Context: an optimization exercise on an open-source flow, tuned for small area. The choices shown serve that exercise and are no tape-out recipe.
Only simulation tests tie the RTL to the original design; equivalence was not proved.
The series may have gaps, and a smaller design here may also do less where the tests do not look.
Power is estimated from default activity; no workload was simulated.

**Run 1: clock nets**

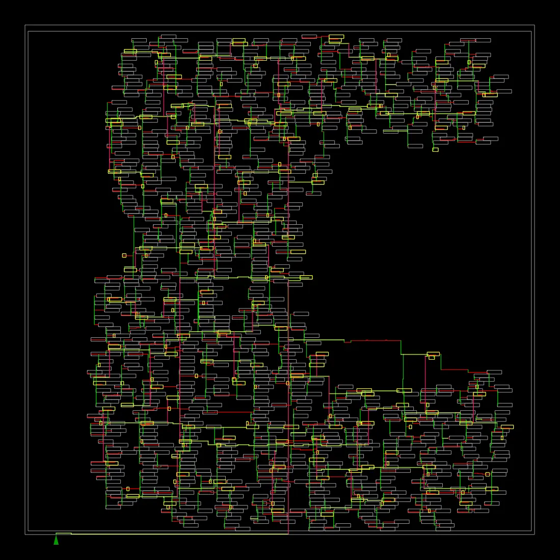
**Run 1: wires at chosen ports, followed through buffers**

Scale: 1.5 px per um.
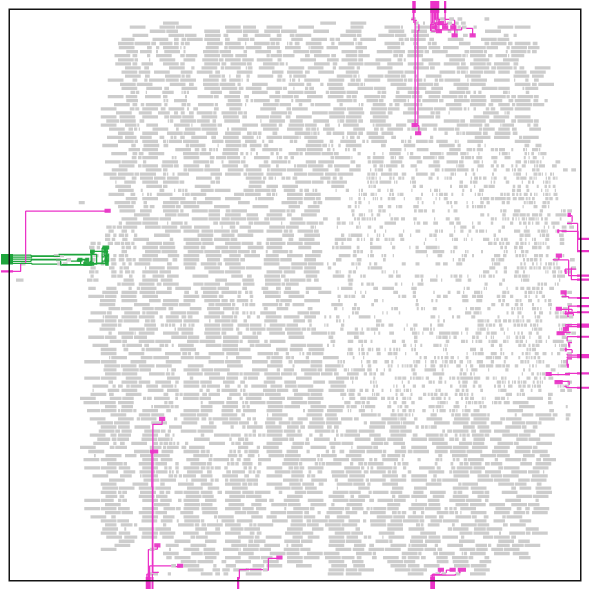
**Run 1: track usage over the die**

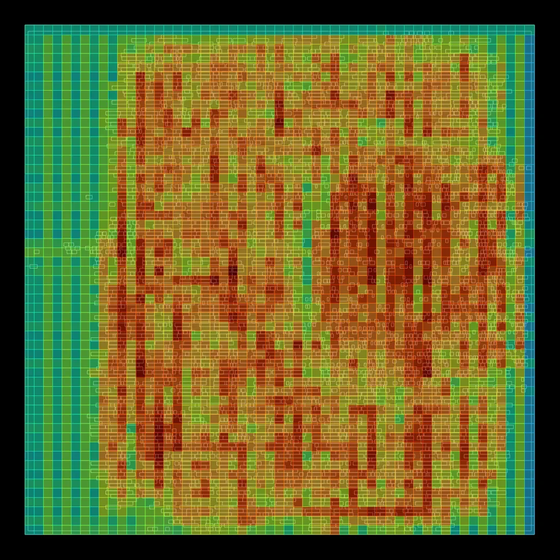
**Run 1: met4 routing**

Scale: 1 px per um.
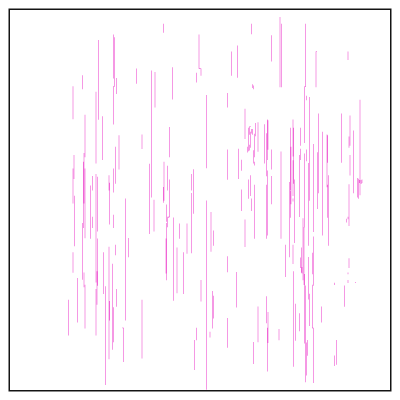
==> flow/design.v <==
module alu (input signed [31:0] in1, input signed [31:0] in2, input [3:0] opCode, input [4:0] shiftAmt, output signed [31:0] result);
	assign result = opCode == 0 ? in1 + in2 :
			opCode == 1 ? in1 - in2 :
			opCode == 2 ? in1 & in2 :
			opCode == 3 ? in1 | in2 :
			opCode == 4 ? in1 << shiftAmt :
			opCode == 5 ? in1 >> shiftAmt :
			opCode == 6 ? in1 >>> shiftAmt :
			opCode == 7 ? in1 > in2 ? 1 : 0 :
			opCode == 8 ? in1 < in2 ? 1 : 0 : 0;
endmodule
module mux (input selCh, input [31:0] inCh0, input [31:0] inCh1, output [31:0] selData);
	assign selData = selCh == 0 ? inCh0 :
			  selCh == 1 ? inCh1 : 0;
endmodule
module registerFile (input wrEnable, input [4:0] wrReg, input [31:0] wrData, input [4:0] rdReg1, output [31:0] rdData1, input [4:0] rdReg2, output [31:0] rdData2, input clk);
	reg [31:0] regFile [31:0];
	assign rdData1 = regFile[rdReg1];
	assign rdData2 = regFile[rdReg2];
	always @(posedge clk) begin if (wrEnable) begin regFile[wrReg] <= wrData; end end
endmodule
module project (input wrEnable, input [4:0] wrReg, input [4:0] rdReg1, input [4:0] rdReg2, input clk, input [3:0] opCode, input [4:0] shiftAmt, output signed [31:0] result, input selCh, input [31:0] selData);
	wire [31:0] selected;
	wire signed [31:0] rdData1;
	wire signed [31:0] rdData2;
	registerFile regFile1 (wrEnable, wrReg, selected, rdReg1, rdData1, rdReg2, rdData2, clk);
	alu alu1 (rdData1, rdData2, opCode, shiftAmt, result);
	mux m1 (selCh, selData, result, selected);
endmodule
==> flow/run.sh <==
#!/bin/bash
# synth_recipe.tcl (not shown) runs the flow's synth.tcl, then flattens the netlist and writes it again
# the make line also repeats each setting of config.mk as NAME=value (left out here)
make -C /OpenROAD-flow-scripts/flow DESIGN_CONFIG=/design/flow/config.mk WORK_HOME=/design/flow/orfs CLKGATE_MAP_FILE= SYNTH_SCRIPT=/design/flow/synth_recipe.tcl finish
==> flow/config.mk <==
export PLATFORM = sky130hd
export DESIGN_NAME = project
export DESIGN_NICKNAME = project
export VERILOG_FILES = /design/flow/design.v
export SDC_FILE = /design/flow/constraint.sdc
export NUM_CORES = 4
export LEC_CHECK = 0
export CAP_MARGIN = 20
export CORE_MARGIN = 2
export CORE_UTILIZATION = 40
export SLEW_MARGIN = 20
==> flow/constraint.sdc <==
create_clock -name core_clock -period 10.0 [get_ports {clk}]
set_input_delay 2.0000 -clock core_clock [delete_from_list [all_inputs] [get_ports {clk}]]
set_output_delay 2.0000 -clock core_clock [all_outputs]
set_load 0.01 [all_outputs]
==> impl_metrics.tcl, run 1 <==
set metrics [dict create \
    stdcell_count 6011 \
    timing.final.max_slew_violations 0 \
    worst-path-max-fanout 31 \
    crit_required_ps 8000 \
    power_switching_share_pct 28.3 \
    reg2reg_to "regFile1.regFile[25][31]" \
    final.hold.worst_slack_ps 2050 \
    final-clk-cell-share_pct 5.28 \
    reg2reg_slack_ps 4130 \
    netlist_area_sq_um 56600 \
    holdBufCountCts 0 \
    post_synth.cell_area_avg_sq_um 15.0 \
    final_area_sq_um 65500 \
    worst_path_most_repeated_cell "sky130_fd_sc_hd__buf_4" \
    post_synthesis_to_final_layout_area_growth_pct 15.9 \
    routed-wl-met2_um 95800 \
    power_per_cell_area_nw_per_um2 169 \
    final.signal_inverter_count 99 \
    synth-simple-area-share_pct 4.92 \
    yosys_most_used_dff "sky130_fd_sc_hd__edfxtp_1" \
    synth_top_family_by_area "multiplexers" \
    nFillCells 12300 \
    setup.worst_path.class "in -> out" \
    startpoint "rdReg2[0]" \
    multi_input_area_sq_um 24400 \
    synthesized_netlist_cell_count 3769 \
    run_status "timing/DRC/antenna clean" \
    synthAdderAreaFrac_pct 2.19 \
    timing.critical_path.arrival_ps 7810 \
]
## Picture notes: 'clock nets'
number of flip-flops and latches: 1024
number of clock sinks seen by CTS: 1024
number of buffers added by the clock tree synthesis step: 106
clock latency on the worst-skew pair: 750 ps
Clock net power: 3.97 mW

## Picture notes: 'wires at chosen ports, followed through buffers'
[`selData`] magenta | bits: 32 | direction: input | end cells: 32 | buffers: 32 | wire: 1040 um
[`wrReg`] green | bits: 5 | direction: input | end cells: 13 | buffers: 5 | wire: 385 um

## Picture notes: 'track usage over the die'
met1 GRT Util: 42.2%
routing layer with the top usage in global route: met2

## Picture notes: 'met4 routing'
nets with wire on the layer: 127
share of all routed wire: 3.5%
wire length on this layer: 7580 um
main direction: vertical

**Run 1: layout detail**

Window x 175 to 205, y 175 to 205 um. Cells in gray, sequential cells in the stronger gray; small squares are vias.
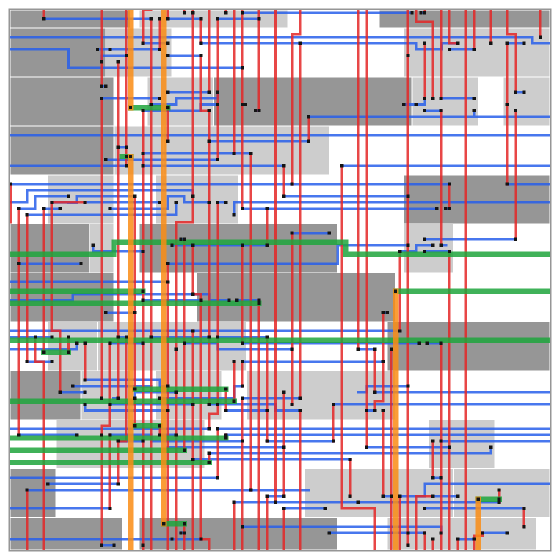

## Run 2: files that changed since run 1, shown whole
==> flow/design.v <==
module addBK (input [31:0] a, input [31:0] b, input cin, output [31:0] sum, output [31:0] g, output [31:0] p);
	assign g = a & b;
	assign p = a ^ b;
	wire [31:0] gg [0:9];
	wire [31:0] pp [0:9];
	assign gg[0] = {g[31:1], g[0] | (p[0] & cin)};
	assign pp[0] = p;
	genvar l, i;
	generate
		for (l = 1; l <= 5; l = l + 1) begin : up
			for (i = 0; i < 32; i = i + 1) begin : b
				if (((i + 1) % (1 << l)) == 0) begin : c
					assign gg[l][i] = gg[l-1][i] | (pp[l-1][i] & gg[l-1][i - (1 << (l-1))]);
					assign pp[l][i] = pp[l-1][i] & pp[l-1][i - (1 << (l-1))];
				end else begin : n
					assign gg[l][i] = gg[l-1][i];
					assign pp[l][i] = pp[l-1][i];
				end
			end
		end
		for (l = 6; l <= 9; l = l + 1) begin : dn
			for (i = 0; i < 32; i = i + 1) begin : b
				if (((i + 1) % (2 << (9 - l))) == (1 << (9 - l)) && i > (1 << (9 - l))) begin : c
					assign gg[l][i] = gg[l-1][i] | (pp[l-1][i] & gg[l-1][i - (1 << (9 - l))]);
					assign pp[l][i] = pp[l-1][i] & pp[l-1][i - (1 << (9 - l))];
				end else begin : n
					assign gg[l][i] = gg[l-1][i];
					assign pp[l][i] = pp[l-1][i];
				end
			end
		end
	endgenerate
	assign sum = p ^ {gg[9][30:0], cin};
endmodule
module shiftR (input [31:0] in, input fill, input [4:0] amt, output [31:0] out);
	wire [31:0] s0 = amt[4] ? {{16{fill}}, in[31:16]} : in;
	wire [31:0] s1 = amt[3] ? {{8{fill}}, s0[31:8]} : s0;
	wire [31:0] s2 = amt[2] ? {{4{fill}}, s1[31:4]} : s1;
	wire [31:0] s3 = amt[1] ? {{2{fill}}, s2[31:2]} : s2;
	assign out     = amt[0] ? {fill, s3[31:1]} : s3;
endmodule
module alu (input signed [31:0] in1, input signed [31:0] in2, input [3:0] opCode, input [4:0] shiftAmt, output signed [31:0] result);
	wire isArith = (opCode == 4'd0) | (opCode == 4'd1);
	wire sub     = (opCode == 4'd1) | (opCode == 4'd7) | (opCode == 4'd8);
	wire isLogic = (opCode == 4'd2) | (opCode == 4'd3);
	wire isOr    = (opCode == 4'd3);
	wire isShl   = (opCode == 4'd4);
	wire isShr   = (opCode == 4'd5) | (opCode == 4'd6);
	wire isGt    = (opCode == 4'd7);
	wire isLt    = (opCode == 4'd8);
	wire [31:0] sum, g, p;
	addBK add (.a(in1), .b(in2 ^ {32{sub}}), .cin(sub), .sum(sum), .g(g), .p(p));
	wire lt = (in1[31] & ~in2[31]) | (~(in1[31] ^ in2[31]) & sum[31]);
	wire eq = &p;
	wire gt = ~lt & ~eq;
	wire [31:0] arev, sh;
	genvar i;
	generate for (i = 0; i < 32; i = i + 1) begin : rev
		assign arev[i] = in1[31 - i];
	end endgenerate
	shiftR shr (.in(isShl ? arev : in1), .fill((opCode == 4'd6) & in1[31]), .amt(shiftAmt), .out(sh));
	generate for (i = 0; i < 32; i = i + 1) begin : outb
		wire base = (isArith & sum[i]) | (isLogic & g[i]) | (isOr & p[i]) | (isShr & sh[i]) | (isShl & sh[31 - i]);
		if (i == 0) begin : b0
			assign result[i] = base | (isLt & lt) | (isGt & gt);
		end else begin : bn
			assign result[i] = base;
		end
	end endgenerate
endmodule
module mux (input selCh, input [31:0] inCh0, input [31:0] inCh1, output [31:0] selData);
	assign selData = selCh == 0 ? inCh0 :
			  selCh == 1 ? inCh1 : 0;
endmodule
module rdPair (input q0, input s0n, input q1, input s1n, output y);
	assign y = ~((q0 | s0n) & (q1 | s1n));
endmodule
module registerFile (input wrEnable, input [4:0] wrReg, input [31:0] wrData, input [4:0] rdReg1, output [31:0] rdData1, input [4:0] rdReg2, output [31:0] rdData2, input clk);
	reg [31:0] regFile [31:0];
	always @(posedge clk) begin if (wrEnable) begin regFile[wrReg] <= wrData; end end
	wire [31:0] sel1n = ~(32'd1 << rdReg1);
	wire [31:0] sel2n = ~(32'd1 << rdReg2);
	genvar i, j;
	generate for (j = 0; j < 32; j = j + 1) begin : bitcol
		wire [15:0] y1, y2;
		for (i = 0; i < 16; i = i + 1) begin : pr
			rdPair p1 (.q0(regFile[2*i][j]), .s0n(sel1n[2*i]), .q1(regFile[2*i+1][j]), .s1n(sel1n[2*i+1]), .y(y1[i]));
			rdPair p2 (.q0(regFile[2*i][j]), .s0n(sel2n[2*i]), .q1(regFile[2*i+1][j]), .s1n(sel2n[2*i+1]), .y(y2[i]));
		end
		assign rdData1[j] = ~|y1;
		assign rdData2[j] = ~|y2;
	end endgenerate
endmodule
module project (input wrEnable, input [4:0] wrReg, input [4:0] rdReg1, input [4:0] rdReg2, input clk, input [3:0] opCode, input [4:0] shiftAmt, output signed [31:0] result, input selCh, input [31:0] selData);
	wire [31:0] selected;
	wire signed [31:0] rdData1;
	wire signed [31:0] rdData2;
	registerFile regFile1 (wrEnable, wrReg, selected, rdReg1, rdData1, rdReg2, rdData2, clk);
	alu alu1 (rdData1, rdData2, opCode, shiftAmt, result);
	mux m1 (selCh, selData, result, selected);
endmodule
==> flow/config.mk <==
export PLATFORM = sky130hd
export DESIGN_NAME = project
export DESIGN_NICKNAME = project
export VERILOG_FILES = /design/flow/design.v
export SDC_FILE = /design/flow/constraint.sdc
export NUM_CORES = 4
export LEC_CHECK = 0
export CAP_MARGIN = 20
export CORE_MARGIN = 2
export CORE_UTILIZATION = 40
export SLEW_MARGIN = 20
export SYNTH_HIERARCHICAL = 1
**Run 2: layout detail**

Window x 157 to 187, y 157 to 187 um. Cells in gray, sequential cells in the stronger gray; small squares are vias.
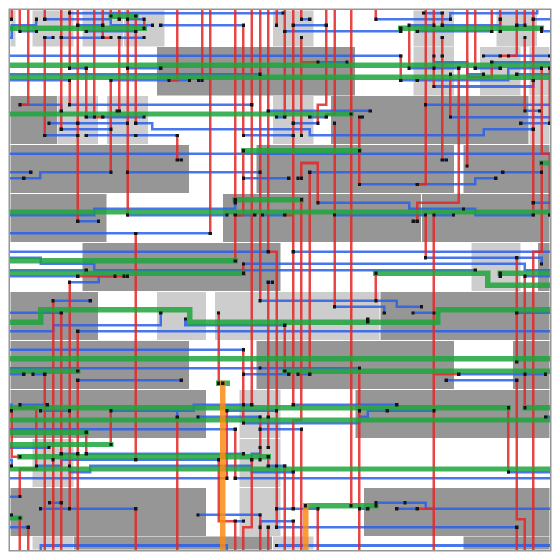
[metal 4] orange
[metal 2] red
[metal 1] blue
[metal 3] green
most frequent: edfxtp_1 (14), o22ai_1 (13), nor4_1 (4)
sequential cells in the window: 14
cells with their middle in the window: 34
netlist names of flops here include: `regFile1.regFile` (14)

**Run 2: wires at chosen ports, followed through buffers**

Scale: 1.5 px per um.
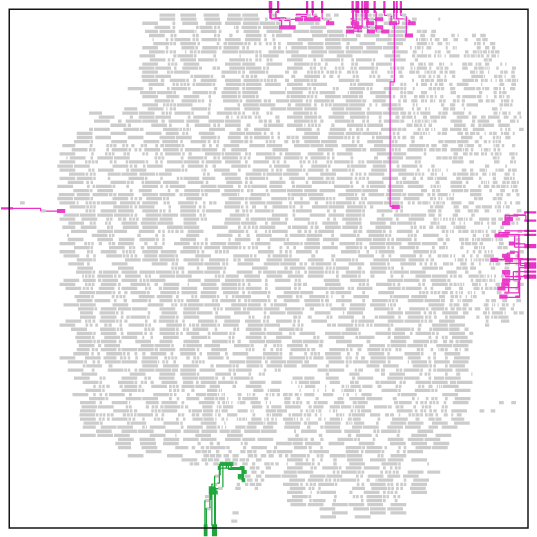
[`selData`] magenta | bits: 32 | direction: input | end cells: 32 | buffers: 32 | wire: 776 um
[`wrReg`] green | bits: 5 | direction: input | end cells: 12 | buffers: 5 | wire: 288 um

==> impl_metrics.tcl, run 2 <==
set metrics [dict create \
    run_status "timing/DRC/antenna clean" \
    sequentialPower_mw 4.93 \
    top_usage_layer "met2" \
    synthArstFlopShare_pct 0 \
    worst_path_most_repeated_cell "sky130_fd_sc_hd__clkdlybuf4s50_1" \
    viasPerCell 6.98 \
    netSwitchingPower_mw 2.79 \
    synthAdderAreaFrac_pct 1.62 \
    synth_top_family_by_area "compound AO/OA/AOI/OAI gates" \
    insertion_delay_ps 690 \
    multi_input_gate_share_of_the_layout_cell_area_pct 27.2 \
    grt.met1_usage_pct 39.9 \
    multi_input_area_sq_um 15200 \
    startpoint "rdReg1[3]" \
    setup.worst_path.class "in -> out" \
    tritoncts_num_sinks 1024 \
    design.seq.count 1024 \
    holdBufCountCts 0 \
    ant_nets 0 \
    power_per_cell_area_nw_per_um2 192 \
    crit_required_ps 8000 \
    nFillCells 9890 \
    final.signal_inverter_count 37 \
    timing.final.max_slew_violations 0 \
    layout.area.seq_sq_um 30700 \
    routed-wl-met2_um 81100 \
    post_route_cells_drive_above_1_share_pct 18.6 \
    n_tap_cell 1524 \
    synth-simple-area-share_pct 7.81 \
    final_area_sq_um 55900 \
    ir_worst_vdd_v 0.000132 \
    post_synthesis_to_final_layout_area_growth_pct 20.4 \
    seq_power_share_pct 45.8 \
    stdcell_count 5336 \
    pwr-share-clk_pct 37.3 \
    layout.nonclk_buf_share_pct 7.98 \
    wl_met3_um 28200 \
    netlist_area_sq_um 46400 \
    final-clk-cell-share_pct 6.18 \
    timing.critical_path.arrival_ps 7920 \
    cts_made_buffers 100 \
    reg2reg_slack_ps 4300 \
    p_clk_mw 4.00 \
    htree_levels 3 \
    synthesized_netlist_cell_count 3269 \
    worst-path-max-fanout 31 \
    cts_tree "done" \
    detailedRoute.firstIterationViolations 6640 \
    postLayoutSetupSlackWorst_ps 76.6 \
    reg2reg_to "regFile1.regFile[0][29]" \
    power_switching_share_pct 26.0 \
    area_fraction_in_compound_gates_after_synthesis_pct 17.4 \
    placed_cells 5147 \
    yosys_most_used_dff "sky130_fd_sc_hd__edfxtp_1" \
    final.hold.worst_slack_ps 2190 \
    post_synth.cell_area_avg_sq_um 14.2 \
]
**Run 2: met4 routing**

Scale: 1.5 px per um.
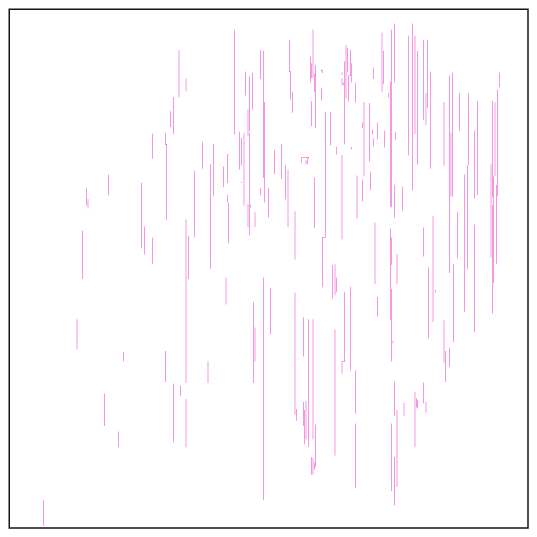

==> run 2 -> run 3 <==
==> flow/flow/run.sh (new file) <==
#!/bin/bash
# The standard ORFS layout (standard.sh, with the standard synthesis), with
# these changes to how the layout is made:
#  - ports are buffered with buf_2 instead of the delay-cell buffer that
#    buffer_ports picks by default;
#  - clock tree synthesis uses clkbuf_8 for the tree and inserts no dummy
#    loads;
#  - after repair, non-critical gates are downsized (RECOVER_POWER).
# make's full output goes to flow_make.log here; ORFS writes each step's log
# under orfs/logs/.
set -euo pipefail
bash standard.sh \
  "BUFFER_PORTS_ARGS=-buffer_cell sky130_fd_sc_hd__buf_2" \
  "CTS_ARGS=-sink_clustering_enable -repair_clock_nets -dont_use_dummy_load -buf_list sky130_fd_sc_hd__clkbuf_8 -sink_clustering_size 18 -sink_clustering_max_diameter 60" \
  "RECOVER_POWER=100" \
  finish > flow_make.log 2>&1
==> flow/standard.sh (new file) <==
#!/bin/bash
# synth_recipe.tcl (not shown) runs the flow's synth.tcl, then flattens the netlist and writes it again
# the make line also repeats each setting of config.mk as NAME=value (left out here)
make -C /OpenROAD-flow-scripts/flow DESIGN_CONFIG=/design/flow/config.mk WORK_HOME=/design/flow/orfs CLKGATE_MAP_FILE= SYNTH_SCRIPT=/design/flow/synth_recipe.tcl "${@:-finish}"
removed: flow/run.sh
**Run 3: met4 routing**

Scale: 1.5 px per um.
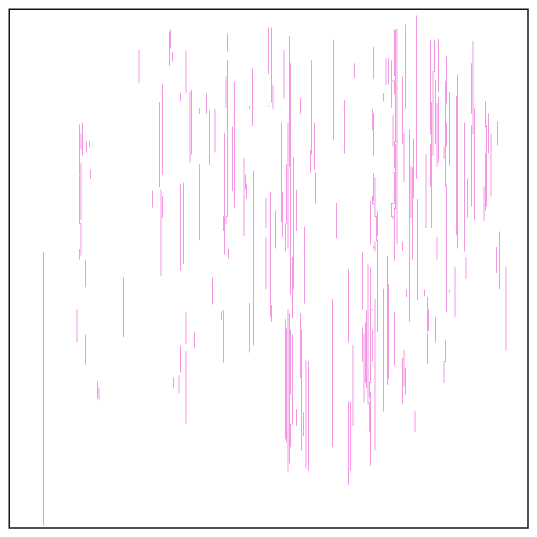
wire length on this layer: 8230 um
share of all routed wire: 4.5%

**Run 3: layout detail**

Window x 157 to 187, y 157 to 187 um. Cells in gray, sequential cells in the stronger gray; small squares are vias.
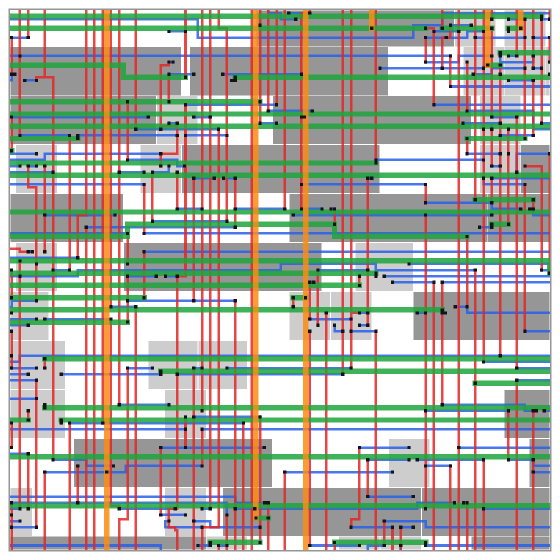
[metal 1] blue
[metal 3] green
[metal 4] orange
[metal 2] red
sequential cells in the window: 13
most frequent: o22ai_1 (14), edfxtp_1 (13)
netlist names of flops here include: `regFile1.regFile` (13)
cells with their middle in the window: 35

==> impl_metrics.tcl, run 3 <==
set metrics [dict create \
    timing.critical_path.arrival_ps 7810 \
    ant_nets 0 \
    ir_worst_vdd_v 0.0000945 \
    synthesized_netlist_cell_count 3269 \
    synth-simple-area-share_pct 7.81 \
    viasPerCell 7.15 \
    design.seq.count 1024 \
    wl_met3_um 27300 \
    netlist_area_sq_um 46400 \
    pwr-share-clk_pct 23.3 \
    drv_cap 37 \
    area_fraction_in_compound_gates_after_synthesis_pct 17.4 \
    timing.final.max_slew_violations 1192 \
    final-clk-cell-share_pct 2.07 \
    final.hold.worst_slack_ps 2020 \
    synthArstFlopShare_pct 0 \
    setup.worst_path.class "in -> out" \
    worst-path-max-fanout 11 \
    synthAdderAreaFrac_pct 1.62 \
    cts_tree "done" \
    layout.area.seq_sq_um 30700 \
    holdBufCountCts 0 \
    p_clk_mw 1.98 \
    reg2reg_to "regFile1.regFile[31][0]" \
    post_route_cells_drive_above_1_share_pct 12.3 \
    sequentialPower_mw 4.93 \
    crit_required_ps 8000 \
    insertion_delay_ps 760 \
    final_area_sq_um 51100 \
    run_status "complete, but fails checks" \
    layout.nonclk_buf_share_pct 4.35 \
    seq_power_share_pct 58.2 \
    power_per_cell_area_nw_per_um2 166 \
    yosys_most_used_dff "sky130_fd_sc_hd__edfxtp_1" \
    routed-wl-met2_um 80300 \
    netSwitchingPower_mw 2.40 \
    grt.met1_usage_pct 39.9 \
    multi_input_area_sq_um 15000 \
    cts_made_buffers 77 \
    htree_levels 3 \
    failed_checks "capacitance limit, slew limit" \
    power_switching_share_pct 28.2 \
    top_usage_layer "met2" \
    reg2reg_slack_ps 3300 \
    startpoint "rdReg1[3]" \
    worst_path_most_repeated_cell "sky130_fd_sc_hd__nor2_1" \
]
**Run 3: clock nets**

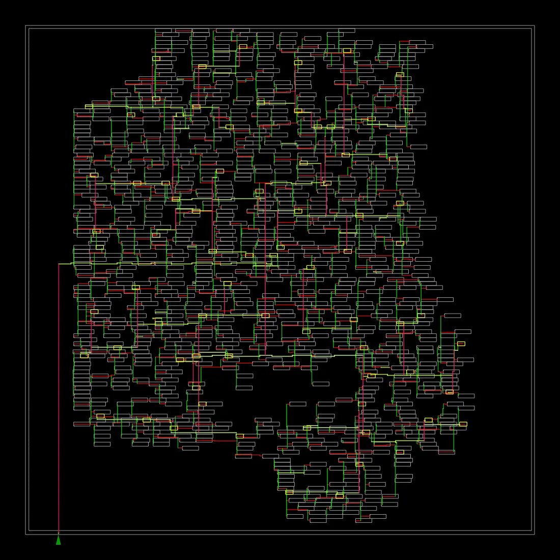

==> run 3 -> run 4 <==
--- a/flow/flow/run.sh
+++ b/flow/flow/run.sh
@@ -5,12 +5,10 @@
 #    buffer_ports picks by default;
 #  - clock tree synthesis uses clkbuf_8 for the tree and inserts no dummy
 #    loads;
-#  - after repair, non-critical gates are downsized (RECOVER_POWER).
 # make's full output goes to flow_make.log here; ORFS writes each step's log
 # under orfs/logs/.
 set -euo pipefail
 bash standard.sh \
   "BUFFER_PORTS_ARGS=-buffer_cell sky130_fd_sc_hd__buf_2" \
   "CTS_ARGS=-sink_clustering_enable -repair_clock_nets -dont_use_dummy_load -buf_list sky130_fd_sc_hd__clkbuf_8 -sink_clustering_size 18 -sink_clustering_max_diameter 60" \
-  "RECOVER_POWER=100" \
   finish > flow_make.log 2>&1
**Run 4: clock nets**

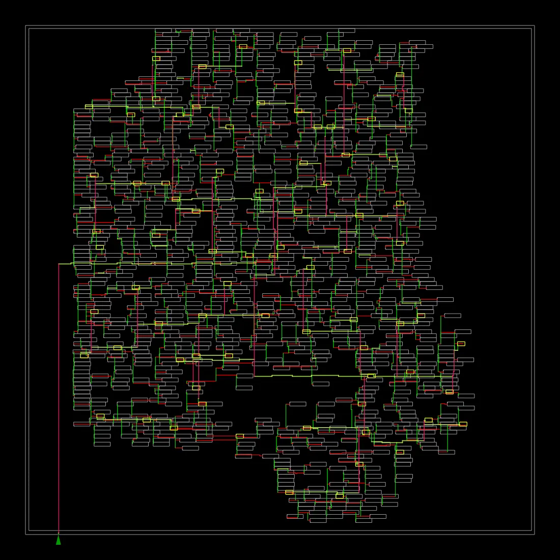
clock tree buffer count of the final layout: 77
clock tree skew after final layout: 123 ps
clock latency on the worst-skew pair: 770 ps
number of buffers added by the clock tree synthesis step: 77
Clock net power: 1.99 mW

**Run 4: layout detail**

Window x 157 to 187, y 157 to 187 um. Cells in gray, sequential cells in the stronger gray; small squares are vias.
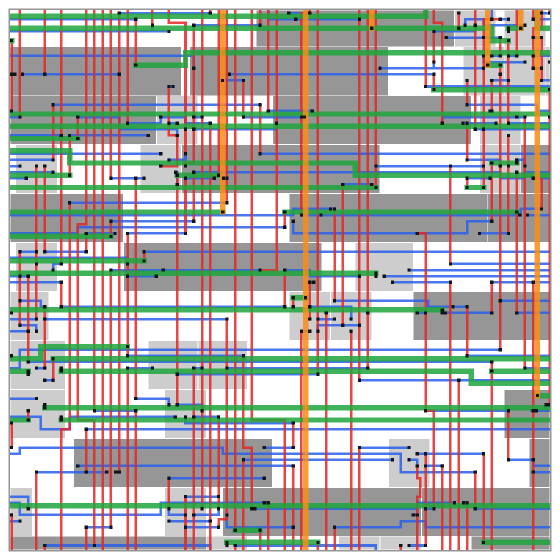
[metal 2] red
[metal 3] green
[metal 1] blue
[metal 4] orange
netlist names of flops here include: `regFile1.regFile` (13)
cells with their middle in the window: 35
most frequent: o22ai_1 (14), edfxtp_1 (13)
sequential cells in the window: 13

==> impl_metrics.tcl, run 4 <==
set metrics [dict create \
    hold_end "regFile1.regFile[8][17]" \
    seq_power_share_pct 57.8 \
    synthesized_netlist_cell_count 3269 \
    setup.worst_path.class "in -> out" \
    multi_input_area_sq_um 15100 \
    startpoint "rdReg2[2]" \
    run_status "timing/DRC/antenna clean" \
    reg2reg_slack_ps 4180 \
    worst-path-max-fanout 24 \
    holdBufCountCts 0 \
    power_switching_share_pct 28.3 \
    power_per_cell_area_nw_per_um2 166 \
    viasPerCell 7.15 \
    area_fraction_in_compound_gates_after_synthesis_pct 17.4 \
    htree_levels 3 \
    drv_cap 0 \
    ir_worst_vdd_v 0.0000950 \
    timing.final.max_slew_violations 0 \
    final.hold.worst_slack_ps 1900 \
    post_route_cells_drive_above_1_share_pct 15.4 \
    routed-wl-met2_um 80200 \
    layout.area.seq_sq_um 30700 \
    sequentialPower_mw 4.92 \
    timing.critical_path.arrival_ps 7700 \
    final.signal_buffer_count 294 \
    design.seq.count 1024 \
    reg2reg_to "regFile1.regFile[26][31]" \
    crit_required_ps 8000 \
    ant_nets 0 \
    grt.met1_usage_pct 39.9 \
    top_usage_layer "met2" \
    synth-simple-area-share_pct 7.81 \
    yosys_most_used_dff "sky130_fd_sc_hd__edfxtp_1" \
    pwr-share-clk_pct 23.3 \
    final-clk-cell-share_pct 2.06 \
    synthAdderAreaFrac_pct 1.62 \
    netSwitchingPower_mw 2.41 \
    final_area_sq_um 51400 \
    netlist_area_sq_um 46400 \
]
**Run 4: wires at chosen ports, followed through buffers**

Scale: 1.5 px per um.
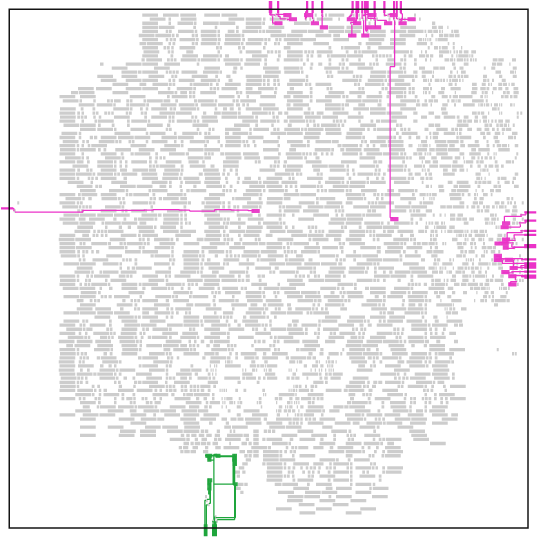

==> run 4 -> run 5 <==
--- a/flow/design.v
+++ b/flow/design.v
@@ -1,4 +1,4 @@
-module addBK (input [31:0] a, input [31:0] b, input cin, output [31:0] sum, output [31:0] g, output [31:0] p);
+module addBK (input [31:0] a, input [31:0] b, input cin, output [31:0] sum, output [31:0] g, output [31:0] p, output [31:0] carry);
 	assign g = a & b;
 	assign p = a ^ b;
 	wire [31:0] gg [0:9];
@@ -30,14 +30,39 @@
 			end
 		end
 	endgenerate
+	assign carry = gg[9];
 	assign sum = p ^ {gg[9][30:0], cin};
 endmodule
-module shiftR (input [31:0] in, input fill, input [4:0] amt, output [31:0] out);
-	wire [31:0] s0 = amt[4] ? {{16{fill}}, in[31:16]} : in;
-	wire [31:0] s1 = amt[3] ? {{8{fill}}, s0[31:8]} : s0;
-	wire [31:0] s2 = amt[2] ? {{4{fill}}, s1[31:4]} : s1;
-	wire [31:0] s3 = amt[1] ? {{2{fill}}, s2[31:2]} : s2;
-	assign out     = amt[0] ? {fill, s3[31:1]} : s3;
+module mx2i (input a0, input a1, input s, output y);
+	assign y = ~(s ? a1 : a0);
+endmodule
+module ao21i (input a1, input a2, input b1, output y);
+	assign y = ~((a1 & a2) | b1);
+endmodule
+module shStage #(parameter N = 1) (input [31:0] x, input fill, input s, output [31:0] y);
+	wire sn = ~s;
+	wire sf = s & fill;
+	genvar i;
+	generate for (i = 0; i < 32; i = i + 1) begin : b
+		if (i + N < 32) begin : m
+			mx2i u (.a0(x[i]), .a1(x[i + N]), .s(s), .y(y[i]));
+		end else begin : f
+			ao21i u (.a1(sn), .a2(x[i]), .b1(sf), .y(y[i]));
+		end
+	end endgenerate
+endmodule
+module shifter (input [31:0] in, input rev, input fill, input [4:0] amt, output [31:0] out);
+	wire [31:0] x0, x1, x2, x3, x4;
+	genvar i;
+	generate for (i = 0; i < 32; i = i + 1) begin : r
+		mx2i u (.a0(in[i]), .a1(in[31 - i]), .s(rev), .y(x0[i]));
+	end endgenerate
+	wire fn = ~fill;
+	shStage #(16) s16 (.x(x0), .fill(fn),   .s(amt[4]), .y(x1));
+	shStage #(8)  s8  (.x(x1), .fill(fill), .s(amt[3]), .y(x2));
+	shStage #(4)  s4  (.x(x2), .fill(fn),   .s(amt[2]), .y(x3));
+	shStage #(2)  s2  (.x(x3), .fill(fill), .s(amt[1]), .y(x4));
+	shStage #(1)  s1  (.x(x4), .fill(fn),   .s(amt[0]), .y(out));
 endmodule
 module alu (input signed [31:0] in1, input signed [31:0] in2, input [3:0] opCode, input [4:0] shiftAmt, output signed [31:0] result);
 	wire isArith = (opCode == 4'd0) | (opCode == 4'd1);
@@ -48,17 +73,15 @@
 	wire isShr   = (opCode == 4'd5) | (opCode == 4'd6);
 	wire isGt    = (opCode == 4'd7);
 	wire isLt    = (opCode == 4'd8);
-	wire [31:0] sum, g, p;
-	addBK add (.a(in1), .b(in2 ^ {32{sub}}), .cin(sub), .sum(sum), .g(g), .p(p));
-	wire lt = (in1[31] & ~in2[31]) | (~(in1[31] ^ in2[31]) & sum[31]);
-	wire eq = &p;
-	wire gt = ~lt & ~eq;
-	wire [31:0] arev, sh;
+	wire [31:0] sum, g, p, carry;
+	addBK add (.a(in1), .b(in2 ^ {32{sub}}), .cin(sub), .sum(sum), .g(g), .p(p), .carry(carry));
+	wire c31 = carry[30];
+	wire lt  = (in1[31] & ~in2[31]) | (in1[31] & ~c31) | (~in2[31] & ~c31);
+	wire eq  = &p;
+	wire gt  = ~lt & ~eq;
+	wire [31:0] sh;
+	shifter shr (.in(in1), .rev(isShl), .fill((opCode == 4'd6) & in1[31]), .amt(shiftAmt), .out(sh));
 	genvar i;
-	generate for (i = 0; i < 32; i = i + 1) begin : rev
-		assign arev[i] = in1[31 - i];
-	end endgenerate
-	shiftR shr (.in(isShl ? arev : in1), .fill((opCode == 4'd6) & in1[31]), .amt(shiftAmt), .out(sh));
 	generate for (i = 0; i < 32; i = i + 1) begin : outb
 		wire base = (isArith & sum[i]) | (isLogic & g[i]) | (isOr & p[i]) | (isShr & sh[i]) | (isShl & sh[31 - i]);
 		if (i == 0) begin : b0
--- a/flow/flow/run.sh
+++ b/flow/flow/run.sh
@@ -5,10 +5,12 @@
 #    buffer_ports picks by default;
 #  - clock tree synthesis uses clkbuf_8 for the tree and inserts no dummy
 #    loads;
+#  - after repair, non-critical gates are downsized (RECOVER_POWER).
 # make's full output goes to flow_make.log here; ORFS writes each step's log
 # under orfs/logs/.
 set -euo pipefail
 bash standard.sh \
   "BUFFER_PORTS_ARGS=-buffer_cell sky130_fd_sc_hd__buf_2" \
   "CTS_ARGS=-sink_clustering_enable -repair_clock_nets -dont_use_dummy_load -buf_list sky130_fd_sc_hd__clkbuf_8 -sink_clustering_size 18 -sink_clustering_max_diameter 60" \
+  "RECOVER_POWER=100" \
   finish > flow_make.log 2>&1
**Run 5: wires at chosen ports, followed through buffers**

Scale: 1.5 px per um.
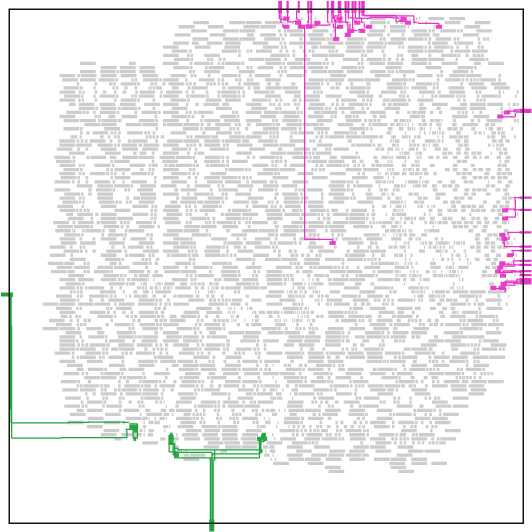
[`wrReg`] green | bits: 5 | direction: input | end cells: 12 | buffers: 5 | wire: 815 um
[`selData`] magenta | bits: 32 | direction: input | end cells: 32 | buffers: 32 | wire: 774 um
port bufs: 90
number of primary I/O pins: 91

==> impl_metrics.tcl, run 5 <==
set metrics [dict create \
    run_status "complete, but fails checks" \
    failed_checks "capacitance limit, slew limit" \
    reg2reg_slack_ps 3250 \
    timing.final.max_slew_violations 1120 \
    ant_nets 0 \
    multi_input_area_sq_um 14200 \
    fin_worst_skew_ps 101 \
    routed-wl-met2_um 74500 \
    setup.worst_path.class "in -> out" \
    viasPerCell 6.97 \
    startpoint "rdReg2[0]" \
    htree_levels 3 \
    final.hold.worst_slack_ps 1900 \
    layout.area.seq_sq_um 30700 \
    power_switching_share_pct 28.0 \
    reg2reg_to "regFile1.regFile[17][0]" \
    pwr-share-clk_pct 24.1 \
    drv_cap 34 \
    row_count 123 \
    post_route_cells_drive_above_1_share_pct 12.8 \
    power_per_cell_area_nw_per_um2 167 \
    final_area_sq_um 50900 \
    grt.met1_usage_pct 39.5 \
    dr.max_layer_used "met5" \
    final.signal_buffer_count 364 \
    top_usage_layer "met2" \
    design.seq.count 1024 \
    seq_power_share_pct 58.1 \
    final-clk-cell-share_pct 2.22 \
    ir_worst_vdd_v 0.0000868 \
    n_clock_buffer 82 \
    p_clk_mw 2.05 \
    synthesized_netlist_cell_count 3184 \
    netSwitchingPower_mw 2.38 \
    netlist_area_sq_um 45600 \
    holdBufCountCts 0 \
    worst-path-max-fanout 8 \
    timing.critical_path.arrival_ps 7820 \
    insertion_delay_ps 800 \
]
**Run 5: met4 routing**

Scale: 1.5 px per um.
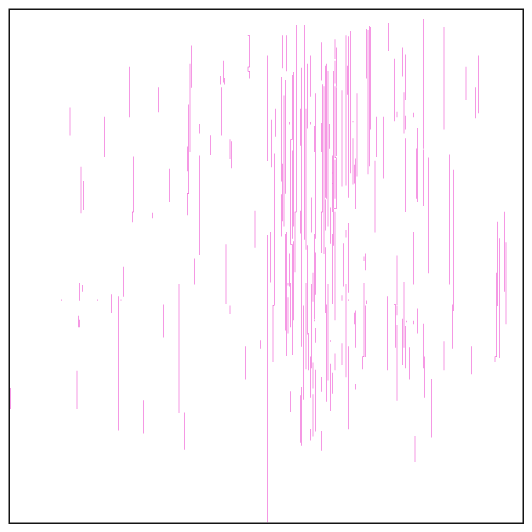
nets with wire on the layer: 144
share of all routed wire: 4.7%

**Run 5: layout detail**

Window x 156 to 186, y 156 to 186 um. Cells in gray, sequential cells in the stronger gray; small squares are vias.
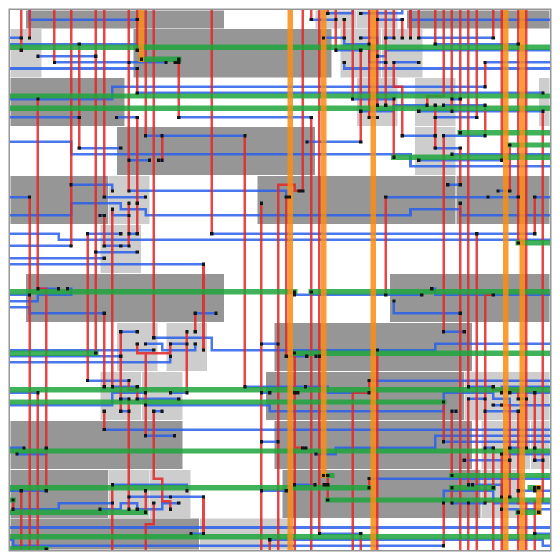

==> run 5 -> run 6 <==
--- a/flow/flow/run.sh
+++ b/flow/flow/run.sh
@@ -5,12 +5,10 @@
 #    buffer_ports picks by default;
 #  - clock tree synthesis uses clkbuf_8 for the tree and inserts no dummy
 #    loads;
-#  - after repair, non-critical gates are downsized (RECOVER_POWER).
 # make's full output goes to flow_make.log here; ORFS writes each step's log
 # under orfs/logs/.
 set -euo pipefail
 bash standard.sh \
   "BUFFER_PORTS_ARGS=-buffer_cell sky130_fd_sc_hd__buf_2" \
   "CTS_ARGS=-sink_clustering_enable -repair_clock_nets -dont_use_dummy_load -buf_list sky130_fd_sc_hd__clkbuf_8 -sink_clustering_size 18 -sink_clustering_max_diameter 60" \
-  "RECOVER_POWER=100" \
   finish > flow_make.log 2>&1
**Run 6: layout detail**

Window x 156 to 186, y 156 to 186 um. Cells in gray, sequential cells in the stronger gray; small squares are vias.
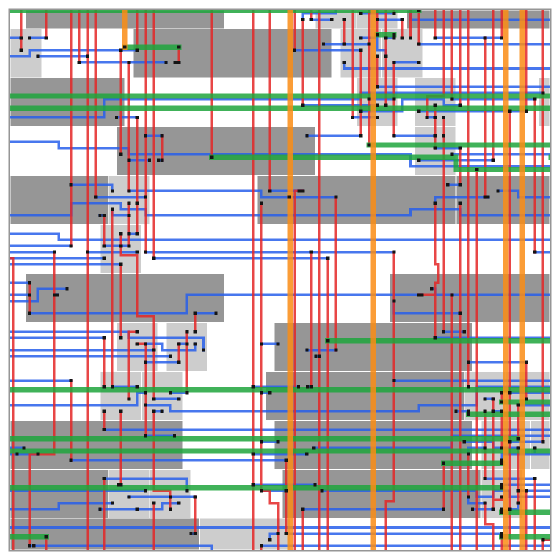
[metal 2] red
[metal 4] orange
[metal 1] blue
[metal 3] green
cells with their middle in the window: 32
sequential cells in the window: 12
most frequent: o22ai_1 (13), edfxtp_1 (12), nor4_1 (3)
netlist names of flops here include: `regFile1.regFile` (12)

==> impl_metrics.tcl, run 6 <==
set metrics [dict create \
    timing.final.max_slew_violations 0 \
    design.seq.count 1024 \
    worst-path-max-fanout 13 \
    grt.met1_usage_pct 39.5 \
    fin_worst_skew_ps 99.4 \
    seq_power_share_pct 57.8 \
    reg2reg_to "regFile1.regFile[17][0]" \
    pwr-share-clk_pct 24.1 \
    drv_cap 0 \
    final_area_sq_um 51200 \
    run_status "timing/DRC/antenna clean" \
    final-clk-cell-share_pct 2.20 \
    dr.max_layer_used "met5" \
    power_per_cell_area_nw_per_um2 166 \
    routed-wl-met2_um 74800 \
    htree_levels 3 \
    reg2reg_slack_ps 4090 \
    power_switching_share_pct 28.0 \
    n_clock_buffer 82 \
    netSwitchingPower_mw 2.38 \
    setup.worst_path.class "in -> out" \
    synthesized_netlist_cell_count 3184 \
    post_route_cells_drive_above_1_share_pct 15.9 \
    multi_input_area_sq_um 14400 \
    top_usage_layer "met2" \
    startpoint "rdReg1[0]" \
]
**Run 6: wires at chosen ports, followed through buffers**

Scale: 1.5 px per um.
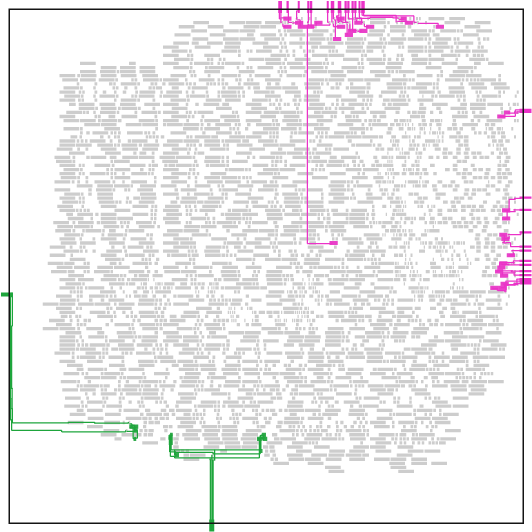
[`wrReg`] green | bits: 5 | direction: input | end cells: 12 | buffers: 5 | wire: 793 um
[`selData`] magenta | bits: 32 | direction: input | end cells: 32 | buffers: 32 | wire: 769 um

**Run 6: clock nets**

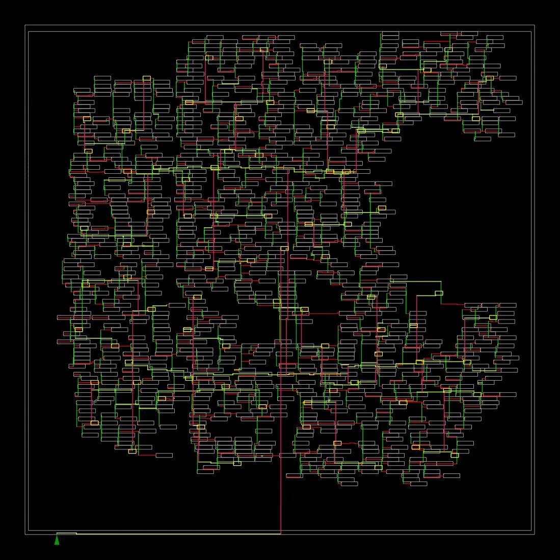

==> run 6 -> run 7 <==
--- a/flow/config.mk
+++ b/flow/config.mk
@@ -5,8 +5,8 @@
 export SDC_FILE = /design/flow/constraint.sdc
 export NUM_CORES = 4
 export LEC_CHECK = 0
-export CAP_MARGIN = 20
+export CAP_MARGIN = 0
 export CORE_MARGIN = 2
 export CORE_UTILIZATION = 40
-export SLEW_MARGIN = 20
+export SLEW_MARGIN = 0
 export SYNTH_HIERARCHICAL = 1
**Run 7: clock nets**

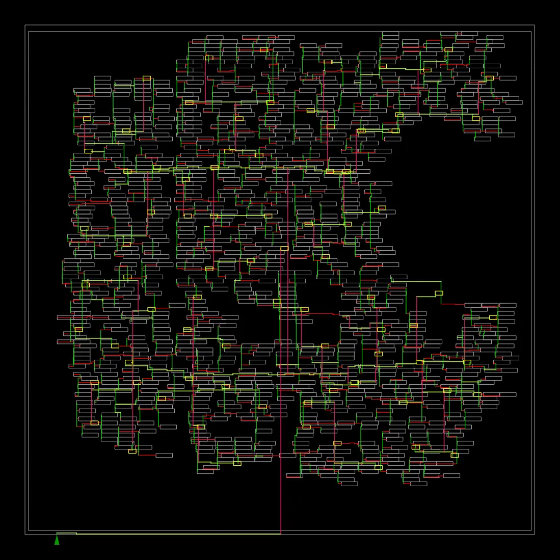
clock tree skew after final layout: 107 ps
clock latency on the worst-skew pair: 800 ps
Clock net power: 2.05 mW
number of buffers added by the clock tree synthesis step: 82
clock tree buffer count of the final layout: 82

==> impl_metrics.tcl, run 7 <==
set metrics [dict create \
    detailedRoute.firstIterationViolations 6599 \
    n_multi_input_combinational_cell 2025 \
    route.detailed.drc 0 \
    worst-path-max-fanout 8 \
    pwr-share-clk_pct 24.1 \
    power_switching_share_pct 28.0 \
    die-width_um 342 \
    run_status "timing/DRC/antenna clean" \
    synthesized_netlist_cell_count 3184 \
    power_per_cell_area_nw_per_um2 166 \
    n_tap_cell 1500 \
    reg2reg_slack_ps 4050 \
    place.detailed.hpwl_um 114000 \
    seq_power_share_pct 57.8 \
    reg2reg_to "regFile1.regFile[17][0]" \
    final-clk-cell-share_pct 2.21 \
    routed_wire_length_um 175000 \
    design.seq.count 1024 \
    routed-wl-met2_um 75200 \
    postPlaceCellArea_sq_um 50000 \
    stdcell_count 5073 \
    setup.worst_path.class "in -> out" \
    nFillCells 9986 \
    cts_tree "done" \
    grt.met1_usage_pct 39.5 \
    htree_levels 3 \
    timing.final.max_slew_violations 0 \
    setup_viol_count_final 0 \
    top_usage_layer "met2" \
    startpoint "rdReg2[0]" \
    netSwitchingPower_mw 2.38 \
    post_route_cells_drive_above_1_share_pct 15.8 \
    critPathCapture "result[0]" \
    final_area_sq_um 51200 \
    multi_input_area_sq_um 14400 \
    multi_input_gate_share_of_the_layout_cell_area_pct 28.1 \
    dr.max_layer_used "met5" \
]
**Run 7: track usage over the die**

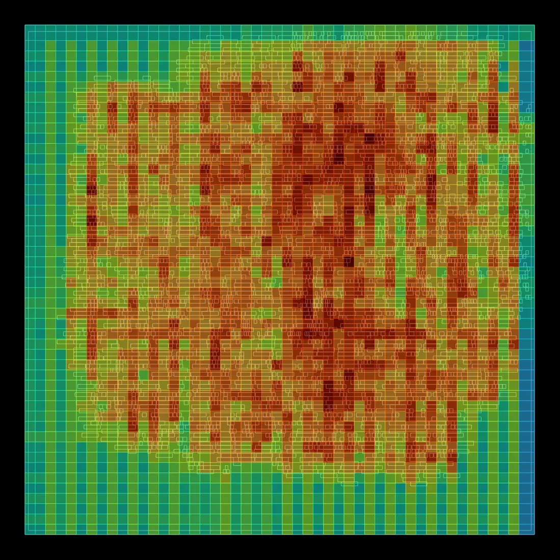
end-of-flow core utilization: 45.4%
combined global-route utilization of all metal layers: 29.1%

**Run 7: met4 routing**

Scale: 1.5 px per um.
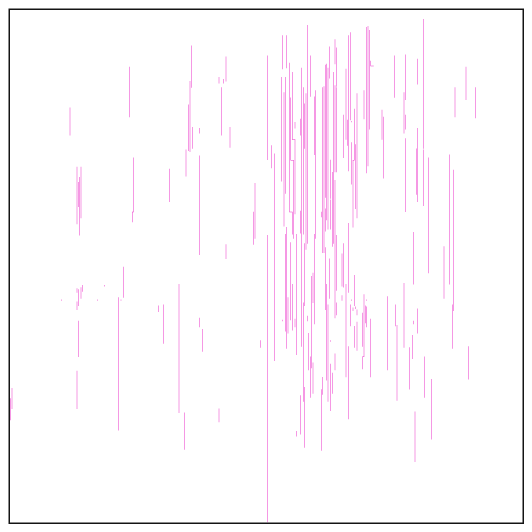

==> run 7 -> run 8 <==
--- a/flow/flow/run.sh
+++ b/flow/flow/run.sh
@@ -5,10 +5,14 @@
 #    buffer_ports picks by default;
 #  - clock tree synthesis uses clkbuf_8 for the tree and inserts no dummy
 #    loads;
+#  - the buffers that synthesis inserted are removed at floorplan, and global
+#    placement is not timing-driven, so buffers are only added where repair
+#    needs them;
 # make's full output goes to flow_make.log here; ORFS writes each step's log
 # under orfs/logs/.
 set -euo pipefail
 bash standard.sh \
   "BUFFER_PORTS_ARGS=-buffer_cell sky130_fd_sc_hd__buf_2" \
   "CTS_ARGS=-sink_clustering_enable -repair_clock_nets -dont_use_dummy_load -buf_list sky130_fd_sc_hd__clkbuf_8 -sink_clustering_size 18 -sink_clustering_max_diameter 60" \
+  "REMOVE_ABC_BUFFERS=1" "GPL_TIMING_DRIVEN=0" \
   finish > flow_make.log 2>&1
--- a/flow/config.mk
+++ b/flow/config.mk
@@ -5,8 +5,8 @@
 export SDC_FILE = /design/flow/constraint.sdc
 export NUM_CORES = 4
 export LEC_CHECK = 0
-export CAP_MARGIN = 0
+export CAP_MARGIN = 20
 export CORE_MARGIN = 2
 export CORE_UTILIZATION = 40
-export SLEW_MARGIN = 0
+export SLEW_MARGIN = 20
 export SYNTH_HIERARCHICAL = 1
**Run 8: met4 routing**

Scale: 1.5 px per um.
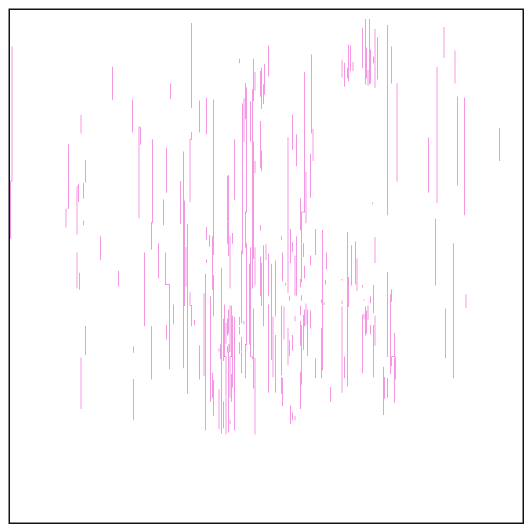
wire length on this layer: 7090 um
nets with wire on the layer: 177
share of all routed wire: 3.9%
longest straight run: 144 um
main direction: vertical

**Run 8: clock nets**

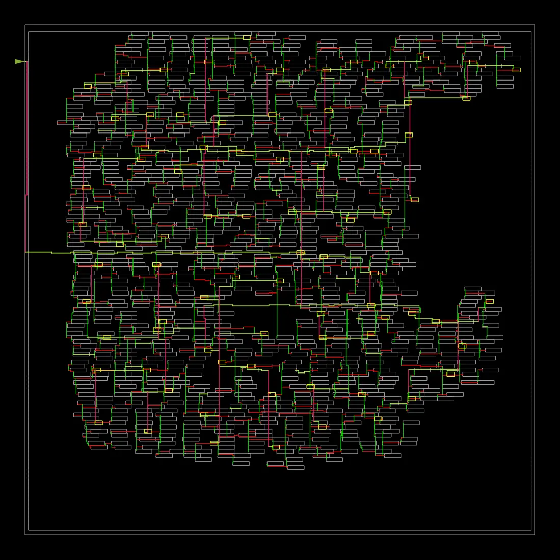
clock latency on the worst-skew pair: 790 ps
clock tree skew after final layout: 152 ps

==> impl_metrics.tcl, run 8 <==
set metrics [dict create \
    multi_input_area_sq_um 14900 \
    power_switching_share_pct 28.0 \
    nFillCells 9717 \
    run_status "complete, but fails checks" \
    postLayoutSetupSlackWorst_ps -62.6 \
    netSwitchingPower_mw 2.38 \
    timing.final.max_slew_violations 0 \
    cts_made_buffers 82 \
    failed_checks "setup timing" \
    htree_levels 3 \
    final_area_sq_um 52200 \
    startpoint "rdReg1[0]" \
    seq_power_share_pct 57.9 \
    n_clock_buffer 82 \
    die-width_um 342 \
    post_route_cells_drive_above_1_share_pct 15.6 \
    power_per_cell_area_nw_per_um2 163 \
    routed_wire_length_um 182000 \
    routed-wl-met2_um 77700 \
    worst-path-max-fanout 18 \
    setup_viol_count_final 1 \
    place.detailed.hpwl_um 122000 \
    synthesized_netlist_cell_count 3184 \
    setup.worst_path.class "in -> out" \
    cts_tree "done" \
    top_usage_layer "met2" \
    finalCoreUtilization_pct 46.3 \
    multi_input_gate_share_of_the_layout_cell_area_pct 28.6 \
    design.seq.count 1024 \
    route.detailed.drc 0 \
    detailedRoute.firstIterationViolations 7593 \
    reg2reg_to "regFile1.regFile[15][31]" \
    grt.met1_usage_pct 40.7 \
    reg2reg_slack_ps 4100 \
    critical-path-slowest-cell "sky130_fd_sc_hd__nor4_1" \
    global_route.usage.total_pct 30.1 \
    stdcell_count 4933 \
    p_clk_mw 2.05 \
    dr.max_layer_used "met5" \
]
**Run 8: track usage over the die**

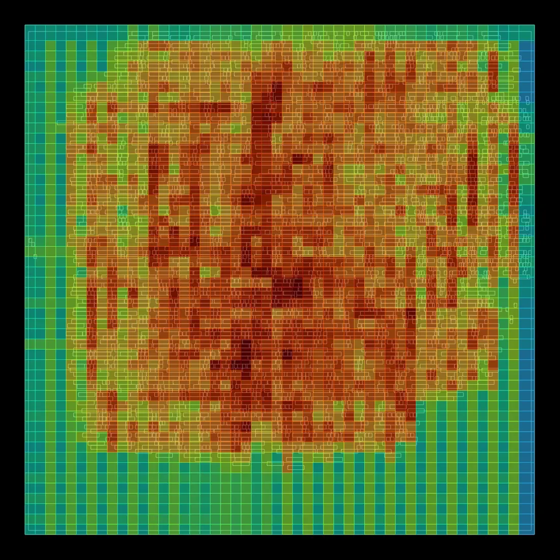

==> run 8 -> run 9 <==
==> flow/flow/run.sh (replaced) <==
#!/bin/bash
# The standard ORFS layout (standard.sh, with the standard synthesis), with
# these changes to how the layout is made:
#  - ports are buffered with buf_2 instead of the delay-cell buffer that
#    buffer_ports picks by default;
#  - clock tree synthesis uses clkbuf_8 for the tree and inserts no dummy
#    loads;
#  - after global routing, non-critical gates are downsized (RECOVER_POWER)
#    and post_grt.tcl then repairs any slew or capacitance this leaves;
# make's full output goes to flow_make.log here; ORFS writes each step's log
# under orfs/logs/.
set -euo pipefail
bash standard.sh \
  "BUFFER_PORTS_ARGS=-buffer_cell sky130_fd_sc_hd__buf_2" \
  "CTS_ARGS=-sink_clustering_enable -repair_clock_nets -dont_use_dummy_load -buf_list sky130_fd_sc_hd__clkbuf_8 -sink_clustering_size 18 -sink_clustering_max_diameter 60" \
  "RECOVER_POWER=100" "POST_GLOBAL_ROUTE_TCL=$PWD/flow/post_grt.tcl" \
  finish > flow_make.log 2>&1
==> flow/flow/post_grt.tcl (new file) <==
# Runs at the end of ORFS's global route step, after power recovery
# (RECOVER_POWER) has downsized non-critical gates: repair any max slew and
# max capacitance that the downsizing left, then legalize and reroute the
# changed nets.
log_cmd global_route -start_incremental
repair_design_helper
log_cmd detailed_placement
log_cmd global_route -end_incremental
log_cmd estimate_parasitics -global_routing
report_check_types -max_slew -max_capacitance -violators
report_worst_slack -max
report_worst_slack -min
**Run 9: track usage over the die**

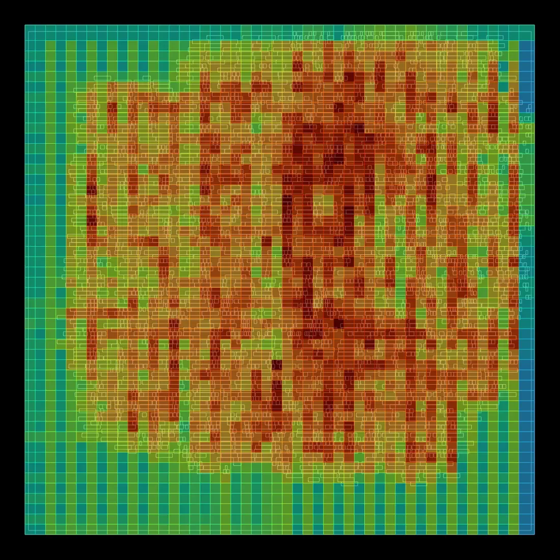
GR Layer Usage met2: 42.5%
wire per inst: 34.4 um
end-of-flow core utilization: 45.7%
met1 GRT Util: 39.5%

**Run 9: met4 routing**

Scale: 1.5 px per um.
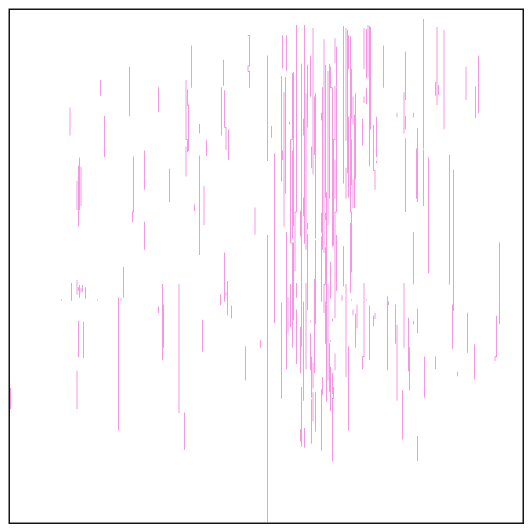
wire length on this layer: 8510 um
nets with wire on the layer: 157
longest straight run: 191 um

==> impl_metrics.tcl, run 9 <==
set metrics [dict create \
    insertion_delay_ps 790 \
    worst-path-max-fanout 8 \
    stdcell_count 5106 \
    critical-path-slowest-cell "sky130_fd_sc_hd__nor4_1" \
    n_clock_buffer 82 \
    place.detailed.hpwl_um 114000 \
    power_per_cell_area_nw_per_um2 165 \
    reg2reg_to "regFile1.regFile[17][0]" \
    htree_levels 3 \
    postLayoutSetupSlackWorst_ps 214 \
    fin_worst_skew_ps 97.1 \
    timing.final.max_slew_violations 0 \
    seq_power_share_pct 57.9 \
    setup_viol_count_final 0 \
    nFillCells 9996 \
    global_route.usage.total_pct 29.1 \
    run_status "timing/DRC/antenna clean" \
    cts_tree "done" \
    detailedRoute.firstIterationViolations 6596 \
    final_area_sq_um 51500 \
    route.detailed.drc 0 \
    multi_input_area_sq_um 14300 \
    setup.worst_path.class "in -> out" \
    die-width_um 342 \
    p_clk_mw 2.05 \
]
**Run 9: clock nets**

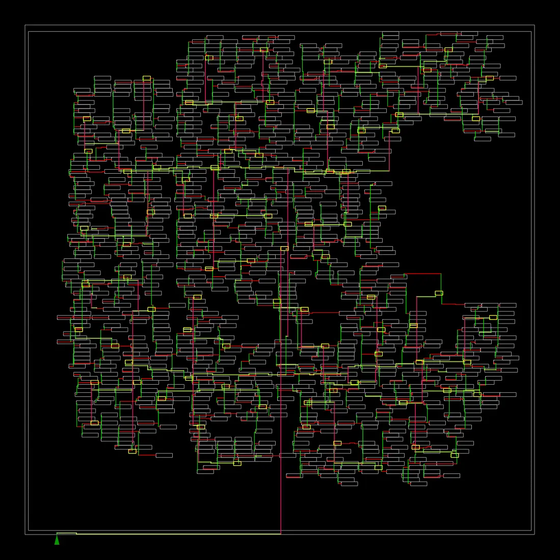

==> run 9 -> run 10 <==
--- a/flow/design.v
+++ b/flow/design.v
@@ -1,6 +1,17 @@
+module xorG (input a, input b, output y);
+	assign y = a ^ b;
+endmodule
+module nandG (input a, input b, output y);
+	assign y = ~(a & b);
+endmodule
 module addBK (input [31:0] a, input [31:0] b, input cin, output [31:0] sum, output [31:0] g, output [31:0] p, output [31:0] carry);
-	assign g = a & b;
-	assign p = a ^ b;
+	wire [31:0] gn;
+	genvar k;
+	generate for (k = 0; k < 32; k = k + 1) begin : pg
+		nandG gk (.a(a[k]), .b(b[k]), .y(gn[k]));
+		xorG pk (.a(a[k]), .b(b[k]), .y(p[k]));
+	end endgenerate
+	assign g = ~gn;
 	wire [31:0] gg [0:9];
 	wire [31:0] pp [0:9];
 	assign gg[0] = {g[31:1], g[0] | (p[0] & cin)};
@@ -31,7 +42,10 @@
 		end
 	endgenerate
 	assign carry = gg[9];
-	assign sum = p ^ {gg[9][30:0], cin};
+	wire [31:0] cy = {gg[9][30:0], cin};
+	generate for (k = 0; k < 32; k = k + 1) begin : sm
+		xorG sk (.a(p[k]), .b(cy[k]), .y(sum[k]));
+	end endgenerate
 endmodule
 module mx2i (input a0, input a1, input s, output y);
 	assign y = ~(s ? a1 : a0);
@@ -64,6 +78,9 @@
 	shStage #(2)  s2  (.x(x3), .fill(fill), .s(amt[1]), .y(x4));
 	shStage #(1)  s1  (.x(x4), .fill(fn),   .s(amt[0]), .y(out));
 endmodule
+module cmpOut (input base, input lt, input isLt, input gtq, output y);
+	assign y = base | (lt ? isLt : gtq);
+endmodule
 module alu (input signed [31:0] in1, input signed [31:0] in2, input [3:0] opCode, input [4:0] shiftAmt, output signed [31:0] result);
 	wire isArith = (opCode == 4'd0) | (opCode == 4'd1);
 	wire sub     = (opCode == 4'd1) | (opCode == 4'd7) | (opCode == 4'd8);
@@ -78,14 +95,14 @@
 	wire c31 = carry[30];
 	wire lt  = (in1[31] & ~in2[31]) | (in1[31] & ~c31) | (~in2[31] & ~c31);
 	wire eq  = &p;
-	wire gt  = ~lt & ~eq;
+	wire gtq = isGt & ~eq;
 	wire [31:0] sh;
 	shifter shr (.in(in1), .rev(isShl), .fill((opCode == 4'd6) & in1[31]), .amt(shiftAmt), .out(sh));
 	genvar i;
 	generate for (i = 0; i < 32; i = i + 1) begin : outb
 		wire base = (isArith & sum[i]) | (isLogic & g[i]) | (isOr & p[i]) | (isShr & sh[i]) | (isShl & sh[31 - i]);
 		if (i == 0) begin : b0
-			assign result[i] = base | (isLt & lt) | (isGt & gt);
+			cmpOut c (.base(base), .lt(lt), .isLt(isLt), .gtq(gtq), .y(result[i]));
 		end else begin : bn
 			assign result[i] = base;
 		end
==> flow/flow/run.sh (replaced) <==
#!/bin/bash
# The standard ORFS layout (standard.sh, with the standard synthesis), with
# these changes to how the layout is made:
#  - ports are buffered with buf_2 instead of the delay-cell buffer that
#    buffer_ports picks by default;
#  - clock tree synthesis uses clkbuf_8 for the tree and inserts no dummy
#    loads;
# make's full output goes to flow_make.log here; ORFS writes each step's log
# under orfs/logs/.
set -euo pipefail
bash standard.sh \
  "BUFFER_PORTS_ARGS=-buffer_cell sky130_fd_sc_hd__buf_2" \
  "CTS_ARGS=-sink_clustering_enable -repair_clock_nets -dont_use_dummy_load -buf_list sky130_fd_sc_hd__clkbuf_8 -sink_clustering_size 18 -sink_clustering_max_diameter 60" \
  finish > flow_make.log 2>&1
removed: flow/flow/post_grt.tcl
**Run 10: clock nets**

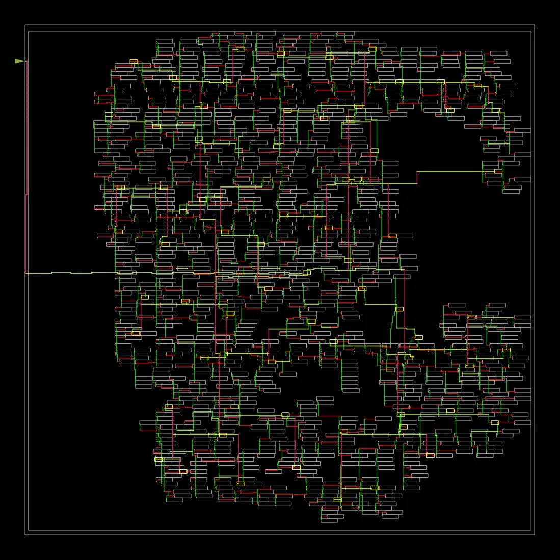
clock tree skew after final layout: 105 ps
clock tree buffer count of the final layout: 76

==> impl_metrics.tcl, run 10 <==
set metrics [dict create \
    run_status "timing/DRC/antenna clean" \
    die-width_um 341 \
    multi_input_area_sq_um 14300 \
    layout.area.seq_sq_um 30700 \
    critical-path-slowest-cell "sky130_fd_sc_hd__nor4_1" \
    seq_power_share_pct 58.4 \
    antenna_found_initial 20 \
    setup.worst_path.class "in -> out" \
    end_kind "primary output" \
    met2_usage_pct 43.0 \
    number_of_nets_in_the_layout 3615 \
    finalCoreUtilization_pct 45.5 \
    worst-path-max-fanout 11 \
    grt.met1_usage_pct 40.1 \
    row_count 123 \
    p_clk_mw 1.98 \
    insertion_delay_ps 790 \
    crit_required_ps 8000 \
    hold_viol_final 0 \
    place.detailed.hpwl_um 111000 \
    layout.nonclk_buf_share_pct 5.75 \
    final.signal_buffer_count 356 \
    hold-path-cell-count 2 \
    dr.max_layer_used "met5" \
    worstHoldStart "selData[18]" \
    timing_worst_slew_pin_value_ps 1190 \
    setup_viol_count_final 0 \
    drt-wirelength-per-cell_um 33.8 \
    global_route.usage.total_pct 28.3 \
    route.detailed.drc 0 \
    fmaxAchievable_mhz 102 \
    timing.final.max_slew_violations 0 \
    drv_cap 0 \
    stdcell_count 5064 \
    largest-register "regFile1.regFile" \
    clockRootBuffer "sky130_fd_sc_hd__clkbuf_8" \
    reg2reg_slack_ps 4400 \
    reg2reg_to "regFile1.regFile[16][31]" \
    startpoint "rdReg1[0]" \
    nFillCells 9893 \
    final_area_sq_um 51200 \
    htree_levels 3 \
    grt_setup_unrepaired "no" \
    post_route_cells_drive_above_1_share_pct 15.5 \
    detailedRoute.firstIterationViolations 6467 \
    layout_top_registers "regFile1.regFile x1024" \
    power_per_cell_area_nw_per_um2 165 \
    finalWeightedCongestion 0.980 \
    met3_usage_pct 6.28 \
    postLayoutSetupSlackWorst_ps 243 \
    cts_tree "done" \
]
**Run 10: layout detail**

Window x 156 to 186, y 156 to 186 um. Cells in gray, sequential cells in the stronger gray; small squares are vias.
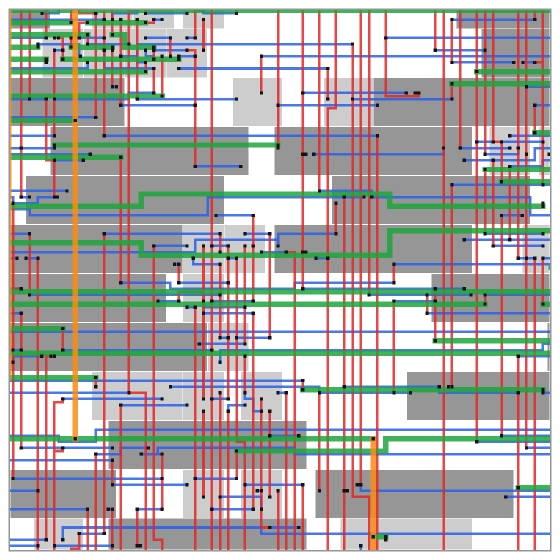
[metal 4] orange
[metal 3] green
[metal 1] blue
[metal 2] red
sequential cells in the window: 16
netlist names of flops here include: `regFile1.regFile` (16)
most frequent: edfxtp_1 (16), o22ai_1 (11)
cells with their middle in the window: 35

**Run 10: wires at chosen ports, followed through buffers**

Scale: 1.5 px per um.
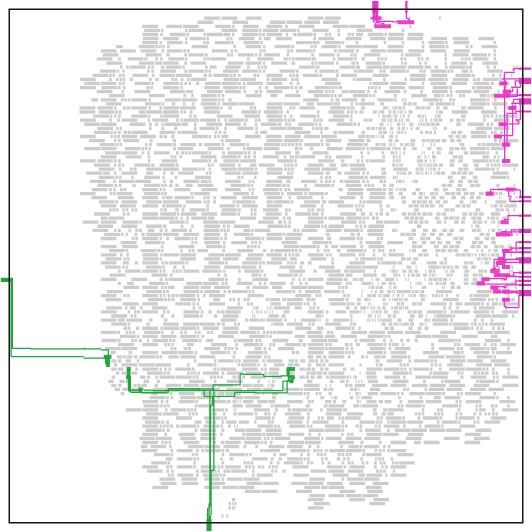

==> run 10 -> run 11 <==
--- a/flow/config.mk
+++ b/flow/config.mk
@@ -7,6 +7,8 @@
 export LEC_CHECK = 0
 export CAP_MARGIN = 20
 export CORE_MARGIN = 2
-export CORE_UTILIZATION = 40
+export CORE_UTILIZATION = 55
+export PLACE_DENSITY = 0.8
+export SETUP_SLACK_MARGIN = 0.1
 export SLEW_MARGIN = 20
 export SYNTH_HIERARCHICAL = 1
**Run 11: wires at chosen ports, followed through buffers**

Scale: 2 px per um.
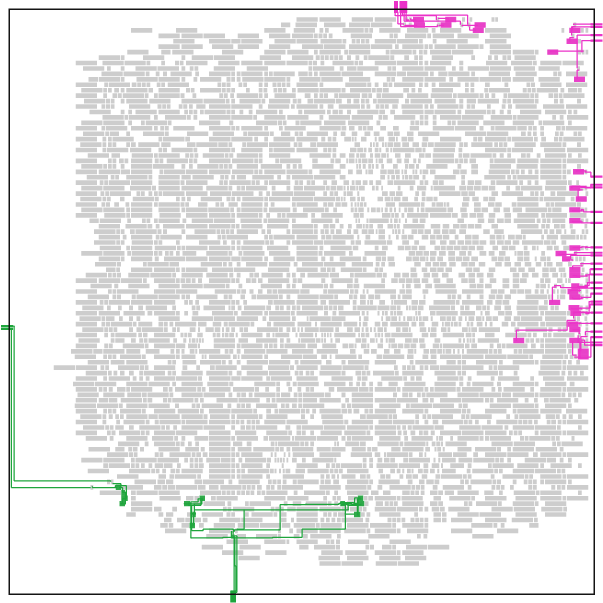
[`selData`] magenta | bits: 32 | direction: input | end cells: 32 | buffers: 32 | wire: 647 um
[`wrReg`] green | bits: 5 | direction: input | end cells: 12 | buffers: 5 | wire: 812 um

**Run 11: clock nets**

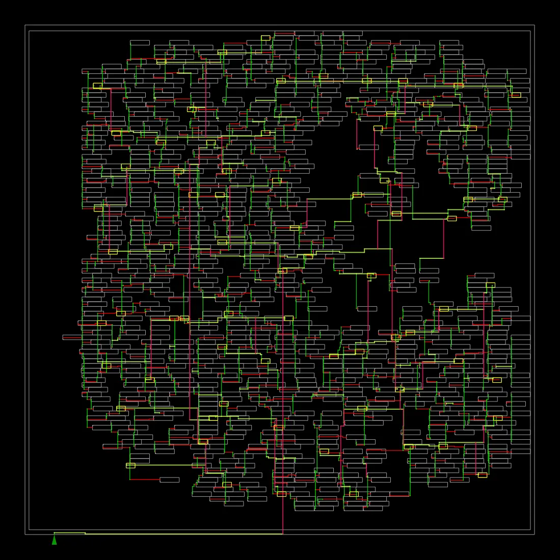
clock tree skew after final layout: 115 ps
Clock net power: 1.93 mW

==> impl_metrics.tcl, run 11 <==
set metrics [dict create \
    drv_cap 0 \
    htree_levels 3 \
    layout.area.seq_sq_um 30700 \
    insertion_delay_ps 750 \
    route.detailed.drc 0 \
    die-width_um 292 \
    number_of_nets_in_the_layout 3546 \
    final.signal_buffer_count 290 \
    antenna_found_initial 21 \
    grt.met1_usage_pct 46.6 \
    timing.final.max_slew_violations 0 \
    setup_viol_count_final 0 \
    post_route_cells_drive_above_1_share_pct 14.1 \
    fmaxAchievable_mhz 103 \
    stdcell_count 4562 \
    dp_worst_setup_slack_ps 578 \
    reg2reg_to "regFile1.regFile[12][31]" \
    hold_viol_final 0 \
    nFillCells 5983 \
    post_synthesis_to_final_layout_area_growth_pct 10.2 \
    worst-path-max-fanout 13 \
    final.signal_inverter_count 61 \
    startpoint "rdReg2[0]" \
    postLayoutSetupSlackWorst_ps 285 \
    end_kind "primary output" \
    clockRootBuffer "sky130_fd_sc_hd__clkbuf_8" \
    seq_power_share_pct 58.9 \
    hold-path-cell-count 8 \
    row_count 105 \
    critical-path-slowest-cell "sky130_fd_sc_hd__nor4_1" \
    crit_required_ps 8000 \
    share_of_the_clock_period_used_by_the_worst_path_after_layout_pct 97.1 \
    layout.nonclk_buf_share_pct 4.85 \
    finalCoreUtilization_pct 61.2 \
    timing_worst_slew_pin_value_ps 1320 \
    global_route.usage.total_pct 36.2 \
    cts_tree "done" \
    place.detailed.hpwl_um 103000 \
    met2_usage_pct 54.4 \
    ff2ff_path_depth 17 \
    largest-register "regFile1.regFile" \
    grt_setup_unrepaired "no" \
    top_power_group "sequential cells" \
    n_clock_buffer 73 \
    finalWeightedCongestion 1.04 \
    worstHoldStart "regFile1.regFile[1][31]" \
    met3_usage_pct 15.7 \
    run_status "timing/DRC/antenna clean" \
    multi_input_area_sq_um 14400 \
    final_area_sq_um 50200 \
    layout_top_registers "regFile1.regFile x1024" \
    n_tap_cell 1070 \
]
**Run 11: met4 routing**

Scale: 1.5 px per um.
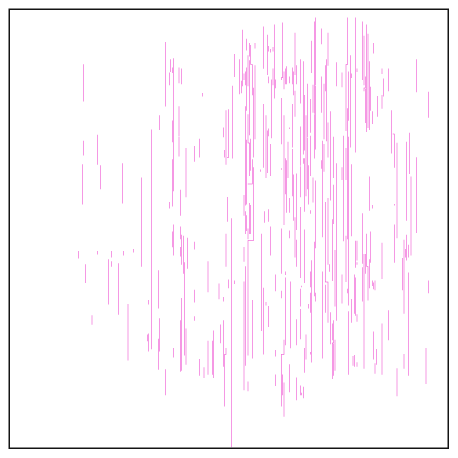

==> run 11 -> run 12 <==
--- a/flow/config.mk
+++ b/flow/config.mk
@@ -8,6 +8,7 @@
 export CAP_MARGIN = 20
 export CORE_MARGIN = 2
 export CORE_UTILIZATION = 55
+export GPL_ROUTABILITY_DRIVEN = 0
 export PLACE_DENSITY = 0.8
 export SETUP_SLACK_MARGIN = 0.1
 export SLEW_MARGIN = 20
**Run 12: met4 routing**

Scale: 1.5 px per um.
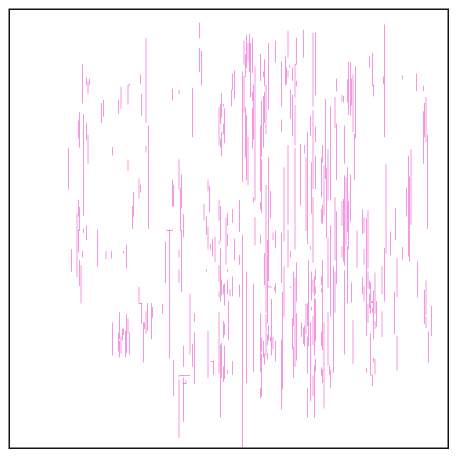
share of all routed wire: 5.2%
nets with wire on the layer: 258
longest straight run: 141 um
overall via count from detail_route: 36600
routed wire length: 160000 um

**Run 12: clock nets**

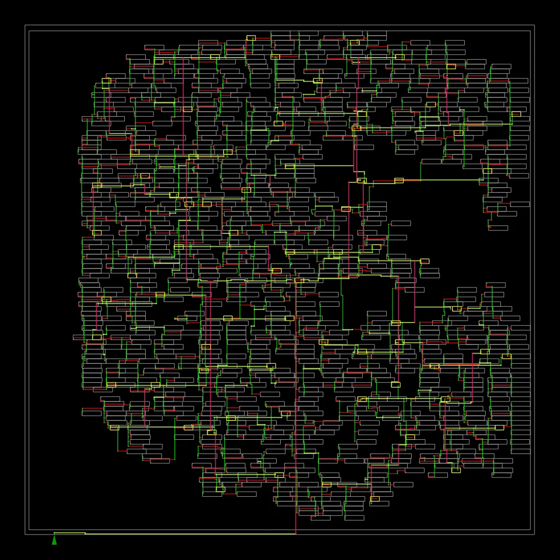
clock tree buffer count of the final layout: 73
Clock net power: 1.94 mW
number of buffers added by the clock tree synthesis step: 73

==> impl_metrics.tcl, run 12 <==
set metrics [dict create \
    insertion_delay_ps 750 \
    fin_worst_skew_ps 95.9 \
    grt_setup_unrepaired "no" \
    global_route.usage.total_pct 36.3 \
    setup_viol_count_final 0 \
    critical-path-slowest-cell "sky130_fd_sc_hd__nor4_1" \
    hold-path-cell-count 2 \
    post_route_cells_drive_above_1_share_pct 13.9 \
    row_count 105 \
    place.detailed.hpwl_um 103000 \
    fmaxAchievable_mhz 104 \
    launching_point_of_the_worst_reg2reg_path "regFile1.regFile[24][0]" \
    htree_levels 3 \
    die-width_um 292 \
    worst-path-max-fanout 16 \
    ff2ff_path_depth 16 \
    cts_setup_buffers 0 \
    met3_usage_pct 15.7 \
    multi_input_area_sq_um 14400 \
    startpoint "rdReg2[3]" \
    n_tap_cell 1070 \
    run_status "timing/DRC/antenna clean" \
    final_area_sq_um 50200 \
    holdBufCountCts 0 \
    worstHoldStart "selData[13]" \
    end_kind "primary output" \
    antenna_found_initial 25 \
    route.detailed.drc 0 \
    layout.area.seq_sq_um 30700 \
    cts.clk_slew.worst_paths_ps 110 \
    grt.met1_usage_pct 46.8 \
    layout_top_registers "regFile1.regFile x1024" \
    hold_viol_final 0 \
    top_usage_layer "met2" \
    final.signal_inverter_count 61 \
    top_power_group "sequential cells" \
    postLayoutSetupSlackWorst_ps 343 \
    number_of_nets_in_the_layout 3546 \
    clockRootBuffer "sky130_fd_sc_hd__clkbuf_8" \
    timing.final.max_slew_violations 0 \
    dp_worst_setup_slack_ps 593 \
    timing.critical_path.depth 21 \
    crit_required_ps 8000 \
    routed-wl-met2_um 68700 \
    share_of_the_clock_period_used_by_the_worst_path_after_layout_pct 96.6 \
    stdcell_count 4565 \
    finalCoreUtilization_pct 61.3 \
    wl_met3_um 32000 \
    timing_worst_slew_pin_value_ps 1210 \
    post_synthesis_to_final_layout_area_growth_pct 10.4 \
    met2_usage_pct 54.8 \
    final.signal_buffer_count 290 \
    nFillCells 5879 \
    layout.nonclk_buf_share_pct 5.06 \
]
**Run 12: track usage over the die**

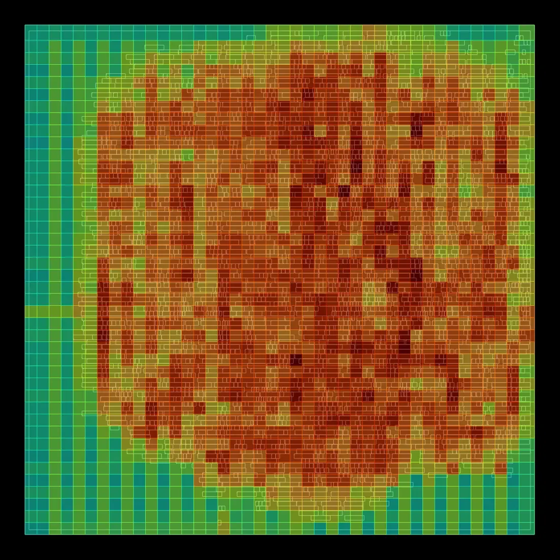

==> run 12 -> run 13 <==
--- a/flow/config.mk
+++ b/flow/config.mk
@@ -7,9 +7,7 @@
 export LEC_CHECK = 0
 export CAP_MARGIN = 20
 export CORE_MARGIN = 2
-export CORE_UTILIZATION = 55
-export GPL_ROUTABILITY_DRIVEN = 0
-export PLACE_DENSITY = 0.8
-export SETUP_SLACK_MARGIN = 0.1
+export CORE_UTILIZATION = 50
+export PLACE_DENSITY = 0.7
 export SLEW_MARGIN = 20
 export SYNTH_HIERARCHICAL = 1
**Run 13: track usage over the die**

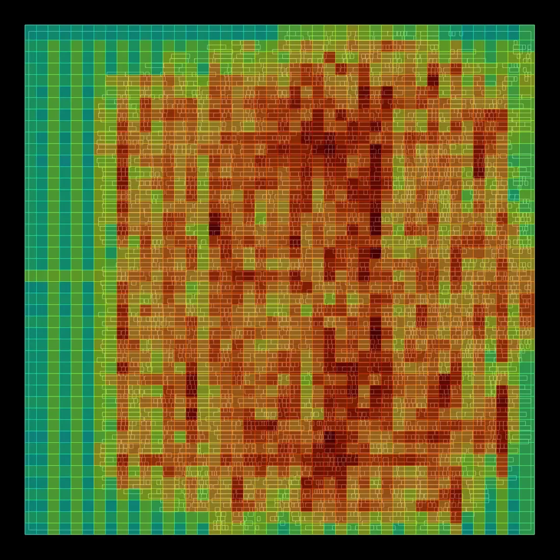
met1 GRT Util: 44.7%
wire per inst: 34.0 um

==> impl_metrics.tcl, run 13 <==
set metrics [dict create \
    met3_usage_pct 9.48 \
    timing_worst_slew_pin_value_ps 1300 \
    post_synthesis_to_final_layout_area_growth_pct 10.4 \
    multi_input_area_sq_um 14300 \
    finalCoreUtilization_pct 55.8 \
    met2_usage_pct 50.1 \
    timing.final.max_slew_violations 0 \
    post_route_cells_drive_above_1_share_pct 14.2 \
    top_power_group "sequential cells" \
    worstHoldStart "selData[13]" \
    fin_worst_skew_ps 119 \
    nFillCells 7089 \
    dp_worst_setup_slack_ps 492 \
    cts_max_path_buffers 3 \
    final_area_sq_um 50300 \
    route.detailed.drc 0 \
    hold_viol_final 0 \
    cts.clk_slew.worst_paths_ps 120 \
    grt_pass1_wl_um 224000 \
    stdcell_count 4682 \
    launching_point_of_the_worst_reg2reg_path "regFile1.regFile[16][7]" \
    timing.critical_path.depth 22 \
    die-width_um 306 \
    place.detailed.hpwl_um 102000 \
    crit_required_ps 8000 \
    row_count 110 \
    holdBufCountCts 0 \
    layout_top_registers "regFile1.regFile x1024" \
    run_status "timing/DRC/antenna clean" \
    n_tap_cell 1176 \
    n_clock_buffer 73 \
    routed-wl-met2_um 70200 \
    top_usage_layer "met2" \
    number_of_nets_in_the_layout 3562 \
    layout.nonclk_buf_share_pct 4.89 \
    postLayoutSetupSlackWorst_ps 302 \
    layout.area.seq_sq_um 30700 \
    worst-path-max-fanout 13 \
    overall_via_count_from_detail_route 35500 \
    setup_viol_count_final 0 \
    end_kind "primary output" \
    cts_made_buffers 73 \
    startpoint "rdReg2[0]" \
    worst_path_most_repeated_cell "sky130_fd_sc_hd__nand2_1" \
    final.signal_buffer_count 306 \
    fmaxAchievable_mhz 103 \
    critical-path-slowest-cell "sky130_fd_sc_hd__nand2_1" \
    ff2ff_path_depth 18 \
    hold-path-cell-count 2 \
    global_route.usage.total_pct 32.7 \
]
**Run 13: clock nets**

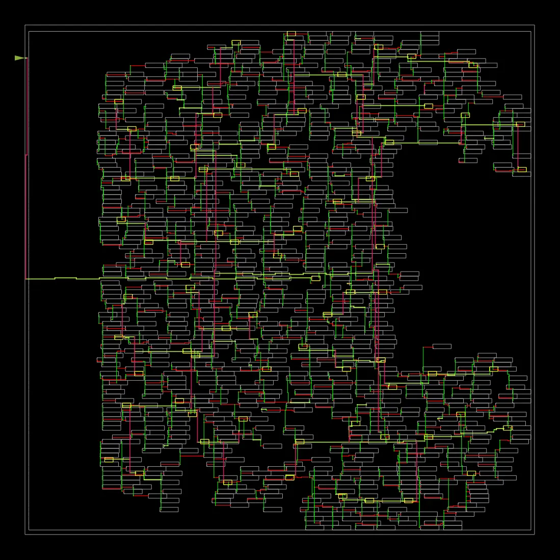
clock latency on the worst-skew pair: 760 ps
Clock net power: 1.92 mW

**Run 13: met4 routing**

Scale: 1.5 px per um.
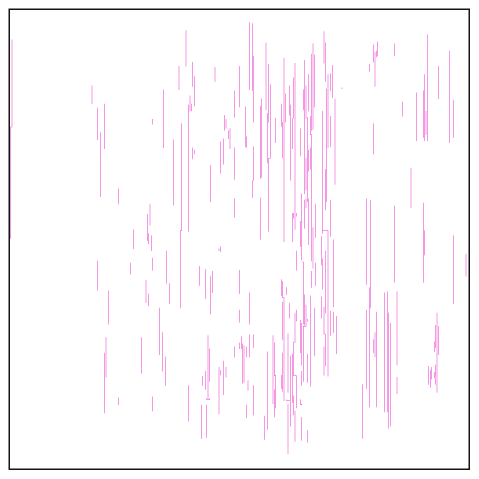

==> run 13 -> run 14 <==
--- a/flow/config.mk
+++ b/flow/config.mk
@@ -8,6 +8,7 @@
 export CAP_MARGIN = 20
 export CORE_MARGIN = 2
 export CORE_UTILIZATION = 50
+export GPL_ROUTABILITY_DRIVEN = 0
 export PLACE_DENSITY = 0.7
 export SLEW_MARGIN = 20
 export SYNTH_HIERARCHICAL = 1
**Run 14: met4 routing**

Scale: 1.5 px per um.
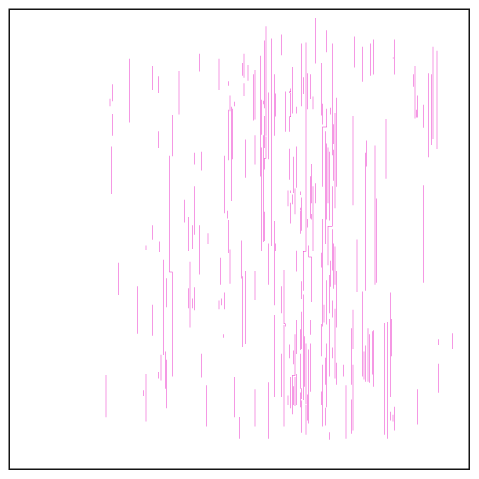
nets with wire on the layer: 146
main direction: vertical

**Run 14: track usage over the die**

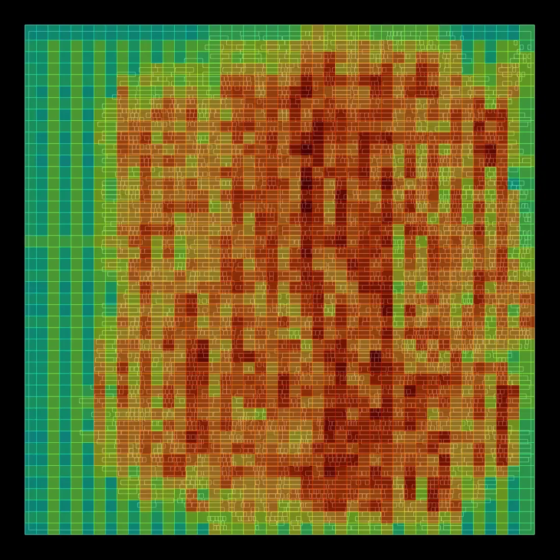
met1 GRT Util: 44.9%
wire per inst: 34.5 um

==> impl_metrics.tcl, run 14 <==
set metrics [dict create \
    worst_path_most_repeated_cell "sky130_fd_sc_hd__buf_4" \
    route.detailed.drc 0 \
    worst-path-max-fanout 18 \
    layout_top_registers "regFile1.regFile x1024" \
    grt_pass1_wl_um 227000 \
    layout.nonclk_buf_share_pct 4.69 \
    cts_made_buffers 73 \
    timing_worst_slew_pin_value_ps 1210 \
    netSwitchingPower_mw 2.32 \
    place.detailed.hpwl_um 103000 \
    top_usage_layer "met2" \
    startpoint "rdReg2[2]" \
    p_comb_mw 1.46 \
    worstHoldStart "selData[13]" \
    die-width_um 306 \
    holdBufCountCts 0 \
    insertion_delay_ps 770 \
    overall_via_count_from_detail_route 35700 \
    multi_input_area_sq_um 14300 \
    timing.critical_path.depth 23 \
    number_of_nets_in_the_layout 3556 \
    launching_point_of_the_worst_reg2reg_path "regFile1.regFile[18][6]" \
    p_clk_mw 1.94 \
    finalCoreUtilization_pct 55.6 \
    final.signal_buffer_count 300 \
    nFillCells 7105 \
    post_route_cells_drive_above_1_share_pct 14.0 \
    row_count 110 \
    global_route.usage.total_pct 33.4 \
    crit_required_ps 8000 \
    n_tap_cell 1176 \
    final_area_sq_um 50200 \
    timing.final.max_slew_violations 0 \
    run_status "timing/DRC/antenna clean" \
    end_kind "primary output" \
    clockRootBuffer "sky130_fd_sc_hd__clkbuf_8" \
    fin_worst_skew_ps 102 \
    hold-path-cell-count 2 \
    share_of_the_clock_period_used_by_the_worst_path_after_layout_pct 97.6 \
    hold_end "regFile1.regFile[14][13]" \
    cts.clk_slew.worst_paths_ps 110 \
    post_synthesis_to_final_layout_area_growth_pct 10.2 \
    cts_max_path_buffers 3 \
    met3_usage_pct 10.9 \
    sequentialPower_mw 4.93 \
    top_power_group "sequential cells" \
    fmaxAchievable_mhz 102 \
    hold_viol_final 0 \
    stdcell_count 4675 \
    postLayoutSetupSlackWorst_ps 240 \
    layout.area.seq_sq_um 30700 \
    routed-wl-met2_um 70900 \
    dp_worst_setup_slack_ps 364 \
    critical-path-slowest-cell "sky130_fd_sc_hd__nor2b_1" \
    ff2ff_path_depth 19 \
    n_clock_buffer 73 \
]
**Run 14: layout detail**

Window x 138 to 168, y 138 to 168 um. Cells in gray, sequential cells in the stronger gray; small squares are vias.
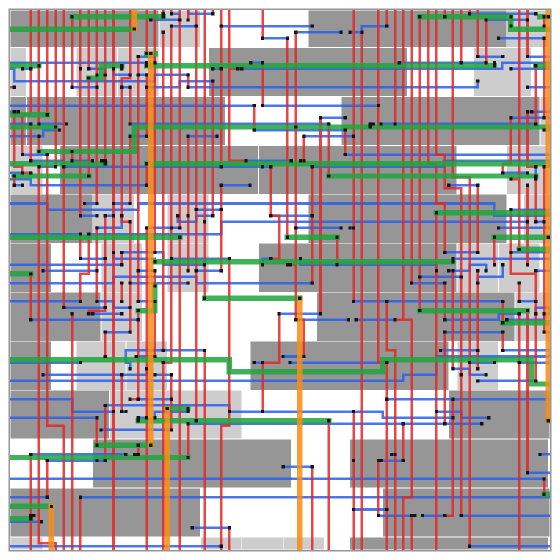

==> run 14 -> run 15 <==
--- a/flow/config.mk
+++ b/flow/config.mk
@@ -7,8 +7,8 @@
 export LEC_CHECK = 0
 export CAP_MARGIN = 20
 export CORE_MARGIN = 2
-export CORE_UTILIZATION = 50
-export GPL_ROUTABILITY_DRIVEN = 0
-export PLACE_DENSITY = 0.7
+export CORE_UTILIZATION = 65
+export PLACE_DENSITY = 0.9
+export SETUP_SLACK_MARGIN = 0.1
 export SLEW_MARGIN = 20
 export SYNTH_HIERARCHICAL = 1
**Run 15: layout detail**

Window x 119 to 149, y 119 to 149 um. Cells in gray, sequential cells in the stronger gray; small squares are vias.
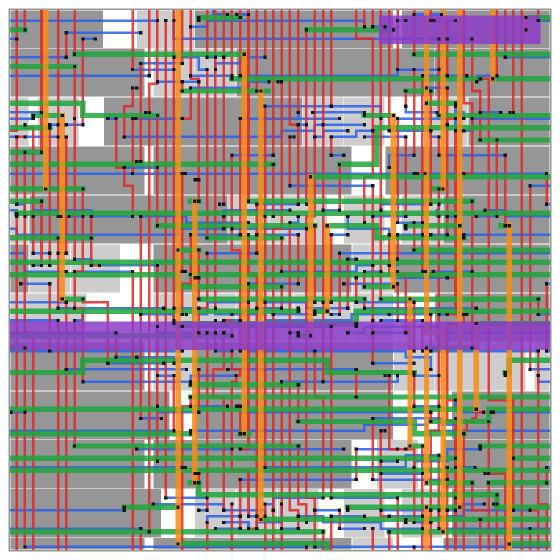
[metal 2] red
[metal 4] orange
[metal 5] purple
[metal 3] green
[metal 1] blue
cells with their middle in the window: 51
most frequent: edfxtp_1 (22), o22ai_1 (18)
netlist names of flops here include: `regFile1.regFile` (22)
sequential cells in the window: 22

**Run 15: cells by drive strength**

Scale: 1.5 px per um.
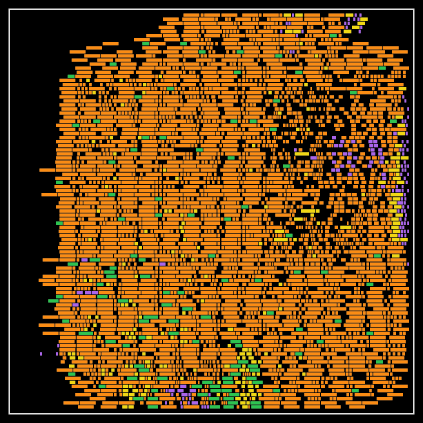
[_3 and _4 cells] yellow | cells: 208
[_0 and _1 cells] orange | cells: 3002
[_6 and larger] green | cells: 117
[_2 cells] purple | cells: 138
post-layout worst setup margin: 219 ps
final std cell area, no fill: 50000 sq um

==> impl_metrics.tcl, run 15 <==
set metrics [dict create \
    run_status "timing/DRC/antenna clean" \
    timing.critical_path.depth 22 \
    top_power_group "sequential cells" \
    p_comb_mw 1.49 \
    overall_via_count_from_detail_route 38300 \
    routed-wl-met2_um 68500 \
    met3_usage_pct 24.0 \
    critical-path-slowest-cell "sky130_fd_sc_hd__nor4_1" \
    cts_made_buffers 69 \
    end_kind "primary output" \
    die-width_um 269 \
    post_route_cells_drive_above_1_share_pct 13.4 \
    worstHoldStart "selData[10]" \
    crit_required_ps 8000 \
    grt.met1_usage_pct 53.3 \
    ff2ff_path_depth 18 \
    layout_top_registers "regFile1.regFile x1024" \
    insertion_delay_ps 740 \
    dp_worst_setup_slack_ps 692 \
    hold-path-cell-count 2 \
    stdcell_count 4426 \
    global_route.usage.total_pct 44.8 \
    cts.clk_slew.worst_paths_ps 110 \
    finalCoreUtilization_pct 71.7 \
    holdBufCountCts 0 \
    layout.nonclk_buf_share_pct 4.90 \
    launching_point_of_the_worst_reg2reg_path "regFile1.regFile[20][4]" \
    startpoint "rdReg2[3]" \
    final.signal_buffer_count 274 \
    cts_max_path_buffers 3 \
    layout.area.seq_sq_um 30700 \
    post_synthesis_to_final_layout_area_growth_pct 9.75 \
]
**Run 15: wires at chosen ports, followed through buffers**

Scale: 2 px per um.
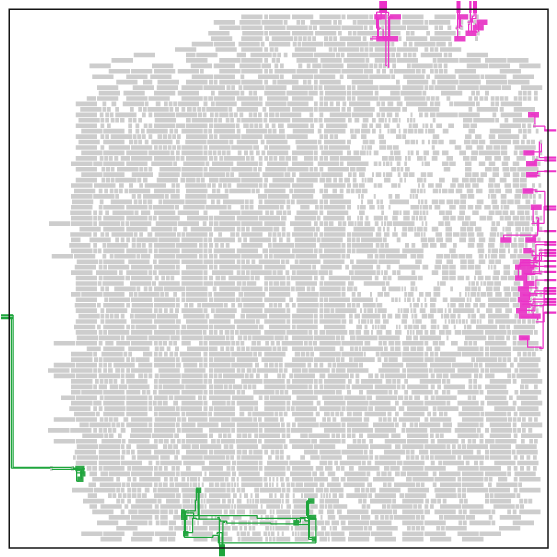

==> run 15 -> run 16 <==
--- a/flow/flow/run.sh
+++ b/flow/flow/run.sh
@@ -5,10 +5,14 @@
 #    buffer_ports picks by default;
 #  - clock tree synthesis uses clkbuf_8 for the tree and inserts no dummy
 #    loads;
+#  - ABC maps the logic for a load of 1 (ABC_LOAD_IN_FF) rather than the
+#    platform's 5, so it does not upsize gates that the layout's own repair
+#    sizes anyway (the registers are unchanged);
 # make's full output goes to flow_make.log here; ORFS writes each step's log
 # under orfs/logs/.
 set -euo pipefail
 bash standard.sh \
   "BUFFER_PORTS_ARGS=-buffer_cell sky130_fd_sc_hd__buf_2" \
   "CTS_ARGS=-sink_clustering_enable -repair_clock_nets -dont_use_dummy_load -buf_list sky130_fd_sc_hd__clkbuf_8 -sink_clustering_size 18 -sink_clustering_max_diameter 60" \
+  "ABC_LOAD_IN_FF=1" \
   finish > flow_make.log 2>&1
--- a/flow/config.mk
+++ b/flow/config.mk
@@ -7,8 +7,8 @@
 export LEC_CHECK = 0
 export CAP_MARGIN = 20
 export CORE_MARGIN = 2
-export CORE_UTILIZATION = 65
-export PLACE_DENSITY = 0.9
-export SETUP_SLACK_MARGIN = 0.1
+export CORE_UTILIZATION = 50
+export GPL_ROUTABILITY_DRIVEN = 0
+export PLACE_DENSITY = 0.7
 export SLEW_MARGIN = 20
 export SYNTH_HIERARCHICAL = 1
**Run 16: wires at chosen ports, followed through buffers**

Scale: 2 px per um.
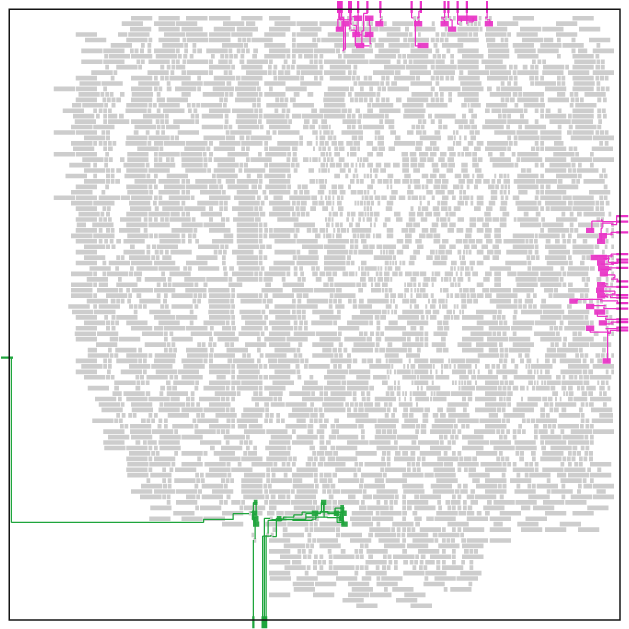
[`wrReg`] green | bits: 5 | direction: input | end cells: 12 | buffers: 5 | wire: 620 um
[`selData`] magenta | bits: 32 | direction: input | end cells: 32 | buffers: 32 | wire: 481 um

==> impl_metrics.tcl, run 16 <==
set metrics [dict create \
    n_multi_input_combinational_cell 2037 \
    crit_required_ps 8000 \
    finalCoreUtilization_pct 56.3 \
    fmaxAchievable_mhz 103 \
    initial_utilization_pct 50.4 \
    worstHoldStart "regFile1.regFile[17][31]" \
    grt.met1_usage_pct 47.1 \
    pwr-share-clk_pct 23.2 \
    ff2ff_path_depth 18 \
    routed-wl-met2_um 71500 \
    worst_path_most_repeated_cell "sky130_fd_sc_hd__nand2_1" \
    launching_point_of_the_worst_reg2reg_path "regFile1.regFile[16][14]" \
    netSwitchingPower_mw 2.34 \
    timing.critical_path.cells "buf_2, nor3b_1, nand2_1, buf_4, o22ai_1, nor4_1, and4_1, xor2_1, nand4_1, a2111oi_4, o31ai_4, o31ai_2, a31oi_1, o21ai_0, buf_4, nand2_1, nand2_1, o21ai_0, a211o_1, buf_2" \
    portBuffers 90 \
    maxSlewHeadroom_pct 15.0 \
    startpoint "rdReg1[4]" \
    overall_via_count_from_detail_route 36400 \
    critical-path-slowest-cell "sky130_fd_sc_hd__nor4_1" \
    final.signal_buffer_count 336 \
    hold-path-cell-count 9 \
    global_route.usage.total_pct 35.2 \
    top_usage_layer "met2" \
    die-width_um 305 \
    htree_levels 3 \
    layout.area.seq_sq_um 30700 \
    stdcell_count 4720 \
    critPathCapture "result[0]" \
    layout_top_registers "regFile1.regFile x1024" \
    post_synthesis_to_final_layout_area_growth_pct 11.7 \
    final.hold.worst_slack_ps 1920 \
    route.detailed.drc 0 \
    cts.clk_slew.worst_paths_ps 120 \
    final_area_sq_um 50500 \
    post_synth.cell_area_avg_sq_um 14.2 \
    fp.dieArea_sq_um 92800 \
    met3_usage_pct 13.2 \
    timing.critical_path.depth 20 \
    cts_made_buffers 74 \
    p_comb_mw 1.50 \
    postLayoutSetupSlackWorst_ps 271 \
    layout.nonclk_buf_share_pct 5.74 \
    top_power_group "sequential cells" \
    buffers_inverters_on_critical_path 4 \
    post_route_cells_drive_above_1_share_pct 13.7 \
    holdBufCountCts 0 \
    run_status "timing/DRC/antenna clean" \
    cts_tree "done" \
    end_kind "primary output" \
    ir_worst_vdd_v 0.0000842 \
    cts_max_path_buffers 3 \
]
**Run 16: clock nets**

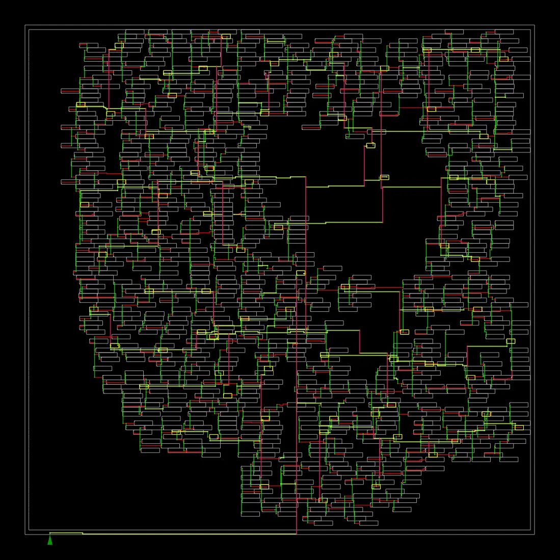
clock latency on the worst-skew pair: 770 ps
clock tree buffer count of the final layout: 74
clock tree skew after final layout: 104 ps
Clock net power: 1.94 mW

**Run 16: track usage over the die**

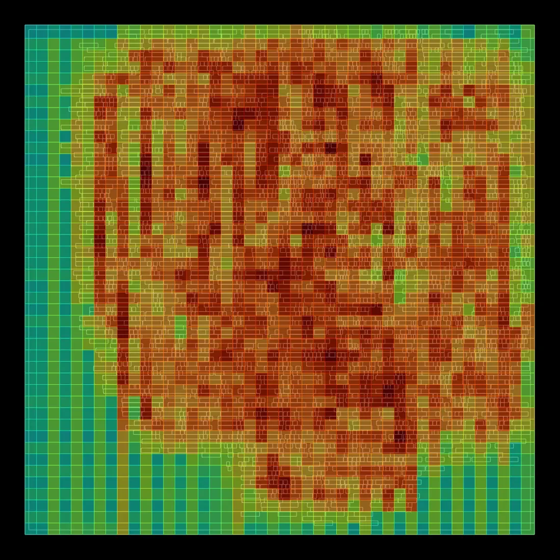

==> run 16 -> run 17 <==
==> flow/flow/run.sh (replaced) <==
#!/bin/bash
# The standard ORFS layout (standard.sh, with the standard synthesis), with
# these changes to how the layout is made:
#  - ports are buffered with buf_2 instead of the delay-cell buffer that
#    buffer_ports picks by default;
#  - clock tree synthesis uses clkbuf_4 for the tree and inserts no dummy
#    loads;
# make's full output goes to flow_make.log here; ORFS writes each step's log
# under orfs/logs/.
set -euo pipefail
bash standard.sh \
  "BUFFER_PORTS_ARGS=-buffer_cell sky130_fd_sc_hd__buf_2" \
  "CTS_ARGS=-sink_clustering_enable -repair_clock_nets -dont_use_dummy_load -buf_list sky130_fd_sc_hd__clkbuf_4 -sink_clustering_size 10 -sink_clustering_max_diameter 40" \
  finish > flow_make.log 2>&1
--- a/flow/config.mk
+++ b/flow/config.mk
@@ -8,7 +8,6 @@
 export CAP_MARGIN = 20
 export CORE_MARGIN = 2
 export CORE_UTILIZATION = 50
-export GPL_ROUTABILITY_DRIVEN = 0
 export PLACE_DENSITY = 0.7
 export SLEW_MARGIN = 20
 export SYNTH_HIERARCHICAL = 1
**Run 17: track usage over the die**

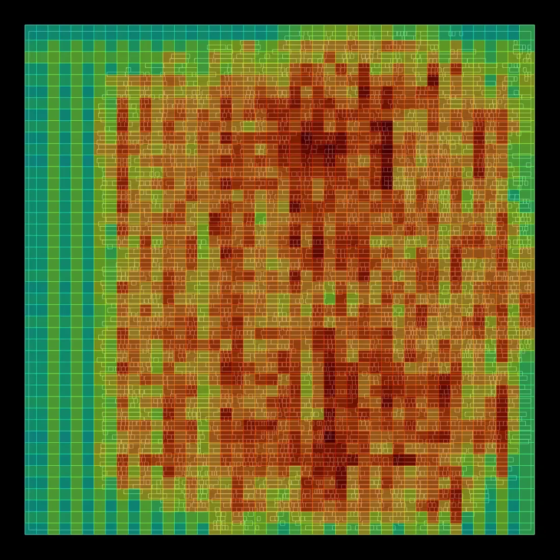
combined global-route utilization of all metal layers: 33.1%
wire per inst: 33.6 um
met1 GRT Util: 44.0%

**Run 17: layout detail**

Window x 138 to 168, y 138 to 168 um. Cells in gray, sequential cells in the stronger gray; small squares are vias.
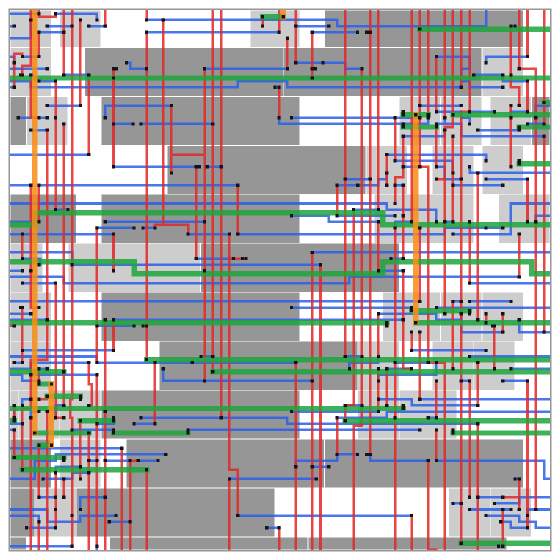
[metal 4] orange
[metal 3] green
[metal 2] red
[metal 1] blue
cells with their middle in the window: 46
sequential cells in the window: 13
most frequent: o22ai_1 (20), edfxtp_1 (13), nor4_1 (7)
netlist names of flops here include: `regFile1.regFile` (13)

==> impl_metrics.tcl, run 17 <==
set metrics [dict create \
    run_status "timing/DRC/antenna clean" \
    critical-path-slowest-cell "sky130_fd_sc_hd__nand2_1" \
    combinationalPowerShare_pct 17.6 \
    pwr-share-clk_pct 23.3 \
    layout.area.seq_sq_um 30700 \
    stdcell_count 4749 \
    cts_made_buffers 137 \
    crit_required_ps 8000 \
    ctsResizeCount 0 \
    p_comb_mw 1.47 \
    die-width_um 306 \
    top_power_group "sequential cells" \
    n_clock_buffer 137 \
    fmaxAchievable_mhz 102 \
    route.detailed.drc 0 \
    fp.dieArea_sq_um 93500 \
    cp_slowest_stage_delay_ps 800 \
    hold-path-cell-count 2 \
    launching_point_of_the_worst_reg2reg_path "regFile1.regFile[16][7]" \
    critPathCapture "result[0]" \
    final-clk-cell-share_pct 2.04 \
    finalWeightedCongestion 1.02 \
    maxSlewHeadroom_pct 12.3 \
    ff2ff_path_depth 18 \
    fin_worst_skew_ps 128 \
    final.hold.worst_slack_ps 1570 \
    reg2reg_to "regFile1.regFile[19][31]" \
    timing.critical_path.depth 22 \
    buffers_inverters_on_critical_path 4 \
    portBuffers 90 \
    timing.critical_path.cells "buf_2, nor2b_1, nand2_1, buf_4, o22ai_1, nor4_1, and4_1, xnor2_1, xor2_1, buf_4, nand4_1, nor2_1, a2111oi_4, a2111oi_4, o31ai_2, o31ai_4, a31oi_1, o21ai_1, o21ai_0, nor2b_1, a211o_1, buf_2" \
    layout_top_registers "regFile1.regFile x1024" \
    initial_utilization_pct 50.5 \
    post_synth.cell_area_avg_sq_um 14.3 \
    final_area_sq_um 50300 \
    final.signal_buffer_count 306 \
    top_usage_layer "met2" \
    holdBufCountCts 0 \
    startpoint "rdReg2[2]" \
    seq_power_share_pct 59.1 \
    cts_max_path_buffers 3 \
    insertion_delay_ps 1080 \
    htree_levels 4 \
    routed-wl-met2_um 70200 \
    ir_worst_vdd_v 0.000110 \
    p_clk_mw 1.95 \
    layout.nonclk_buf_share_pct 4.89 \
    cts.clk_slew.worst_paths_ps 100 \
    postLayoutSetupSlackWorst_ps 219 \
    met3_usage_pct 11.9 \
    worstHoldStart "selData[13]" \
    overall_via_count_from_detail_route 35800 \
    post_route_cells_drive_above_1_share_pct 15.7 \
    cts_tree "done" \
    post_synthesis_to_final_layout_area_growth_pct 10.5 \
    vias_in_the_first_global_route 33300 \
    n_multi_input_combinational_cell 2037 \
    design.seq.count 1024 \
    fp.dieH_um 306 \
]
**Run 17: met4 routing**

Scale: 1.5 px per um.
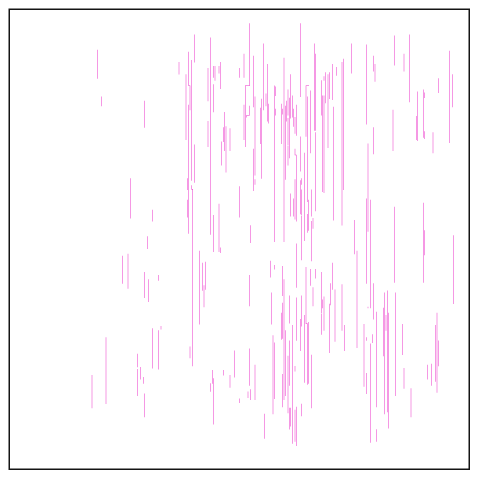

==> run 18: a larger rewrite; changed files in full <==
==> flow/design.v <==
module addBK (input [31:0] an, input [31:0] bn, input cin, output [31:0] sum, output [31:0] g, output [31:0] p, output [31:0] carry);
	assign g = ~(an | bn);
	assign p = an ^ bn;
	wire [31:0] gg [0:9];
	wire [31:0] pp [0:9];
	assign gg[0] = {g[31:1], g[0] | (p[0] & cin)};
	assign pp[0] = p;
	genvar l, i;
	generate
		for (l = 1; l <= 5; l = l + 1) begin : up
			for (i = 0; i < 32; i = i + 1) begin : b
				if (((i + 1) % (1 << l)) == 0) begin : c
					assign gg[l][i] = gg[l-1][i] | (pp[l-1][i] & gg[l-1][i - (1 << (l-1))]);
					assign pp[l][i] = pp[l-1][i] & pp[l-1][i - (1 << (l-1))];
				end else begin : n
					assign gg[l][i] = gg[l-1][i];
					assign pp[l][i] = pp[l-1][i];
				end
			end
		end
		for (l = 6; l <= 9; l = l + 1) begin : dn
			for (i = 0; i < 32; i = i + 1) begin : b
				if (((i + 1) % (2 << (9 - l))) == (1 << (9 - l)) && i > (1 << (9 - l))) begin : c
					assign gg[l][i] = gg[l-1][i] | (pp[l-1][i] & gg[l-1][i - (1 << (9 - l))]);
					assign pp[l][i] = pp[l-1][i] & pp[l-1][i - (1 << (9 - l))];
				end else begin : n
					assign gg[l][i] = gg[l-1][i];
					assign pp[l][i] = pp[l-1][i];
				end
			end
		end
	endgenerate
	assign carry = gg[9];
	assign sum = p ^ {gg[9][30:0], cin};
endmodule
module mx2i (input a0, input a1, input s, output y);
	assign y = ~(s ? a1 : a0);
endmodule
module ao21i (input a1, input a2, input b1, output y);
	assign y = ~((a1 & a2) | b1);
endmodule
module shStage #(parameter N = 1) (input [31:0] x, input fill, input s, output [31:0] y);
	wire sn = ~s;
	wire sf = s & fill;
	genvar i;
	generate for (i = 0; i < 32; i = i + 1) begin : b
		if (i + N < 32) begin : m
			mx2i u (.a0(x[i]), .a1(x[i + N]), .s(s), .y(y[i]));
		end else begin : f
			ao21i u (.a1(sn), .a2(x[i]), .b1(sf), .y(y[i]));
		end
	end endgenerate
endmodule
module shifter (input [31:0] inn, input rev, input fill, input [4:0] amt, output [31:0] outn);
	wire [31:0] x0, x1, x2, x3, x4;
	genvar i;
	generate for (i = 0; i < 32; i = i + 1) begin : r
		mx2i u (.a0(inn[i]), .a1(inn[31 - i]), .s(rev), .y(x0[i]));
	end endgenerate
	wire fn = ~fill;
	shStage #(16) s16 (.x(x0), .fill(fill), .s(amt[4]), .y(x1));
	shStage #(8)  s8  (.x(x1), .fill(fn),   .s(amt[3]), .y(x2));
	shStage #(4)  s4  (.x(x2), .fill(fill), .s(amt[2]), .y(x3));
	shStage #(2)  s2  (.x(x3), .fill(fn),   .s(amt[1]), .y(x4));
	shStage #(1)  s1  (.x(x4), .fill(fill), .s(amt[0]), .y(outn));
endmodule
module alu (input [31:0] in1n, input [31:0] in2n, input [3:0] opCode, input [4:0] shiftAmt, output signed [31:0] result);
	wire isArith = (opCode == 4'd0) | (opCode == 4'd1);
	wire sub     = (opCode == 4'd1) | (opCode == 4'd7) | (opCode == 4'd8);
	wire isLogic = (opCode == 4'd2) | (opCode == 4'd3);
	wire isOr    = (opCode == 4'd3);
	wire isShl   = (opCode == 4'd4);
	wire isShr   = (opCode == 4'd5) | (opCode == 4'd6);
	wire isGt    = (opCode == 4'd7);
	wire isLt    = (opCode == 4'd8);
	wire [31:0] sum, g, p, carry;
	addBK add (.an(in1n), .bn(in2n ^ {32{sub}}), .cin(sub), .sum(sum), .g(g), .p(p), .carry(carry));
	wire c31 = carry[30];
	wire a31 = ~in1n[31];
	wire b31 = ~in2n[31];
	wire lt  = (a31 & ~b31) | (a31 & ~c31) | (~b31 & ~c31);
	wire eq  = &p;
	wire gt  = ~lt & ~eq;
	wire [31:0] shn;
	shifter shr (.inn(in1n), .rev(isShl), .fill((opCode == 4'd6) & a31), .amt(shiftAmt), .outn(shn));
	genvar i;
	generate for (i = 0; i < 32; i = i + 1) begin : outb
		wire base = (isArith & sum[i]) | (isLogic & g[i]) | (isOr & p[i]) | (isShr & ~shn[i]) | (isShl & ~shn[31 - i]);
		if (i == 0) begin : b0
			assign result[i] = base | (isLt & lt) | (isGt & gt);
		end else begin : bn
			assign result[i] = base;
		end
	end endgenerate
endmodule
module mux (input selCh, input [31:0] inCh0, input [31:0] inCh1, output [31:0] selData);
	assign selData = selCh == 0 ? inCh0 :
			  selCh == 1 ? inCh1 : 0;
endmodule
module rdPair (input q0, input s0n, input q1, input s1n, output y);
	assign y = ~((q0 | s0n) & (q1 | s1n));
endmodule
module registerFile (input wrEnable, input [4:0] wrReg, input [31:0] wrData, input [4:0] rdReg1, output [31:0] rdData1n, input [4:0] rdReg2, output [31:0] rdData2n, input clk);
	reg [31:0] regFile [31:0];
	always @(posedge clk) begin if (wrEnable) begin regFile[wrReg] <= wrData; end end
	wire [31:0] sel1n = ~(32'd1 << rdReg1);
	wire [31:0] sel2n = ~(32'd1 << rdReg2);
	genvar i, j;
	generate for (j = 0; j < 32; j = j + 1) begin : bitcol
		wire [15:0] y1, y2;
		for (i = 0; i < 16; i = i + 1) begin : pr
			rdPair p1 (.q0(regFile[2*i][j]), .s0n(sel1n[2*i]), .q1(regFile[2*i+1][j]), .s1n(sel1n[2*i+1]), .y(y1[i]));
			rdPair p2 (.q0(regFile[2*i][j]), .s0n(sel2n[2*i]), .q1(regFile[2*i+1][j]), .s1n(sel2n[2*i+1]), .y(y2[i]));
		end
		assign rdData1n[j] = |y1;
		assign rdData2n[j] = |y2;
	end endgenerate
endmodule
module project (input wrEnable, input [4:0] wrReg, input [4:0] rdReg1, input [4:0] rdReg2, input clk, input [3:0] opCode, input [4:0] shiftAmt, output signed [31:0] result, input selCh, input [31:0] selData);
	wire [31:0] selected;
	wire [31:0] rdData1n;
	wire [31:0] rdData2n;
	registerFile regFile1 (wrEnable, wrReg, selected, rdReg1, rdData1n, rdReg2, rdData2n, clk);
	alu alu1 (rdData1n, rdData2n, opCode, shiftAmt, result);
	mux m1 (selCh, selData, result, selected);
endmodule
==> flow/flow/run.sh <==
#!/bin/bash
# The standard ORFS layout (standard.sh, with the standard synthesis), with
# these changes to how the layout is made:
#  - ports are buffered with buf_2 instead of the delay-cell buffer that
#    buffer_ports picks by default;
#  - clock tree synthesis uses clkbuf_8 for the tree and inserts no dummy
#    loads;
# make's full output goes to flow_make.log here; ORFS writes each step's log
# under orfs/logs/.
set -euo pipefail
bash standard.sh \
  "BUFFER_PORTS_ARGS=-buffer_cell sky130_fd_sc_hd__buf_2" \
  "CTS_ARGS=-sink_clustering_enable -repair_clock_nets -dont_use_dummy_load -buf_list sky130_fd_sc_hd__clkbuf_8 -sink_clustering_size 18 -sink_clustering_max_diameter 60" \
  finish > flow_make.log 2>&1
==> flow/config.mk <==
export PLATFORM = sky130hd
export DESIGN_NAME = project
export DESIGN_NICKNAME = project
export VERILOG_FILES = /design/flow/design.v
export SDC_FILE = /design/flow/constraint.sdc
export NUM_CORES = 4
export LEC_CHECK = 0
export CAP_MARGIN = 20
export CORE_MARGIN = 2
export CORE_UTILIZATION = 40
export SLEW_MARGIN = 20
export SYNTH_HIERARCHICAL = 1
**Run 18: met4 routing**

Scale: 1.5 px per um.
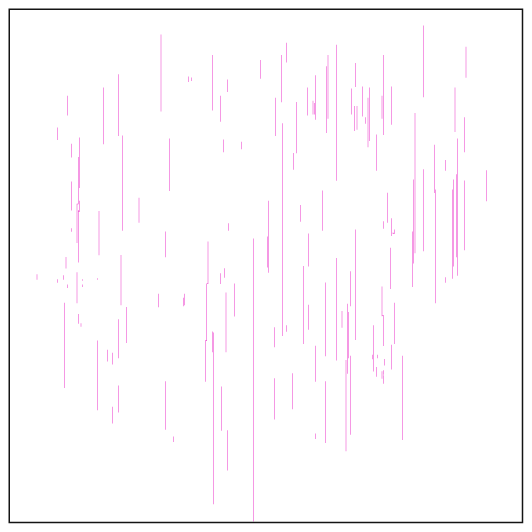
main direction: vertical
wire length on this layer: 4040 um
share of all routed wire: 2.4%
longest straight run: 188 um
nets with wire on the layer: 104

**Run 18: clock nets**

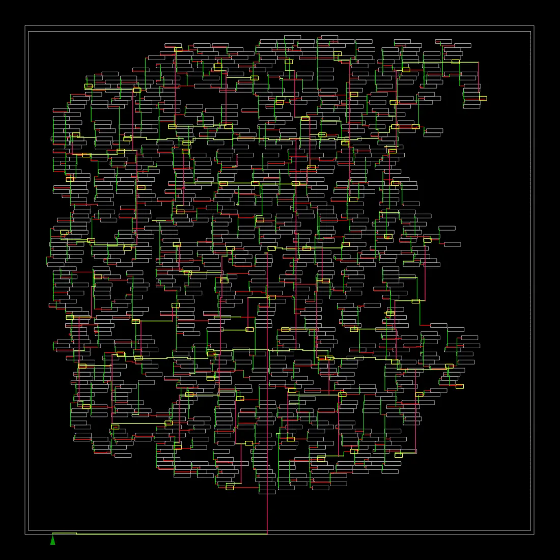
number of buffers added by the clock tree synthesis step: 85
clock tree buffer count of the final layout: 85

==> impl_metrics.tcl, run 18 <==
set metrics [dict create \
    cts_tree "done" \
    final_area_sq_um 51900 \
    top_power_group "sequential cells" \
    fp.dieArea_sq_um 116000 \
    run_status "timing/DRC/antenna clean" \
    global_route.usage.total_pct 27.7 \
    pwr-share-clk_pct 24.1 \
    crit_required_ps 8000 \
    fmaxAchievable_mhz 101 \
    final.hold.worst_slack_ps 1900 \
    top_usage_layer "met2" \
    seq_power_share_pct 57.6 \
    final-clk-cell-share_pct 2.25 \
    htree_levels 3 \
    worstHoldStart "selData[12]" \
    post_synth.cell_area_avg_sq_um 14.1 \
    hold-path-cell-count 2 \
    ir_worst_vdd_v 0.0000948 \
    layout.area.seq_sq_um 30700 \
    n_multi_input_combinational_cell 2025 \
    ctsResizeCount 0 \
    critPathCapture "result[0]" \
    combinationalPowerShare_pct 18.3 \
    drt-wirelength-per-cell_um 32.6 \
    postLayoutSetupSlackWorst_ps 76.0 \
    grt.met1_usage_pct 39.4 \
    route.detailed.drc 0 \
    holdBufCountCts 0 \
    vias_in_the_first_global_route 32800 \
    timing.critical_path.depth 24 \
    cts.clk_slew.worst_paths_ps 100 \
    startpoint "rdReg2[3]" \
    reg2reg_to "regFile1.regFile[28][0]" \
    layout.nonclk_buf_share_pct 6.58 \
    cts_max_path_buffers 3 \
    post_synthesis_to_final_layout_area_growth_pct 14.2 \
    cp_slowest_stage_delay_ps 710 \
    overall_via_count_from_detail_route 35400 \
    ff2ff_path_depth 21 \
    finalWeightedCongestion 0.977 \
    portBuffers 90 \
]

==> afterwards: timing with drivers on the ports <==
Ports are ideal in the flow. The routed layouts listed here were re-timed in OpenROAD.
Step 1: set_driving_cell puts a clkbuf_16 on clk and a buf_2 on each other input, an assumption about the parent block.
Step 2 times the ports against the registers' clock, not the clock port: input delays grow and output delays shrink by t, the midpoint of the rising clock arrivals with the driver on.
Slacks: ideal / step 1 / step 2; pairs: ideal / step 1.
run	t (ns)	setup WS [ns]	pins driven straight from the clock port
run 1	0.803	0.190 / 0.141 / 0.141	1
run 2	0.749	0.077 / -0.002 / -0.002	1
run 3	0.768	0.191 / 0.146 / 0.146	1
run 4	0.777	0.298 / 0.171 / 0.171	1
run 5	0.816	0.181 / 0.081 / 0.081	1
run 6	0.811	0.347 / 0.245 / 0.245	1
run 7	0.811	0.291 / 0.195 / 0.195	1
run 8	0.778	-0.063 / -0.127 / -0.127	1
run 9	0.807	0.214 / 0.114 / 0.114	1
run 10	0.801	0.243 / 0.126 / 0.126	1
run 11	0.752	0.285 / 0.203 / 0.203	1
run 12	0.762	0.343 / 0.237 / 0.237	1
run 13	0.765	0.302 / 0.277 / 0.277	1
run 14	0.786	0.240 / 0.081 / 0.081	1
run 15	0.747	0.219 / 0.197 / 0.197	1
run 16	0.777	0.271 / 0.250 / 0.250	1
run 17	1.083	0.219 / 0.189 / 0.189	1
run 18	0.794	0.076 / -0.013 / -0.013	1
Met with ideal ports but missed after step 2: setup timing in run 2 and run 18. For run 14, which loses most, drivers alone change the setup slack by -0.159 ns; drivers and shift together by -0.159 ns.
